This is an optimization exercise on Yosys and OpenROAD, whose aim is small area, a short achievable clock period and few clock cycles, not a production implementation.
In this exercise RTL edits were held to simulation tests only and were not proved equivalent to the original.
Not every run is shown, and edits may drop behaviour that the tests do not exercise.

run_1/congestion.png
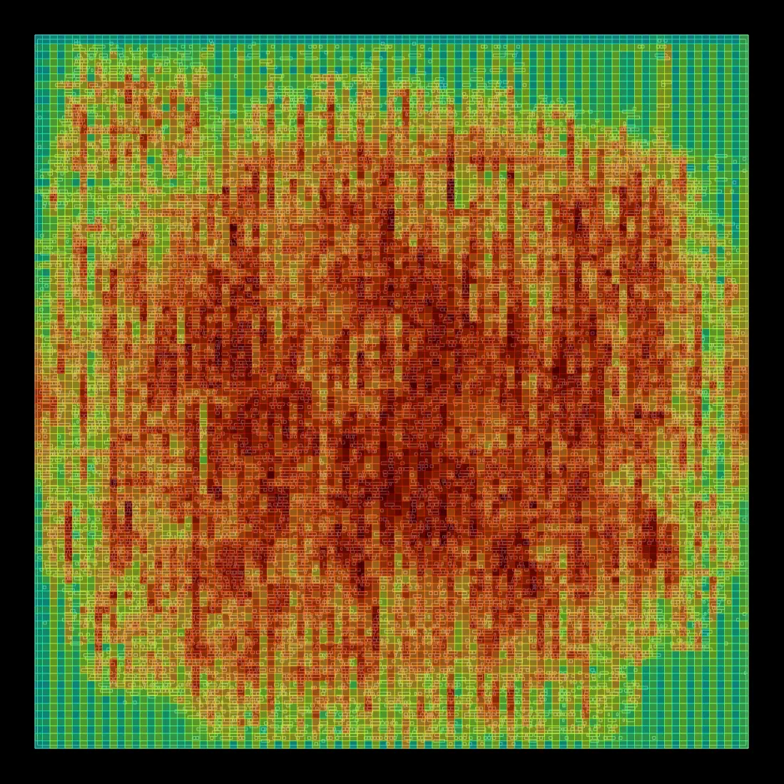
run_1/clk_routes.png
Bar = 200 µm.
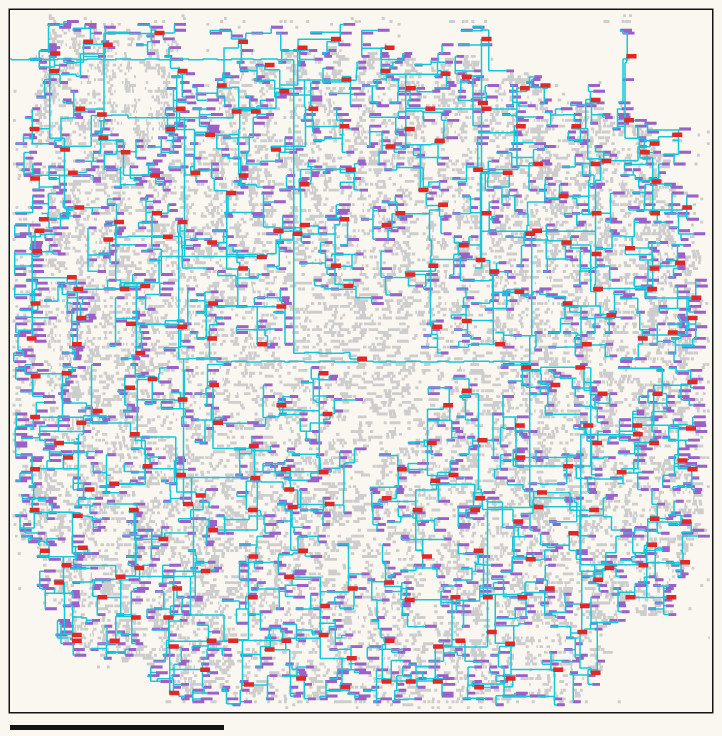
run_1/placement_by_type.png
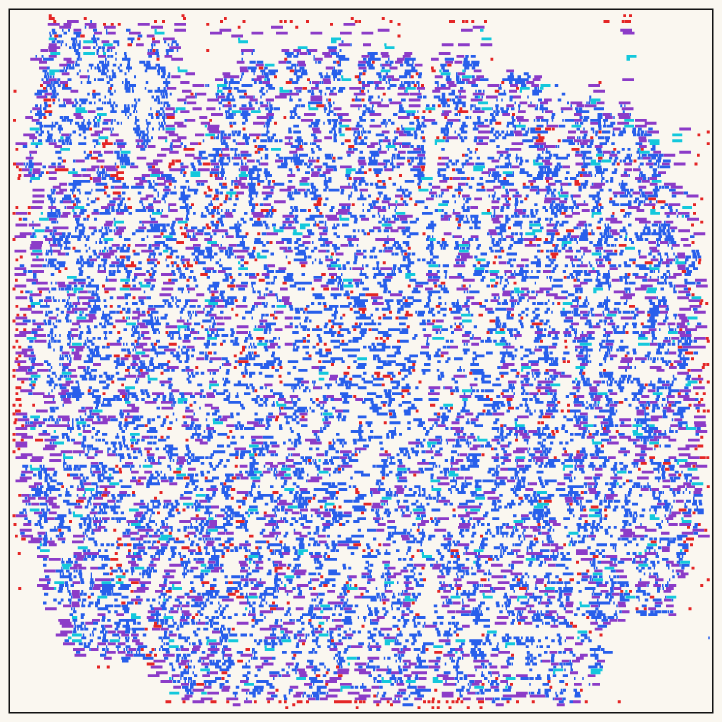
run_1/worst_path.png
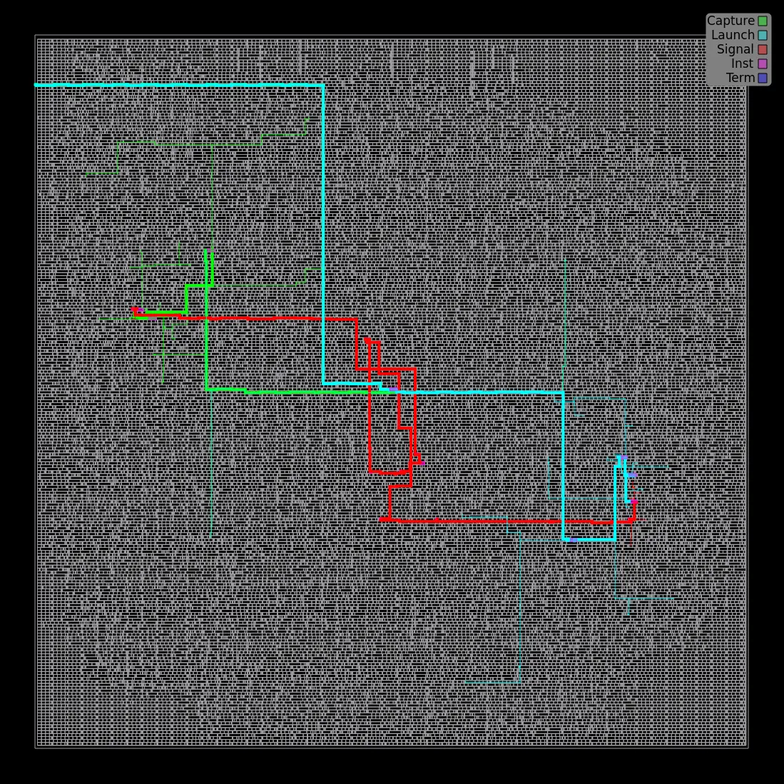
`flow/standard.sh`:
```
#!/bin/bash
# synth_recipe.tcl (not shown) runs the flow's synth.tcl, then flattens the netlist and writes it again
# the make line also repeats each setting of config.mk as NAME=value (left out here)
make -C /OpenROAD-flow-scripts/flow DESIGN_CONFIG=/design/flow/config.mk WORK_HOME=/design/flow/orfs CLKGATE_MAP_FILE= SYNTH_SCRIPT=/design/flow/synth_recipe.tcl "${@:-finish}"
```
`flow/flow/run.sh`:
```
#!/bin/bash
# Layout: the standard flow (standard.sh, unchanged synthesis and steps)
# with two optimisation settings changed:
#  - ORFS's timing repair is asked for more setup slack than the clock needs,
#    so that it sizes and buffers the critical paths for a shorter period;
#  - the port buffers that placement inserts on every input and output are
#    buf_4 cells instead of the tool's default pick (a delay cell).
# The clock, constraints and everything else are the standard flow's. make's
# full output goes to make_finish.log in this folder; the tools' own logs
# are under orfs/logs.
set -o pipefail
bash standard.sh SETUP_SLACK_MARGIN=7.25 "BUFFER_PORTS_ARGS=-buffer_cell sky130_fd_sc_hd__buf_4" \
  finish > make_finish.log 2>&1
```
`flow/constraint.sdc`:
```
create_clock -name core_clock -period 11.0 [get_ports {clk}]
set_input_delay 2.2000 -clock core_clock [delete_from_list [all_inputs] [get_ports {clk}]]
set_output_delay 2.2000 -clock core_clock [all_outputs]
set_load 0.01 [all_outputs]
```
`flow/design.v`:
```
parameter unsigned LANES = 5;
parameter unsigned LANE_BITS = 64;
parameter unsigned KEY_BITS = 128;
parameter logic [63:0] IV_AEAD = 64'h0000000080400c06;
parameter unsigned ROUNDS_A = 12;
parameter unsigned ROUNDS_B = 6;
parameter logic [63:0] IV_HASH = 64'h0000010000400c00;
parameter unsigned CCW = 32;
parameter unsigned CCSW = 32;
parameter logic [3:0] OP_DO_ENC = 4'h0;
parameter logic [3:0] OP_DO_DEC = 4'h1;
parameter logic [3:0] OP_DO_HASH = 4'h2;
parameter logic [3:0] OP_LD_KEY = 4'h3;
parameter logic [3:0] OP_LD_NONCE = 4'h4;
parameter logic [3:0] OP_LD_AD = 4'h5;
parameter logic [3:0] OP_LD_PT = 4'h6;
parameter logic [3:0] OP_LD_CT = 4'h7;
parameter logic [3:0] OP_LD_TAG = 4'h8;
parameter logic [3:0] D_NULL = 4'h0;
parameter logic [3:0] D_NONCE = 4'h1;
parameter logic [3:0] D_AD = 4'h2;   
parameter logic [3:0] D_PTCT = 4'h3;   
parameter logic [3:0] D_TAG = 4'h4;
parameter logic [3:0] D_HASH = 4'h5;
parameter unsigned SBOX_LATENCY = 1;
parameter integer NUM_SHARES = 2;
parameter unsigned UROL = 1;
module dom_and #(parameter W = 64) (
    input  logic [2*W-1:0] a_i,   
    input  logic [2*W-1:0] b_i,   
    output logic [2*W-1:0] x_o    
);
  assign x_o[W-1:0]   = a_i[W-1:0] & b_i[2*W-1:W];
  assign x_o[2*W-1:W] = a_i[2*W-1:W] & b_i[W-1:0];
endmodule
module ascon_aff1 (
    input  logic [639:0] x_i,
    input  logic [  7:0] rc,
    output logic [639:0] a_o
);
  genvar s;
  for (s = 0; s < 2; s++) begin : g_s
    assign a_o[s*320+0*64 +: 64] = x_i[s*320+0*64 +: 64] ^ x_i[s*320+4*64 +: 64];
    assign a_o[s*320+1*64 +: 64] = x_i[s*320+1*64 +: 64];
    assign a_o[s*320+2*64 +: 64] = x_i[s*320+2*64 +: 64] ^ x_i[s*320+1*64 +: 64] ^
                                   ((s == 0) ? {56'd0, rc} : 64'd0);
    assign a_o[s*320+3*64 +: 64] = x_i[s*320+3*64 +: 64];
    assign a_o[s*320+4*64 +: 64] = x_i[s*320+4*64 +: 64] ^ x_i[s*320+3*64 +: 64];
  end
endmodule
module ascon_cross (
    input  logic [639:0] x_i,
    input  logic [  7:0] rc,
    output logic [639:0] c_o
);
  logic [639:0] a;
  ascon_aff1 u_aff1 (.x_i(x_i), .rc(rc), .a_o(a));
  genvar i;
  for (i = 0; i < 5; i++) begin : g_lane
    logic [127:0] c;
    dom_and #(.W(64)) u_and (
        .a_i({a[320+((i+1)%5)*64 +: 64], ~a[((i+1)%5)*64 +: 64]}),
        .b_i({a[320+((i+2)%5)*64 +: 64], a[((i+2)%5)*64 +: 64]}),
        .x_o(c)
    );
    assign c_o[i*64 +: 64]     = c[63:0];
    assign c_o[320+i*64 +: 64] = c[127:64];
  end
endmodule
module asconp (
    input  logic [639:0] x_i,    
    input  logic [639:0] c_i,    
    input  logic [  7:0] rc,     
    output logic [639:0] x_o     
);
  logic [639:0] a, chi;
  ascon_aff1 u_aff1 (.x_i(x_i), .rc(rc), .a_o(a));
  genvar s, i;
  for (s = 0; s < 2; s++) begin : g_s
    for (i = 0; i < 5; i++) begin : g_lane
      logic [63:0] n;
      assign n = (s == 0) ? ~a[s*320+((i+1)%5)*64 +: 64] : a[s*320+((i+1)%5)*64 +: 64];
      assign chi[s*320+i*64 +: 64] = a[s*320+i*64 +: 64] ^ (n & a[s*320+((i+2)%5)*64 +: 64]) ^
                                     c_i[s*320+i*64 +: 64];
    end
    logic [63:0] y0, y1, y2, y3, y4;
    assign y0 = chi[s*320+0*64 +: 64] ^ chi[s*320+4*64 +: 64];
    assign y1 = chi[s*320+1*64 +: 64] ^ chi[s*320+0*64 +: 64];
    assign y2 = chi[s*320+2*64 +: 64];
    assign y3 = chi[s*320+3*64 +: 64] ^ chi[s*320+2*64 +: 64];
    assign y4 = chi[s*320+4*64 +: 64];
    assign x_o[s*320+0*64 +: 64] = y0 ^ {y0[18:0], y0[63:19]} ^ {y0[27:0], y0[63:28]};
    assign x_o[s*320+1*64 +: 64] = y1 ^ {y1[60:0], y1[63:61]} ^ {y1[38:0], y1[63:39]};
    if (s == 0) begin : g_x2
      assign x_o[s*320+2*64 +: 64] = y2 ^ {y2[0], y2[63:1]} ^ {y2[5:0], y2[63:6]};
    end else begin : g_nx2
      assign x_o[s*320+2*64 +: 64] = ~(y2 ^ {y2[0], y2[63:1]} ^ {y2[5:0], y2[63:6]});
    end
    assign x_o[s*320+3*64 +: 64] = y3 ^ {y3[9:0], y3[63:10]} ^ {y3[16:0], y3[63:17]};
    assign x_o[s*320+4*64 +: 64] = y4 ^ {y4[6:0], y4[63:7]} ^ {y4[40:0], y4[63:41]};
  end
endmodule
module ascon_core_sca #(parameter D = NUM_SHARES) (
    input  logic              clk,
    input  logic              rst,
    input  logic [D*CCSW-1:0] key,
    input  logic              key_valid,
    output logic              key_ready,
    input  logic [ D*CCW-1:0] bdi,
    input  logic              bdi_valid,
    output logic              bdi_ready,
    input  logic [       3:0] bdi_type,
    input  logic              bdi_eot,
    input  logic              bdi_eoi,
    input  logic              decrypt,
    input  logic              hash,
    output logic [ D*CCW-1:0] bdo,
    output logic              bdo_valid,
    input  logic              bdo_ready,
    output logic [       3:0] bdo_type,
    output logic              bdo_eot,
    output logic              auth,
    output logic              auth_valid,
    input  logic              auth_ready
);
  localparam logic [319:0] HASH_S0 = 320'h5e8d41f43fad61388605739fcd2fad293697f8352b4c1977dc2f1d954a6561c411044c070e4afff5;
  localparam logic [319:0] HASH_S1 = 320'h6a02e43dea888078c51deabe75d74ec1821d6aeeb399c315579d05a48c6a71c6ff97d4add52d0fc8;
  localparam logic [639:0] HASH_S = {HASH_S1, HASH_S0};
  localparam logic [2:0] F_IDLE = 3'd0, F_NONCE = 3'd1, F_PERM = 3'd2, F_ABS = 3'd3,
                         F_SQZ = 3'd4, F_TAGV = 3'd5;
  localparam logic [2:0] P_INIT = 3'd0, P_AD = 3'd1, P_PT = 3'd2, P_FINAL = 3'd3,
                         P_HASH = 3'd4;
  function automatic integer wo(input integer s, input integer p);
    wo = s * 320 + (p / 2) * 64 + ((p % 2 == 0) ? 32 : 0);
  endfunction
  function automatic logic [7:0] rcon(input logic [3:0] t);
    rcon = {4'hF - t, t};
  endfunction
  logic [639:0] x;            
  logic [639:0] cr;           
  logic [255:0] kr;           
  logic [  3:0] t;            
  logic [2:0] fsm, pk;
  logic [1:0] wc;             
  logic [1:0] seg;            
  logic [1:0] hcnt;           
  logic       sqw;            
  logic       fdec, fhash, feoi, fadeot, dsep;
  logic [1:0] kcnt;           
  logic       kbusy;          
  logic       eng;            
  logic [1:0] eptr;
  logic       aint, rdy, kfree;
  logic [3:0] kwe;            
  logic [1:0] za;             
  logic [1:0] tw;             
  logic       tv_done;        
  logic        ib_v, ib_eot, ib_eoi, ib_hash, ib_dec;
  logic [ 3:0] ib_type;
  logic [63:0] ib_d;
  logic        ib1_v, ib1_eot, ib1_eoi, ib1_hash, ib1_dec;
  logic [ 3:0] ib1_type;
  logic [63:0] ib1_d;
  logic        ov, oe, ov2, oe2;
  logic [ 3:0] ot, ot2;
  logic [63:0] od, od2;
  logic [255:0] kl;
  assign kl = {kr[191:128], kr[255:192], kr[63:0], kr[127:64]};
  logic [639:0] r, xn, cn;
  logic [  3:0] tn;
  asconp i_asconp (.x_i(x), .c_i(cr), .rc(rcon(t)), .x_o(r));
  ascon_cross i_cross (.x_i(xn), .rc(rcon(tn)), .c_o(cn));
  logic lastr, abs_next, fin_direct, abs_cyc, hl, rnd, sqz_rnd;
  logic c_n0, c_h0, c_n, c_ad, c_pt, dual, c_data, cons1, cons2;
  logic l_eot, l_eoi, blk_end, wl;
  logic start12, start6, kx12, kx34, dsep_now, nonce_st;
  logic dx_hi, dx_lo, dec_hi, dec_lo, tg0, tg1;
  logic o_push, o_rhi, o_rlo, o_r6, o_xhi, o_xlo, o_d, o_k, o_t3, o_t4, o_pe;
  logic [3:0] o_xe;
  logic [9:0] w_sr, w_sx, w_sh, w_kx, w_dx;
  localparam integer NDEC = 97;
  logic [NDEC-1:0] dq, dn;
  assign {lastr, abs_next, fin_direct, abs_cyc, hl, rnd, sqz_rnd,
          c_n0, c_h0, c_n, c_ad, c_pt, dual, c_data, cons1, cons2,
          l_eot, l_eoi, blk_end, wl, start12, start6, kx12, kx34, dsep_now, nonce_st,
          dx_hi, dx_lo, dec_hi, dec_lo, tg0, tg1, w_sr, w_sx, w_sh, w_kx, w_dx,
          o_push, o_rhi, o_rlo, o_r6, o_xhi, o_xlo, o_xe, o_d, o_k, o_t3, o_t4, o_pe} = dq;
  always_comb begin
    if (start6) tn = 4'd6;
    else if (start12 | lastr) tn = 4'd0;
    else if (rnd) tn = t + 4'd1;
    else tn = t;
  end
  logic [63:0] d_hi, d_lo;
  assign d_hi = ib_d;
  assign d_lo = (dual | tg1) ? ib1_d : ib_d;
  always_comb begin
    for (int p = 0; p < 10; p++) begin
      logic sr, sx, sh, kx, dx;
      sr = w_sr[p];
      sx = w_sx[p];
      sh = w_sh[p];
      kx = w_kx[p];
      dx = w_dx[p];
      for (int s = 0; s < 2; s++) begin
        logic [31:0] w;
        w = ({32{sr}} & r[wo(s, p) +: 32]) | ({32{sx}} & x[wo(s, p) +: 32]) |
            ({32{sh}} & HASH_S[wo(s, p) +: 32]);
        if (p >= 2) w = w ^ ({32{kx}} & kl[s*128 + wo(0, p) - ((p < 6) ? 64 : 192) +: 32]);
        if ((p == 1) | (p == 7)) w = w ^ ({32{dx}} & d_lo[s*32 +: 32]);
        else w = w ^ ({32{dx}} & d_hi[s*32 +: 32]);
        if ((s == 0) & (p == 0)) w = w ^ ({32{nonce_st}} & IV_AEAD[31:0]);
        if ((s == 0) & (p == 1)) w = w ^ ({32{nonce_st}} & IV_AEAD[63:32]);
        if (p == 0) w[31] = w[31] ^ fin_direct;
        if ((s == 0) & (p == 9)) w[0] = w[0] ^ dsep_now;
        xn[wo(s, p) +: 32] = w;
      end
    end
  end
  logic cap, cap_tv, ktake;
  assign cap = bdi_valid & rdy & ((bdi_type != D_PTCT) | bdo_ready) & ((fsm != F_TAGV) | tv_done);
  assign cap_tv = bdi_valid & rdy & (fsm == F_TAGV) & !tv_done & (bdi_type == D_TAG);
  assign ktake = key_valid & kfree;
  logic [31:0] tv_st;
  logic        tv_eq;
  always_comb begin
    tv_st = 32'd0;
    for (int w = 0; w < 4; w++)
      if (tw == w) tv_st = x[wo(0, 6 + w) +: 32] ^ x[wo(1, 6 + w) +: 32];
    tv_eq = ((bdi[31:0] ^ bdi[63:32]) == tv_st);
  end
  logic tv_z;
  assign tv_z = (!za[0] | ((x[wo(0, 6) +: 32] ^ x[wo(1, 6) +: 32]) == 32'd0)) &
                (!za[1] | ((x[wo(0, 7) +: 32] ^ x[wo(1, 7) +: 32]) == 32'd0));
  logic        push, push2;
  logic [63:0] pd, pd2;
  logic [ 3:0] pty;
  logic        pe, pe2;
  always_comb begin
    for (int s = 0; s < 2; s++) begin
      logic [31:0] rw, xw, mw;
      rw = ({32{o_rhi}} & r[wo(s, 0) +: 32]) | ({32{o_rlo}} & r[wo(s, 1) +: 32]) |
           ({32{o_r6}} & r[wo(s, 6) +: 32]);
      xw = ({32{o_xhi}} & x[wo(s, 0) +: 32]) | ({32{o_xlo}} & x[wo(s, 1) +: 32]);
      for (int w = 0; w < 4; w++) xw = xw | ({32{o_xe[w]}} & x[wo(s, 6 + w) +: 32]);
      mw = ({32{o_d}} & ib_d[s*32 +: 32]) | ({32{o_k}} & kr[s*128 + 96 +: 32]);
      pd[s*32 +: 32] = rw ^ (xw ^ mw);
      pd2[s*32 +: 32] = (rnd ? r[wo(s, 1) +: 32] : x[wo(s, 1) +: 32]) ^ ib1_d[s*32 +: 32];
    end
    push = o_push;
    push2 = c_pt & dual;
    pty = o_t3 ? D_PTCT : o_t4 ? D_TAG : D_HASH;
    pe = o_pe;
    pe2 = ib1_eot;
  end
  logic [2:0] fsm_n, pk_n;
  logic [1:0] wc_n, seg_n, hcnt_n, kcnt_n, eptr_n;
  logic sqw_n, fdec_n, fhash_n, feoi_n, fadeot_n, dsep_n, kbusy_n, eng_n, aint_n;
  logic [1:0] za_n, tw_n;
  logic tv_done_n;
  logic auth_n, auth_valid_n, ov_n, ov2_n;
  logic rdy_n;
  logic ib_v_n, ib1_v_n;
  always_comb begin
    fsm_n = fsm;
    pk_n = pk;
    wc_n = wc;
    seg_n = seg;
    hcnt_n = hcnt;
    kcnt_n = kcnt;
    eptr_n = eptr;
    sqw_n = sqw;
    fdec_n = fdec;
    fhash_n = fhash;
    feoi_n = feoi;
    fadeot_n = fadeot;
    dsep_n = dsep;
    kbusy_n = kbusy;
    eng_n = eng;
    aint_n = aint;
    za_n = za;
    auth_n = auth;
    auth_valid_n = auth_valid;
    tw_n = tw;
    tv_done_n = tv_done & (fsm != F_TAGV);
    if (cap_tv) begin
      tw_n = tw + 2'd1;
      aint_n = aint & tv_eq & tv_z;
      if (tw == 2'd3) begin
        auth_valid_n = 1'b1;
        auth_n = aint & tv_eq & tv_z;
        tv_done_n = 1'b1;
      end
    end
    if (eng & !ov2) begin
      eptr_n = eptr + 2'd1;
      if (eptr == 2'd3) eng_n = 1'b0;
    end
    case (fsm)
      F_IDLE: begin
        if (c_n0) begin
          fsm_n = F_NONCE;
          wc_n = 2'd1;
          fdec_n = ib_dec;
          fhash_n = 1'b0;
          feoi_n = 1'b0;
          fadeot_n = 1'b0;
          seg_n = 2'd0;
          dsep_n = 1'b1;
          kbusy_n = 1'b1;
        end else if (c_h0) begin
          fdec_n = 1'b0;
          fhash_n = 1'b1;
          feoi_n = l_eoi;
          fadeot_n = l_eot;
          hcnt_n = 2'd0;
        end
      end
      F_NONCE: begin
        if (c_n) begin
          wc_n = wc + 2'd1;
          if (wc == 2'd3) begin
            feoi_n = ib_eoi;
            fsm_n = F_PERM;
            pk_n = P_INIT;
          end
        end
      end
      F_SQZ: begin
        if (!ov2) begin
          sqw_n = 1'b1;
          if (sqw) begin
            sqw_n = 1'b0;
            if (hcnt == 2'd3) fsm_n = F_IDLE;
            else begin
              hcnt_n = hcnt + 2'd1;
              fsm_n = F_PERM;
              pk_n = P_HASH;
            end
          end
        end
      end
      F_TAGV: begin
        if (tv_done) fsm_n = F_IDLE;
      end
      default: ;
    endcase
    if (lastr) begin
      if (abs_next) begin
        fsm_n = F_ABS;
        wc_n = 2'd0;
      end else if (pk == P_FINAL) begin
        kbusy_n = 1'b0;
        if (fdec) begin
          fsm_n = F_TAGV;
          za_n = {tg1, tg0};
          tw_n = {tg1, tg0 & !tg1};
          aint_n = 1'b1;
        end else begin
          fsm_n = F_IDLE;
          eng_n = 1'b1;
          eptr_n = ov2 ? 2'd0 : 2'd1;
        end
      end else if (pk == P_HASH) begin
        fsm_n = F_SQZ;
        sqw_n = !ov2;
      end else begin
        fsm_n = F_PERM;   
        pk_n = P_FINAL;
        dsep_n = 1'b0;
      end
    end
    if (c_ad) begin
      fadeot_n = l_eot;
      feoi_n = feoi | l_eoi;
      seg_n = l_eot ? 2'd2 : 2'd1;
      if (fhash & l_eot) hcnt_n = 2'd0;
    end
    if (c_ad | c_h0) pk_n = fhash_n ? P_HASH : P_AD;
    if (c_pt) begin
      seg_n = 2'd2;
      dsep_n = 1'b0;
      pk_n = l_eot ? P_FINAL : P_PT;
    end
    if (c_data) begin
      if (blk_end) begin
        fsm_n = F_PERM;
        wc_n = 2'd0;
      end else begin
        fsm_n = F_ABS;
        wc_n = 2'd1;
      end
    end
    ib_v_n = cons2 ? 1'b0 : cons1 ? ib1_v : ib_v;
    ib1_v_n = (cons1 | cons2) ? 1'b0 : ib1_v;
    if (cap) begin
      if (ib_v_n) ib1_v_n = 1'b1;
      else ib_v_n = 1'b1;
    end
    if (cap | ktake) auth_valid_n = 1'b0;
    if (ktake) kcnt_n = kcnt + 2'd1;
    ov_n = ov;
    ov2_n = ov2;
    if (!ov | bdo_ready) begin
      ov_n = ov2 | push;
      ov2_n = push2;
    end else if (push) begin
      ov2_n = 1'b1;
    end
  end
  logic dn_cons;
  assign dn_cons = rst ? 1'b0 : bdo_ready ? (dn_p[82] | dn_p[81]) : (dn_q[82] | dn_q[81]);
  assign rdy_n = (fsm_n == F_TAGV) |
                 ((!ib1_v_n | dn_cons) &
                  !((fsm_n == F_PERM) & (pk_n == P_FINAL) & fdec_n & (tn >= 4'd10)));
  logic [3:0] ib_type_n, ib1_type_n;
  logic ib_hash_n, ib_eot_n, ib_eoi_n, ib1_eot_n, ib1_eoi_n;
  always_comb begin
    ib_type_n = ib_type;
    ib_hash_n = ib_hash;
    ib_eot_n = ib_eot;
    ib_eoi_n = ib_eoi;
    if (ib_ld_cap) begin
      ib_type_n = bdi_type;
      ib_hash_n = hash;
      ib_eot_n = bdi_eot;
      ib_eoi_n = bdi_eoi;
    end else if (ib_ld_shift) begin
      ib_type_n = ib1_type;
      ib_hash_n = ib1_hash;
      ib_eot_n = ib1_eot;
      ib_eoi_n = ib1_eoi;
    end
    ib1_type_n = ib1_ld_cap ? bdi_type : ib1_type;
    ib1_eot_n = ib1_ld_cap ? bdi_eot : ib1_eot;
    ib1_eoi_n = ib1_ld_cap ? bdi_eoi : ib1_eoi;
  end
  logic       dnc_v, dnc1_v, dnc_hash, dnc_eot, dnc_eoi, dnc1_eot, dnc1_eoi;
  logic [3:0] dnc_type, dnc1_type;
  logic       shift_nc;
  assign shift_nc = cons1 & !cons2 & ib1_v;
  assign dnc_v = cons2 ? 1'b0 : cons1 ? ib1_v : ib_v;
  assign dnc1_v = (cons1 | cons2) ? 1'b0 : ib1_v;
  assign dnc_type = shift_nc ? ib1_type : ib_type;
  assign dnc_hash = shift_nc ? ib1_hash : ib_hash;
  assign dnc_eot = shift_nc ? ib1_eot : ib_eot;
  assign dnc_eoi = shift_nc ? ib1_eoi : ib_eoi;
  assign dnc1_type = ib1_type;
  assign dnc1_eot = ib1_eot;
  assign dnc1_eoi = ib1_eoi;
  logic ovp_n, ov2p_n, ovq_n, ov2q_n;
  assign ovp_n = ov2 | push;
  assign ov2p_n = push2;
  assign ovq_n = ov ? ov : (ov2 | push);
  assign ov2q_n = ov ? (ov2 | push) : push2;
  logic [NDEC-1:0] dn_p, dn_q, dn_r;
  ascon_dec i_dec_p (
      .fsm(fsm_n), .t(tn), .pk(pk_n), .feoi(feoi_n), .fadeot(fadeot_n), .fhash(fhash_n),
      .fdec(fdec_n), .seg(seg_n), .eng(eng_n), .eptr(eptr_n), .ov(ovp_n), .ov2(ov2p_n),
      .wc(wc_n), .ib_v(dnc_v), .ib_type(dnc_type), .ib_hash(dnc_hash), .ib_eot(dnc_eot),
      .ib_eoi(dnc_eoi), .ib1_v(dnc1_v), .ib1_type(dnc1_type), .ib1_eot(dnc1_eot),
      .ib1_eoi(dnc1_eoi), .sqw(sqw_n), .hcnt(hcnt_n), .dsep(dsep_n), .d_o(dn_p)
  );
  ascon_dec i_dec_q (
      .fsm(fsm_n), .t(tn), .pk(pk_n), .feoi(feoi_n), .fadeot(fadeot_n), .fhash(fhash_n),
      .fdec(fdec_n), .seg(seg_n), .eng(eng_n), .eptr(eptr_n), .ov(ovq_n), .ov2(ov2q_n),
      .wc(wc_n), .ib_v(dnc_v), .ib_type(dnc_type), .ib_hash(dnc_hash), .ib_eot(dnc_eot),
      .ib_eoi(dnc_eoi), .ib1_v(dnc1_v), .ib1_type(dnc1_type), .ib1_eot(dnc1_eot),
      .ib1_eoi(dnc1_eoi), .sqw(sqw_n), .hcnt(hcnt_n), .dsep(dsep_n), .d_o(dn_q)
  );
  ascon_dec i_dec_r (
      .fsm(F_IDLE), .t(4'd0), .pk(3'd0), .feoi(1'b0), .fadeot(1'b0), .fhash(1'b0),
      .fdec(1'b0), .seg(2'd0), .eng(1'b0), .eptr(2'd0), .ov(1'b0), .ov2(1'b0),
      .wc(2'd0), .ib_v(1'b0), .ib_type(4'd0), .ib_hash(1'b0), .ib_eot(1'b0),
      .ib_eoi(1'b0), .ib1_v(1'b0), .ib1_type(4'd0), .ib1_eot(1'b0),
      .ib1_eoi(1'b0), .sqw(1'b0), .hcnt(2'd0), .dsep(1'b0), .d_o(dn_r)
  );
  assign dn = rst ? dn_r : bdo_ready ? dn_p : dn_q;
  logic ib_ld_cap, ib_ld_shift, ib1_ld_cap;
  assign ib_ld_shift = cons1 & !cons2 & ib1_v;
  assign ib_ld_cap = cap & !(cons2 ? 1'b0 : cons1 ? ib1_v : ib_v);
  assign ib1_ld_cap = cap & (cons2 ? 1'b0 : cons1 ? ib1_v : ib_v);
  always_ff @(posedge clk) begin
    x <= xn;
    cr <= cn;
    dq <= dn;
    t <= tn;
    fsm <= rst ? F_IDLE : fsm_n;
    pk <= pk_n;
    wc <= wc_n;
    seg <= seg_n;
    hcnt <= hcnt_n;
    kcnt <= rst ? 2'd0 : kcnt_n;
    eptr <= eptr_n;
    sqw <= sqw_n;
    fdec <= fdec_n;
    fhash <= fhash_n;
    feoi <= feoi_n;
    fadeot <= fadeot_n;
    dsep <= dsep_n;
    kbusy <= !rst & kbusy_n;
    eng <= !rst & eng_n;
    aint <= aint_n;
    za <= za_n;
    kfree <= rst | !kbusy_n;
    kwe <= rst ? 4'b0001 : {4{!kbusy_n}} & (4'b0001 << kcnt_n);
    auth <= auth_n;
    auth_valid <= !rst & auth_valid_n;
    ib_v <= !rst & ib_v_n;
    ib1_v <= !rst & ib1_v_n;
    rdy <= rst | rdy_n;
    ov <= !rst & ov_n;
    ov2 <= !rst & ov2_n;
    tw <= tw_n;
    tv_done <= !rst & tv_done_n;
    if (ib_ld_cap) begin
      ib_d <= bdi;
      ib_type <= bdi_type;
      ib_eot <= bdi_eot;
      ib_eoi <= bdi_eoi;
      ib_hash <= hash;
      ib_dec <= decrypt;
    end else if (ib_ld_shift) begin
      ib_d <= ib1_d;
      ib_type <= ib1_type;
      ib_eot <= ib1_eot;
      ib_eoi <= ib1_eoi;
      ib_hash <= ib1_hash;
      ib_dec <= ib1_dec;
    end
    if (ib1_ld_cap) begin
      ib1_d <= bdi;
      ib1_type <= bdi_type;
      ib1_eot <= bdi_eot;
      ib1_eoi <= bdi_eoi;
      ib1_hash <= hash;
      ib1_dec <= decrypt;
    end
    for (int w = 0; w < 4; w++) begin
      if (key_valid & kwe[w]) begin
        kr[(3-w)*32 +: 32] <= key[31:0];
        kr[128+(3-w)*32 +: 32] <= key[63:32];
      end
    end
    if (!ov | bdo_ready) begin
      if (ov2) begin
        od <= od2;
        ot <= ot2;
        oe <= oe2;
      end else if (push) begin
        od <= pd;
        ot <= pty;
        oe <= pe;
      end
      if (push2) begin
        od2 <= pd2;
        ot2 <= D_PTCT;
        oe2 <= pe2;
      end
    end else if (push) begin
      od2 <= pd;
      ot2 <= pty;
      oe2 <= pe;
    end
  end
  assign key_ready = kfree;
  assign bdi_ready = rdy;
  assign bdo = od;
  assign bdo_valid = ov;
  assign bdo_type = ot;
  assign bdo_eot = oe;
endmodule
module ascon_dec (
    input  logic [2:0] fsm,
    input  logic [3:0] t,
    input  logic [2:0] pk,
    input  logic       feoi, fadeot, fhash, fdec,
    input  logic [1:0] seg,
    input  logic       eng,
    input  logic [1:0] eptr,
    input  logic       ov, ov2,
    input  logic [1:0] wc,
    input  logic       ib_v,
    input  logic [3:0] ib_type,
    input  logic       ib_hash, ib_eot, ib_eoi, ib1_v,
    input  logic [3:0] ib1_type,
    input  logic       ib1_eot, ib1_eoi, sqw,
    input  logic [1:0] hcnt,
    input  logic       dsep,
    output logic [96:0] d_o
);
  localparam logic [3:0] D_NONCE = 4'h1, D_AD = 4'h2, D_PTCT = 4'h3, D_TAG = 4'h4;
  localparam logic [2:0] F_IDLE = 3'd0, F_NONCE = 3'd1, F_PERM = 3'd2, F_ABS = 3'd3,
                         F_SQZ = 3'd4, F_TAGV = 3'd5;
  localparam logic [2:0] P_INIT = 3'd0, P_AD = 3'd1, P_PT = 3'd2, P_FINAL = 3'd3,
                         P_HASH = 3'd4;
  logic lastr, abs_next, fin_direct, abs_cyc, hl, rnd, sqz_rnd;
  logic c_n0, c_h0, c_n, c_ad, c_pt, dual, c_data, cons1, cons2;
  logic l_eot, l_eoi, blk_end, wl;
  logic start12, start6, kx12, kx34, dsep_now, nonce_st;
  assign lastr = (fsm == F_PERM) & (t == 4'd11);
  always_comb begin
    case (pk)
      P_INIT:  abs_next = !feoi;
      P_AD:    abs_next = !(fadeot & feoi);
      P_PT:    abs_next = 1'b1;
      P_HASH:  abs_next = !fadeot;
      default: abs_next = 1'b0;
    endcase
  end
  assign fin_direct = lastr & (((pk == P_INIT) & feoi) | ((pk == P_AD) & fadeot & feoi));
  assign abs_cyc = (fsm == F_ABS) | (lastr & abs_next);
  assign hl = (fsm == F_IDLE) & (!eng | ((eptr == 2'd3) & !ov2));
  assign c_n0 = ib_v & (ib_type == D_NONCE) & (fsm == F_IDLE) & (!eng | (eptr != 2'd0) | !ov2);
  assign c_h0 = ib_v & (ib_type == D_AD) & ib_hash & hl;
  assign c_n = ib_v & (ib_type == D_NONCE) & nonce_st &
               (!eng | (eptr > wc) | ((eptr == wc) & !ov2));
  assign c_ad = ib_v & abs_cyc & (ib_type == D_AD) & (fhash | (seg != 2'd2));
  assign c_pt = ib_v & abs_cyc & (ib_type == D_PTCT) & !fhash & (seg != 2'd1) & !ov2;
  assign dual = ib1_v & !ib_eot & ((c_h0 | (c_ad & !wc[0])) & (ib1_type == D_AD) |
                                   (c_pt & !wc[0] & (ib1_type == D_PTCT) & !ov));
  assign c_data = c_h0 | c_ad | c_pt;
  assign cons1 = c_n0 | c_n | c_data | tg0;
  assign cons2 = dual | tg1;
  assign l_eot = dual ? ib1_eot : ib_eot;
  assign l_eoi = dual ? ib1_eoi : ib_eoi;
  assign wl = dual | (wc[0] & !c_h0);
  assign blk_end = wl | l_eot;
  assign sqz_rnd = (fsm == F_SQZ) & sqw & !ov2 & (hcnt != 2'd3);
  assign rnd = (fsm == F_PERM) | sqz_rnd;
  assign nonce_st = (fsm == F_NONCE);
  assign kx12 = nonce_st | fin_direct | (c_pt & l_eot);
  assign kx34 = lastr & ((pk == P_INIT) | (pk == P_FINAL));
  assign dsep_now = (c_pt & dsep) | fin_direct;
  assign start12 = (c_n & (wc == 2'd3)) | ((c_h0 | (c_ad & fhash)) & blk_end) |
                   (c_pt & l_eot) | fin_direct;
  assign start6 = (c_ad & !fhash & blk_end) | (c_pt & !l_eot & wl);
  logic dx_hi, dx_lo, dec_hi, dec_lo, tg0, tg1;
  assign tg0 = lastr & (pk == P_FINAL) & fdec & ib_v & (ib_type == D_TAG);
  assign tg1 = tg0 & ib1_v & (ib1_type == D_TAG);
  assign dx_hi = c_data & (!wc[0] | c_h0);
  assign dx_lo = dual | (c_data & wc[0] & !c_h0);
  assign dec_hi = c_pt & fdec & dx_hi;
  assign dec_lo = c_pt & fdec & dx_lo;
  logic tag0p, dig0p, sqzp, engp;
  logic o_push, o_rhi, o_rlo, o_r6, o_xhi, o_xlo, o_d, o_k, o_t3, o_t4, o_pe;
  logic [3:0] o_xe;
  assign tag0p = lastr & (pk == P_FINAL) & !fdec & !ov2;
  assign dig0p = lastr & (pk == P_HASH) & fadeot & !ov2;
  assign sqzp = (fsm == F_SQZ) & !ov2;
  assign engp = eng & !ov2 & !c_pt & !tag0p & !dig0p & !sqzp;
  assign o_push = c_pt | tag0p | dig0p | sqzp | engp;
  assign o_rhi = (c_pt & rnd & dx_hi) | dig0p;
  assign o_rlo = c_pt & rnd & !dx_hi;
  assign o_r6 = tag0p;
  assign o_xhi = (c_pt & !rnd & dx_hi) | (sqzp & !sqw);
  assign o_xlo = (c_pt & !rnd & !dx_hi) | (sqzp & sqw);
  assign o_xe = {4{engp}} & (4'b0001 << eptr);
  assign o_d = c_pt;
  assign o_k = tag0p;
  assign o_t3 = c_pt;
  assign o_t4 = tag0p | engp;
  assign o_pe = c_pt ? ib_eot : engp ? (eptr == 2'd3) : sqzp & sqw & (hcnt == 2'd3);
  logic [9:0] w_sr, w_sx, w_sh, w_kx, w_dx;
  always_comb begin
    for (int p = 0; p < 10; p++) begin
      logic ldw;
      ldw = ((p == 0) & dec_hi) | ((p == 1) & dec_lo) | ((p == 6) & c_n0) |
            ((p >= 6) & c_n & (wc == p - 6));
      w_sr[p] = rnd & !ldw;
      w_sh[p] = hl & !ldw;
      w_sx[p] = !rnd & !hl & !ldw & !(nonce_st & (p < 6));
      w_kx[p] = ((p >= 2) & (p < 6) & kx12) | ((p >= 6) & kx34);
      w_dx[p] = ((p == 0) & dx_hi) | ((p == 1) & dx_lo) | ((p >= 6) & ldw) |
                ((p == 6) & tg0) | ((p == 7) & tg1);
    end
  end
  assign d_o = {lastr, abs_next, fin_direct, abs_cyc, hl, rnd, sqz_rnd,
                c_n0, c_h0, c_n, c_ad, c_pt, dual, c_data, cons1, cons2,
                l_eot, l_eoi, blk_end, wl, start12, start6, kx12, kx34, dsep_now, nonce_st,
                dx_hi, dx_lo, dec_hi, dec_lo, tg0, tg1, w_sr, w_sx, w_sh, w_kx, w_dx,
                o_push, o_rhi, o_rlo, o_r6, o_xhi, o_xlo, o_xe, o_d, o_k, o_t3, o_t4, o_pe};
endmodule
```
`flow/config.mk`:
```
export PLATFORM = sky130hd
export DESIGN_NAME = ascon_core_sca
export DESIGN_NICKNAME = ascon_core_sca
export VERILOG_FILES = /design/flow/design.v
export SDC_FILE = /design/flow/constraint.sdc
export NUM_CORES = 4
export LEC_CHECK = 0
export CAP_MARGIN = 30
export CORE_MARGIN = 2
export CORE_UTILIZATION = 28
export GPL_ROUTABILITY_DRIVEN = 1
export GPL_TIMING_DRIVEN = 1
export PLACE_DENSITY = 0.38
export SLEW_MARGIN = 20
export TNS_END_PERCENT = 10
```
==> impl_metrics.env, run 1 <==
export IMPL_port_buffers=213
export IMPL_synth_top_cell_area_share_pct=23.4
export IMPL_seqCellArea_um2=44100
export IMPL_rsz0062_at_grt="true"
export IMPL_cpMaxStageDelayCell="nor4_1"
export IMPL_clock_buffers=379
export IMPL_drc=0
export IMPL_grt_usage_pct=37.6
export IMPL_sh_seq_area_pct=29.8
export IMPL_max_freq_ghz=0.233
export IMPL_cap_violations=0
export IMPL_wirelength_um=839000
export IMPL_cp_cell_sequence="xor2_1 -> nor4_1 -> nand4_1 -> o21ai_0 -> nand3_1 -> a211oi_1 -> nand4_1 -> nor4_2 -> buf_4 -> a211o_1"
export IMPL_synth_edf_count=532
export IMPL_vias_per_cell=5.46
export IMPL_preCtsSetupSlack_ns=5.12
export IMPL_syn_inst=11880
export IMPL_nets=12996
export IMPL_cpMostUsedCell="nand4_1"
export IMPL_startpoint_type="register"
export IMPL_design_area_um2=148000
export IMPL_synth_most_common_cell="xnor2_1"
export IMPL_grt_max_degree=91
export IMPL_endpoint="aint"
export IMPL_cts_htree_levels=5
export IMPL_crit_arrival_ns=5.22
export IMPL_multiInputGateArea_um2=75800
export IMPL_grt_pass1_vias=96405
export IMPL_end_kind="register"
export IMPL_reg2reg_slack_ns=6.71
export IMPL_ios=216
export IMPL_startpoint="x[529]"
export IMPL_buffers=946
export IMPL_place_congestion=1.10
export IMPL_whs_path_depth=0
export IMPL_synth_seq_area_share_pct=36.8
export IMPL_cts_tree="built"
export IMPL_cts_path_max_buffers=4
export IMPL_min_delay_start="dq[66]"
export IMPL_maxSlewViolCount=0
export IMPL_dieArea_um2=431000
export IMPL_use_met1_pct=47.7
export IMPL_status="no timing/DRC/antenna violations"
export IMPL_r2r_end="aint"
export IMPL_placed_area_um2=133000
export IMPL_cts_resized=448
export IMPL_slew_headroom_pct=8.61
export IMPL_routed_top_layer="met5"
export IMPL_timing_hold_violations_final=0
export IMPL_crit_fanout=6
export IMPL_synth_compound_area_share_pct=8.81
export IMPL_fp_dieH_um=657
export IMPL_avgSynthCellArea_um2=10.0
export IMPL_core_area_um2=424000
export IMPL_antenna_cells=140
export IMPL_rows=239
export IMPL_critical_path_class="register to register"
export IMPL_ys_flop_type="dfxtp_1"
export IMPL_multi_input_area_share_pct=51.3
export IMPL_cts_root_buf="clkbuf_16"
export IMPL_ys_warnings_count=2
export IMPL_cts_sinks=1924
export IMPL_worst_pin_slew_ns=1.37
export IMPL_ys_ff_latch=1924
Testbench counts for the RTL of run 1, summed over its fixed seeds: cycles 19,418.
Notes on congestion.png above:
end-of-flow core utilization: 34.9%
met3 global-route usage: 9.63%
WL per Instance: 45.1 µm
GRT met2 Usage: 54.3%

Notes on clk_routes.png above:
Purple is flip-flops, count 1924. Cyan is clock wires, length 35.6 mm. Red is clock drivers, count 265.
There are 266 routed clock nets. Position of the flops: widely spread.

Notes on placement_by_type.png above:
Purple is sequential cells, cells 1924, share of their area 31%. Cyan is clock drivers and dummy loads, cells 480, share of their area 6.3%. Red is remaining buffers and delay cells, cells 946, share of their area 6.1%. Blue is combinational and other logic, cells 9460, share of their area 56%.

Notes on worst_path.png above:
Fin Setup TNS: 0 ns
PnR worst setup slack: 6.71 ns
non-filler cells, final: 18.6k
minimum clock period: 4.29 ns

==> run 1 -> run 2 <==
--- a/flow/flow/run.sh
+++ b/flow/flow/run.sh
@@ -11,3 +11,3 @@
 set -o pipefail
-bash standard.sh SETUP_SLACK_MARGIN=7.25 "BUFFER_PORTS_ARGS=-buffer_cell sky130_fd_sc_hd__buf_4" \
+bash standard.sh SETUP_SLACK_MARGIN=7.3 "BUFFER_PORTS_ARGS=-buffer_cell sky130_fd_sc_hd__buf_4" \
   finish > make_finish.log 2>&1
--- a/flow/config.mk
+++ b/flow/config.mk
@@ -14,2 +14 @@
 export SLEW_MARGIN = 20
-export TNS_END_PERCENT = 10
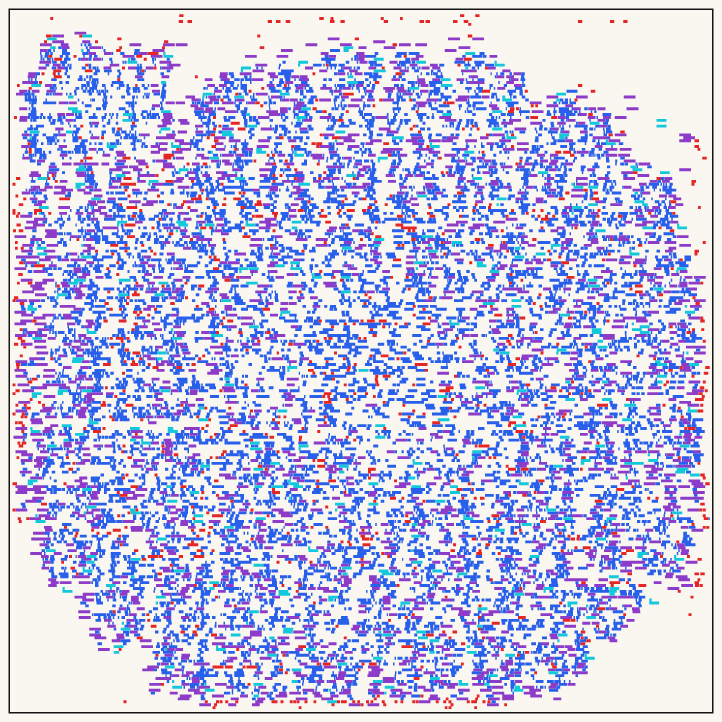
run_2/placement_by_type.png
Seq/total area: 29.2%
post-route cell area: 151000 µm²
end-of-flow core utilization: 35.6%
total core area: 424000 µm²

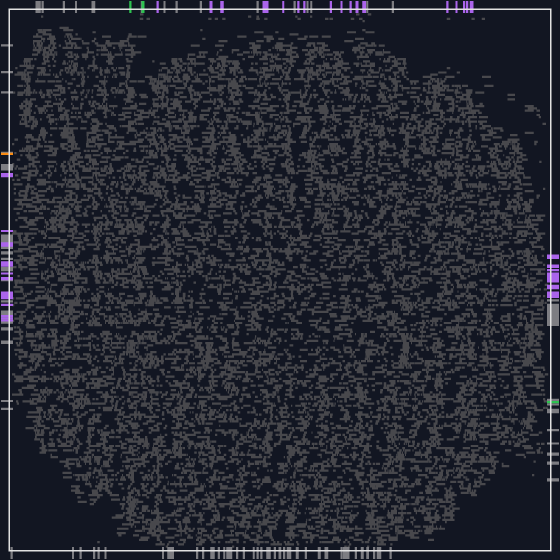
run_2/io_placement.png
Pins as bars across the die edge, other pins in gray.
Purple is `bdo`, pins 64, direction output, edge 25 top, 20 right, 19 left. Orange is `bdi_valid`, pins 1, direction input, edge left. Green is `bdo_type`, pins 4, direction output, edge 3 top, 1 right.
All pins by edge: 59 left, 56 bottom, 54 right, 47 top.

==> impl_metrics.env, run 2 <==
export IMPL_multiInputCombCellCount=8629
export IMPL_yosys_area_share_xor_xnor_pct=35.1
export IMPL_worst_pin_slew_ns=1.27
export IMPL_skew_ns=0.0557
export IMPL_grt_max_degree=108
export IMPL_preCtsSetupSlack_ns=5.22
export IMPL_cts_clk_slew_worst_paths_ns=0.06
export IMPL_grt_overflow=0
export IMPL_startpoint="x[561]"
export IMPL_fin_ws_ns=6.88
export IMPL_ant_nets=0
export IMPL_synth_top_family_by_area="XOR/XNOR gates"
export IMPL_post_cts_buffers=164
export IMPL_dp_hpwl_um=638000
export IMPL_cts_made_buffers=262
export IMPL_nWellTaps=5663
export IMPL_synthSimpleGateAreaFrac_pct=8.52
export IMPL_drc=0
export IMPL_cp_depth=9
export IMPL_ys_flop_type="dfxtp_1"
export IMPL_whs_ns=0.449
export IMPL_vias_per_cell=5.44
export IMPL_clock_buffers=379
export IMPL_end_kind="register"
export IMPL_dieArea_um2=431000
export IMPL_first_pass_iters=6
export IMPL_nets=13079
export IMPL_cts_htree_levels=5
export IMPL_synth_top_cell_area_share_pct=23.4
export IMPL_routed_top_layer="met5"
export IMPL_synthAdderAreaFrac_pct=3.27
export IMPL_start_util_pct=28.1
export IMPL_met2_length_um=333000
export IMPL_async_flop_share_pct=0
export IMPL_synthTopCellsByArea="dfxtp_1, xnor2_1, edfxtp_1, xor2_1, xnor3_1"
export IMPL_port_buffers=213
export IMPL_wire_per_inst_um=43.8
export IMPL_place_congestion=1.14
export IMPL_reg2reg_slack_ns=6.88
export IMPL_grt_pass1_wl_um=1030000
export IMPL_synth_seq_area_share_pct=36.8
export IMPL_worstHoldEndpoint="za[0]"
export IMPL_crit_arrival_ns=4.90
export IMPL_synthTopCellsByCount="xnor2_1, dfxtp_1, xor2_1"
export IMPL_cts_tree="built"
export IMPL_cts_sinks=1924
export IMPL_critPathMaxStageDelay_ns=0.70
export IMPL_r2r_end="auth"
export IMPL_synth_mux_area_share_pct=3.38
export IMPL_timing_hold_violations_final=0
export IMPL_reg2reg_from="x[561]"
export IMPL_min_period_over_period_pct=37.5
export IMPL_syn_inst=11880
export IMPL_placed_area_um2=133000
export IMPL_finalNonFillerCells=18679
export IMPL_wl_met1_um=321000
export IMPL_worstRegToRegCells=9
export IMPL_global_route_usage_met3_pct=10.7
export IMPL_drtIter0Drc=14698
export IMPL_clkCellAreaFrac_pct=5.81
export IMPL_ios=216
export IMPL_tns_ns=0
export IMPL_wl_met3_um=87100
export IMPL_syn_cell_area_um2=119000
export IMPL_wirelength_um=818000
export IMPL_critical_path_class="register to register"
export IMPL_grt_use_met2_pct=52.9
export IMPL_dominant_cells="multi-input combinational cells"
export IMPL_max_freq_ghz=0.243
export IMPL_ys_warnings_count=2
export IMPL_clock_latency_ns=0.98
export IMPL_vias=101550
export IMPL_grt_usage_pct=36.7
export IMPL_startpoint_type="register"
export IMPL_inv_count=832
export IMPL_final_cell_mix="xnor2_1, dfxtp_1, nand2_1"
export IMPL_cp_num_buf_inv=1
export IMPL_antenna_found_initial=114
export IMPL_synth_edf_count=532
export IMPL_setup_violations=0
export IMPL_min_delay_start="dq[66]"
export IMPL_status="no timing/DRC/antenna violations"
export IMPL_syn2layout_area_growth_pct=26.7
export IMPL_cp_cell_sequence="xor2_2 -> nor4_2 -> nand4_1 -> o21ai_1 -> nand3_2 -> a211oi_2 -> nand4_1 -> nor4_2 -> buf_6"
export IMPL_synth_compound_area_share_pct=8.81
export IMPL_synthDistinctLibCells=91
export IMPL_reg_top3="cr (640), x (640), kr (256)"
export IMPL_whs_path_depth=0
export IMPL_rsz0062_at_grt="true"
export IMPL_crit_fanout=6
export IMPL_maxSlewViolCount=0
export IMPL_synth_nets=12279
export IMPL_multi_input_area_share_pct=51.3
export IMPL_nFillCells=43071
export IMPL_avgSynthCellArea_um2=10.0
export IMPL_rows=239
export IMPL_cap_violations=0
export IMPL_crit_family="simple AND/OR/NAND/NOR gates"
export IMPL_placed_cells=17797
export IMPL_netlist_top_cell_by_area="dfxtp_1"
export IMPL_antenna_cells=125
export IMPL_fp_dieH_um=657
export IMPL_period_needed_ns=4.12
export IMPL_cpMaxStageDelayCell="nand4_1"
export IMPL_seqCellArea_um2=44200
export IMPL_buffers=1031
export IMPL_grt_pass1_vias=96472
export IMPL_cts_root_buf="clkbuf_16"
export IMPL_synth_most_common_cell="xnor2_1"
export IMPL_hold_class="register to register"
export IMPL_endpoint="auth"
export IMPL_use_met1_pct=46.1
export IMPL_grt_busiest_layer="met2"
export IMPL_die_w_um=657
export IMPL_buf_share_pct=6.68
export IMPL_seq_cell_count=1924
export IMPL_cts_resized=812
export IMPL_final_layout_size_suffix_gt1_share_pct=20.5
export IMPL_cts_hold_buffers=0
export IMPL_slew_headroom_pct=15.5
export IMPL_layout_commonest_cell="xnor2_1"
export IMPL_cp_required_ns=11.78
export IMPL_multiInputGateArea_um2=77500
export IMPL_cts_path_max_buffers=4
export IMPL_ys_ff_latch=1924
==> run 2 -> run 3 <==
--- a/flow/design.v
+++ b/flow/design.v
@@ -506,3 +506,3 @@
     kwe <= rst ? 4'b0001 : {4{!kbusy_n}} & (4'b0001 << kcnt_n);
-    auth <= auth_n;
+    auth <= auth_q;
     auth_valid <= !rst & auth_valid_n;
@@ -544,12 +544,6 @@
     end
+    od <= od_n;
+    ot <= ot_n;
+    oe <= oe_n;
     if (!ov | bdo_ready) begin
-      if (ov2) begin
-        od <= od2;
-        ot <= ot2;
-        oe <= oe2;
-      end else if (push) begin
-        od <= pd;
-        ot <= pty;
-        oe <= pe;
-      end
       if (push2) begin
@@ -565,2 +559,14 @@
   end
+  logic        o_sel2, o_selp, o_selh;
+  logic [63:0] od_n;
+  logic [ 3:0] ot_n;
+  logic        oe_n, auth_q, a_set;
+  assign o_sel2 = (!ov | bdo_ready) & ov2;
+  assign o_selp = (!ov | bdo_ready) & !ov2 & push;
+  assign o_selh = !(o_sel2 | o_selp);
+  assign od_n = ({64{o_sel2}} & od2) | ({64{o_selp}} & pd) | ({64{o_selh}} & od);
+  assign ot_n = ({4{o_sel2}} & ot2) | ({4{o_selp}} & pty) | ({4{o_selh}} & ot);
+  assign oe_n = (o_sel2 & oe2) | (o_selp & pe) | (o_selh & oe);
+  assign a_set = cap_tv & (tw == 2'd3);
+  assign auth_q = (a_set & aint & tv_eq & tv_z) | (!a_set & auth);
   assign key_ready = kfree;
--- a/flow/flow/run.sh
+++ b/flow/flow/run.sh
@@ -11,3 +11,3 @@
 set -o pipefail
-bash standard.sh SETUP_SLACK_MARGIN=7.3 "BUFFER_PORTS_ARGS=-buffer_cell sky130_fd_sc_hd__buf_4" \
+bash standard.sh SETUP_SLACK_MARGIN=7.35 "BUFFER_PORTS_ARGS=-buffer_cell sky130_fd_sc_hd__buf_4" \
   finish > make_finish.log 2>&1
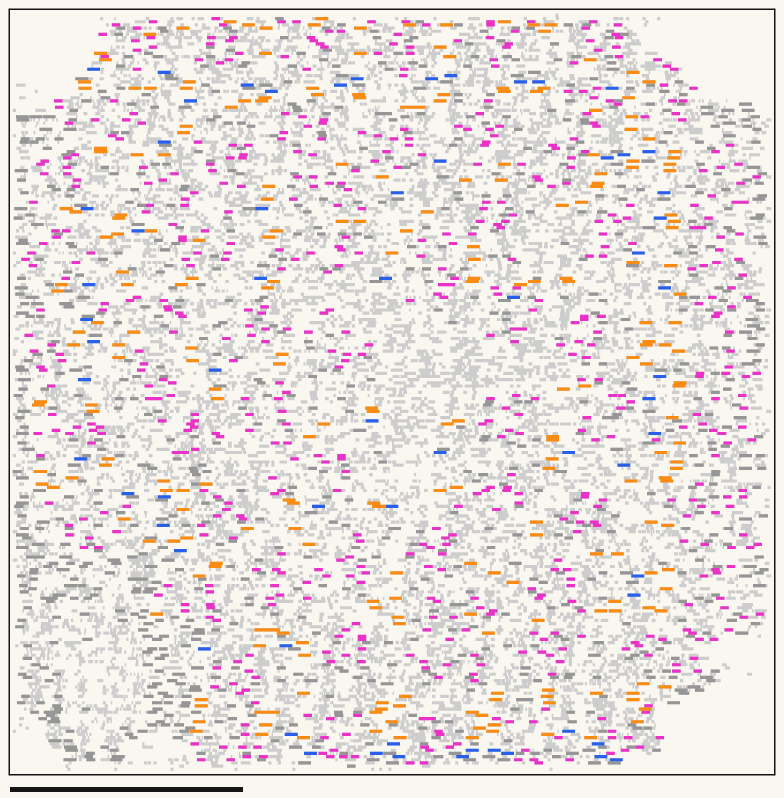
run_3/flops_by_reg.png
Bar = 200 µm. Other sequential cells in the stronger gray, the rest of the logic in the fainter gray.
Blue is `ib_d`, placed flops 64, where widely spread. Orange is `kr`, placed flops 256, where widely spread. Magenta is `cr`, placed flops 640, where widely spread.
Another 965 sequential cells are not colored.

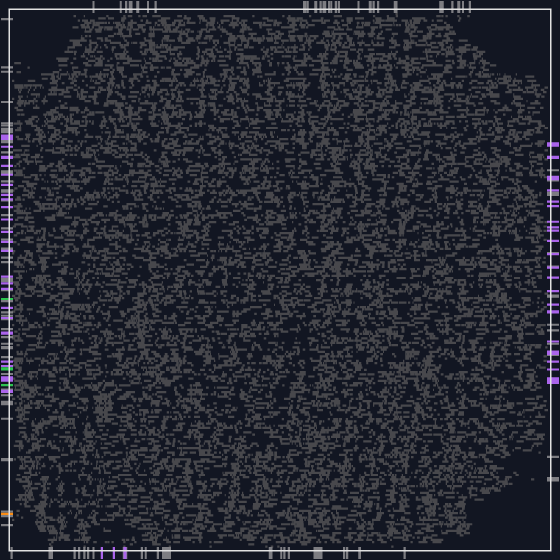
run_3/io_placement.png
Pins as bars across the die edge, other pins in gray.
Green is `bdo_type`, pins 4, direction output, edge left. Orange is `bdi_valid`, pins 1, direction input, edge left. Purple is `bdo`, pins 64, direction output, edge 30 left, 30 right, 4 bottom.
All pins by edge: 86 left, 48 bottom, 45 right, 37 top.

==> impl_metrics.env, run 3 <==
export IMPL_status="no timing/DRC/antenna violations"
export IMPL_final_cell_mix="xnor2_1, nand2_1, dfxtp_1"
export IMPL_synth_edf_count=463
export IMPL_wl_met1_um=366000
export IMPL_nFillCells=42826
export IMPL_vias=105366
export IMPL_hold_class="register to register"
export IMPL_grt_max_degree=98
export IMPL_whs_path_depth=0
export IMPL_cts_resized=1115
export IMPL_wire_per_inst_um=47.1
export IMPL_startpoint="od[59]"
export IMPL_synth_seq_area_share_pct=36.3
export IMPL_r2r_end="aint"
export IMPL_slew_headroom_pct=5.22
export IMPL_synthTopCellsByArea="dfxtp_1, xnor2_1, edfxtp_1, xor2_1, xnor3_1"
export IMPL_ios=216
export IMPL_antenna_cells=49
export IMPL_multiInputCombCellCount=8817
export IMPL_start_util_pct=28.1
export IMPL_yosys_area_share_xor_xnor_pct=35.0
export IMPL_synth_compound_area_share_pct=9.46
export IMPL_place_congestion=1.10
export IMPL_first_pass_iters=9
export IMPL_grt_pass1_vias=98472
export IMPL_syn_inst=12084
export IMPL_post_cts_buffers=215
export IMPL_min_period_over_period_pct=35.7
export IMPL_dp_hpwl_um=684000
export IMPL_cp_required_ns=8.80
export IMPL_cts_made_buffers=268
export IMPL_routed_top_layer="met5"
export IMPL_synth_most_common_cell="xnor2_1"
export IMPL_grt_use_met2_pct=54.9
export IMPL_endpoint="bdo[59]"
export IMPL_crit_family="flip-flops"
export IMPL_grt_overflow=0
export IMPL_placed_cells=18051
export IMPL_ant_nets=0
export IMPL_preCtsSetupSlack_ns=4.94
export IMPL_cp_num_buf_inv=1
export IMPL_inv_count=829
export IMPL_ys_ff_latch=1925
export IMPL_global_route_usage_met3_pct=14.1
export IMPL_met2_length_um=346000
export IMPL_min_delay_start="dq[66]"
export IMPL_netlist_top_cell_by_area="dfxtp_1"
export IMPL_drtIter0Drc=15838
export IMPL_cts_htree_levels=5
export IMPL_reg2reg_from="x[522]"
export IMPL_fp_dieH_um=656
export IMPL_nets=13457
export IMPL_cts_sinks=1925
export IMPL_cts_root_buf="clkbuf_16"
export IMPL_design_area_um2=155000
export IMPL_ys_flop_type="dfxtp_1"
export IMPL_grt_pass1_wl_um=1110000
export IMPL_die_w_um=656
export IMPL_final_core_util_pct=36.5
export IMPL_clock_latency_ns=1.01
export IMPL_cts_path_max_buffers=4
export IMPL_synthSimpleGateAreaFrac_pct=8.95
export IMPL_skew_ns=0.0610
export IMPL_avgSynthCellArea_um2=9.85
export IMPL_final_layout_size_suffix_gt1_share_pct=23.6
export IMPL_cts_clk_slew_worst_paths_ns=0.06
export IMPL_dominant_cells="multi-input combinational cells"
export IMPL_synth_mux_area_share_pct=2.81
export IMPL_cts_hold_buffers=0
export IMPL_ys_warnings_count=2
export IMPL_antenna_found_initial=126
export IMPL_placed_area_um2=134000
export IMPL_vias_per_cell=5.55
export IMPL_fin_ws_ns=7.07
export IMPL_crit_fanout=2
export IMPL_use_met1_pct=52.8
export IMPL_maxSlewViolCount=0
export IMPL_rows=239
export IMPL_multi_input_area_share_pct=51.5
export IMPL_core_area_um2=423000
export IMPL_layout_commonest_cell="xnor2_1"
export IMPL_sh_seq_area_pct=28.3
export IMPL_startpoint_type="register"
export IMPL_worstHoldEndpoint="za[0]"
export IMPL_setup_violations=0
export IMPL_dieArea_um2=430000
export IMPL_synthTopCellsByCount="xnor2_1, dfxtp_1, nand2_1"
export IMPL_syn2layout_area_growth_pct=29.9
export IMPL_async_flop_share_pct=0
export IMPL_reg2reg_slack_ns=7.16
export IMPL_multiInputGateArea_um2=79600
export IMPL_synth_top_family_by_area="XOR/XNOR gates"
export IMPL_synthDistinctLibCells=87
export IMPL_nWellTaps=5663
export IMPL_seq_cell_count=1925
export IMPL_reg_top3="cr (640), x (640), kr (256)"
export IMPL_cp_cell_sequence="buf_6"
export IMPL_tns_ns=0
export IMPL_drc=0
export IMPL_period_needed_ns=3.93
export IMPL_buf_share_pct=7.88
export IMPL_seqCellArea_um2=43800
export IMPL_cp_depth=1
export IMPL_crit_arrival_ns=1.73
export IMPL_synth_nets=12483
export IMPL_clock_buffers=402
export IMPL_synth_top_cell_area_share_pct=24.6
export IMPL_worstRegToRegCells=11
export IMPL_clkCellAreaFrac_pct=5.67
export IMPL_synthAdderAreaFrac_pct=3.28
export IMPL_critPathMaxStageDelay_ns=0.55
export IMPL_worst_pin_slew_ns=1.42
export IMPL_buffers=1217
export IMPL_critical_path_class="register to primary output"
export IMPL_grt_usage_pct=40.1
export IMPL_whs_ns=0.436
export IMPL_grt_busiest_layer="met2"
Testbench counts for the RTL of run 3, summed over its fixed seeds: cycles 19,418.
==> run 3 -> run 4 <==
--- a/flow/flow/run.sh
+++ b/flow/flow/run.sh
@@ -11,3 +11,3 @@
 set -o pipefail
-bash standard.sh SETUP_SLACK_MARGIN=7.35 "BUFFER_PORTS_ARGS=-buffer_cell sky130_fd_sc_hd__buf_4" \
+bash standard.sh SETUP_SLACK_MARGIN=7.1 "BUFFER_PORTS_ARGS=-buffer_cell sky130_fd_sc_hd__buf_4" \
   finish > make_finish.log 2>&1
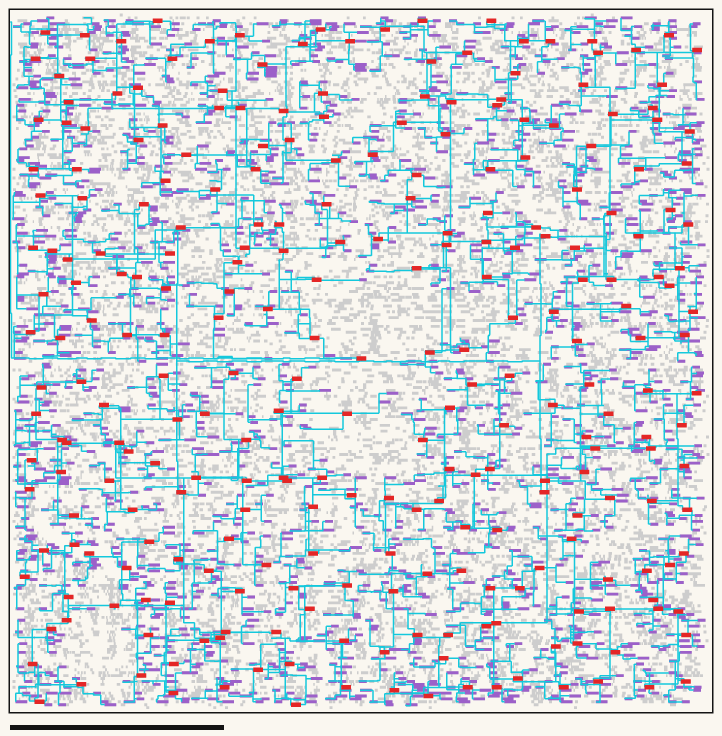
run_4/clk_routes.png
Bar = 200 µm.
Setup Skew: 0.0579 ns
clock latency (worst-skew pair): 0.99 ns

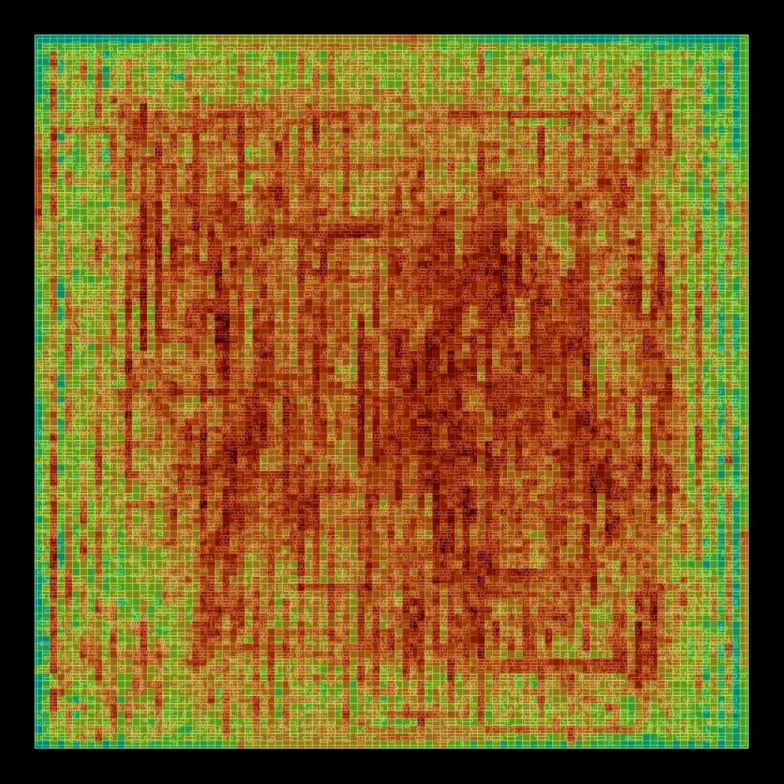
run_4/congestion.png
WL per Instance: 49.3 µm
Total GRT Usage: 41.5%
met1 usage: 56.1%
met3 global-route usage: 12.1%

==> impl_metrics.env, run 4 <==
export IMPL_status="no timing/DRC/antenna violations"
export IMPL_cts_hold_buffers=0
export IMPL_fp_dieH_um=656
export IMPL_reg_top3="cr (640), x (640), kr (256)"
export IMPL_final_layout_size_suffix_gt1_share_pct=19.1
export IMPL_grt_use_met2_pct=58.0
export IMPL_core_area_um2=423000
export IMPL_syn_cell_area_um2=119000
export IMPL_dp_hpwl_um=718000
export IMPL_vias=104074
export IMPL_avgSynthCellArea_um2=9.85
export IMPL_whs_ns=0.402
export IMPL_rows=239
export IMPL_synth_mux_area_share_pct=2.81
export IMPL_ios=216
export IMPL_vias_per_cell=5.54
export IMPL_period_needed_ns=4.02
export IMPL_synthTopCellsByCount="xnor2_1, dfxtp_1, nand2_1"
export IMPL_placed_cells=18066
export IMPL_multiInputCombCellCount=8815
export IMPL_synthAdderAreaFrac_pct=3.28
export IMPL_crit_fanout=4
export IMPL_synthSimpleGateAreaFrac_pct=8.95
export IMPL_synth_most_common_cell="xnor2_1"
export IMPL_syn2layout_area_growth_pct=25.9
export IMPL_cp_depth=9
export IMPL_ys_warnings_count=2
export IMPL_cts_made_buffers=271
export IMPL_cts_resized=513
export IMPL_synth_compound_area_share_pct=9.46
export IMPL_slew_headroom_pct=16.9
export IMPL_startpoint="x[461]"
export IMPL_seqCellArea_um2=43500
export IMPL_drc=0
export IMPL_multiInputGateArea_um2=77400
export IMPL_dominant_cells="multi-input combinational cells"
export IMPL_final_cell_mix="xnor2_1, dfxtp_1, nand2_1"
export IMPL_endpoint="od2[60]"
export IMPL_layout_commonest_cell="xnor2_1"
export IMPL_timing_hold_violations_final=0
export IMPL_ys_flop_type="dfxtp_1"
export IMPL_synthDistinctLibCells=87
export IMPL_sh_seq_area_pct=29.0
export IMPL_placed_area_um2=134000
export IMPL_clock_buffers=392
export IMPL_r2r_end="od2[60]"
export IMPL_ant_nets=0
export IMPL_min_period_over_period_pct=36.6
export IMPL_grt_pass1_vias=97754
export IMPL_wirelength_um=927000
export IMPL_cts_clk_slew_worst_paths_ns=0.06
export IMPL_synth_nets=12483
export IMPL_seq_cell_count=1925
export IMPL_wl_met1_um=392000
export IMPL_cp_num_buf_inv=1
export IMPL_dieArea_um2=430000
export IMPL_cts_sinks=1925
export IMPL_clkCellAreaFrac_pct=6.13
export IMPL_cts_root_buf="clkbuf_16"
export IMPL_start_util_pct=28.1
export IMPL_grt_pass1_wl_um=1150000
export IMPL_met2_length_um=367000
export IMPL_worstHoldEndpoint="za[0]"
export IMPL_grt_overflow=0
export IMPL_routed_top_layer="met5"
export IMPL_synth_top_family_by_area="XOR/XNOR gates"
export IMPL_worstRegToRegCells=9
export IMPL_startpoint_type="register"
export IMPL_cpMostUsedCell="xnor2_4"
export IMPL_finalNonFillerCells=18796
export IMPL_synth_seq_area_share_pct=36.3
export IMPL_nets=13259
export IMPL_critPathMaxStageDelay_ns=0.65
export IMPL_cp_cell_sequence="inv_1 -> ha_1 -> xor2_1 -> xnor2_4 -> xnor2_4 -> xnor3_1 -> a222oi_1 -> xnor2_4 -> o21ai_0"
export IMPL_crit_family="XOR/XNOR gates"
export IMPL_synth_edf_count=463
export IMPL_post_cts_buffers=120
export IMPL_tns_ns=0
export IMPL_synthTopCellsByArea="dfxtp_1, xnor2_1, edfxtp_1, xor2_1, xnor3_1"
export IMPL_critical_path_class="register to register"
export IMPL_design_area_um2=150000
export IMPL_crit_arrival_ns=4.70
export IMPL_place_congestion=1.07
export IMPL_hold_class="register to register"
export IMPL_whs_path_depth=0
export IMPL_reg2reg_slack_ns=6.98
export IMPL_buffers=1018
export IMPL_final_core_util_pct=35.4
export IMPL_nWellTaps=5663
export IMPL_preCtsSetupSlack_ns=5.14
export IMPL_fin_ws_ns=6.98
export IMPL_reg2reg_from="x[461]"
export IMPL_worst_pin_slew_ns=1.24
export IMPL_antenna_cells=51
export IMPL_maxSlewViolCount=0
export IMPL_antenna_found_initial=123
export IMPL_netlist_top_cell_by_area="dfxtp_1"
export IMPL_buf_share_pct=6.35
export IMPL_ys_ff_latch=1925
export IMPL_yosys_area_share_xor_xnor_pct=35.0
export IMPL_syn_inst=12084
export IMPL_nFillCells=43106
export IMPL_grt_busiest_layer="met2"
export IMPL_grt_max_degree=100
export IMPL_synth_top_cell_area_share_pct=24.6
export IMPL_inv_count=829
export IMPL_setup_violations=0
export IMPL_first_pass_iters=9
export IMPL_die_w_um=656
export IMPL_cts_htree_levels=5
export IMPL_min_delay_start="dq[66]"
export IMPL_multi_input_area_share_pct=51.6

what the ideal ports hide:
The flow's constraints put no driver on any port. The routed layouts listed below were extracted and timed again, unchanged, in two steps.
Step 1, drivers: a clkbuf_16 drives clk and a buf_2 each remaining input, both assumed.
Step 2 moves the port delays by t, midway between the first and last clock arrival at a register: inputs arrive t later, outputs are due t later. That takes back most of the time a late clock gives input paths.
a / b / c = no drivers / after step 1 / after step 2; a / b = the first two.
run | t, ns | setup WS [ns] | worst slew at a driven data input, ns
run 1 | 1.097 | 6.707 / 6.707 / 6.016 | 0.25
run 2 | 1.076 | 6.880 / 6.880 / 5.985 | 0.32
run 3 | 1.119 | 7.074 / 6.937 / 6.228 | 0.30
run 4 | 1.090 | 6.977 / 6.860 / 6.186 | 0.36
After both steps setup and hold are still met in every run listed. The setup slack of run 2, which loses most, moves by 0.000 ns with the drivers and by -0.895 ns with both steps.
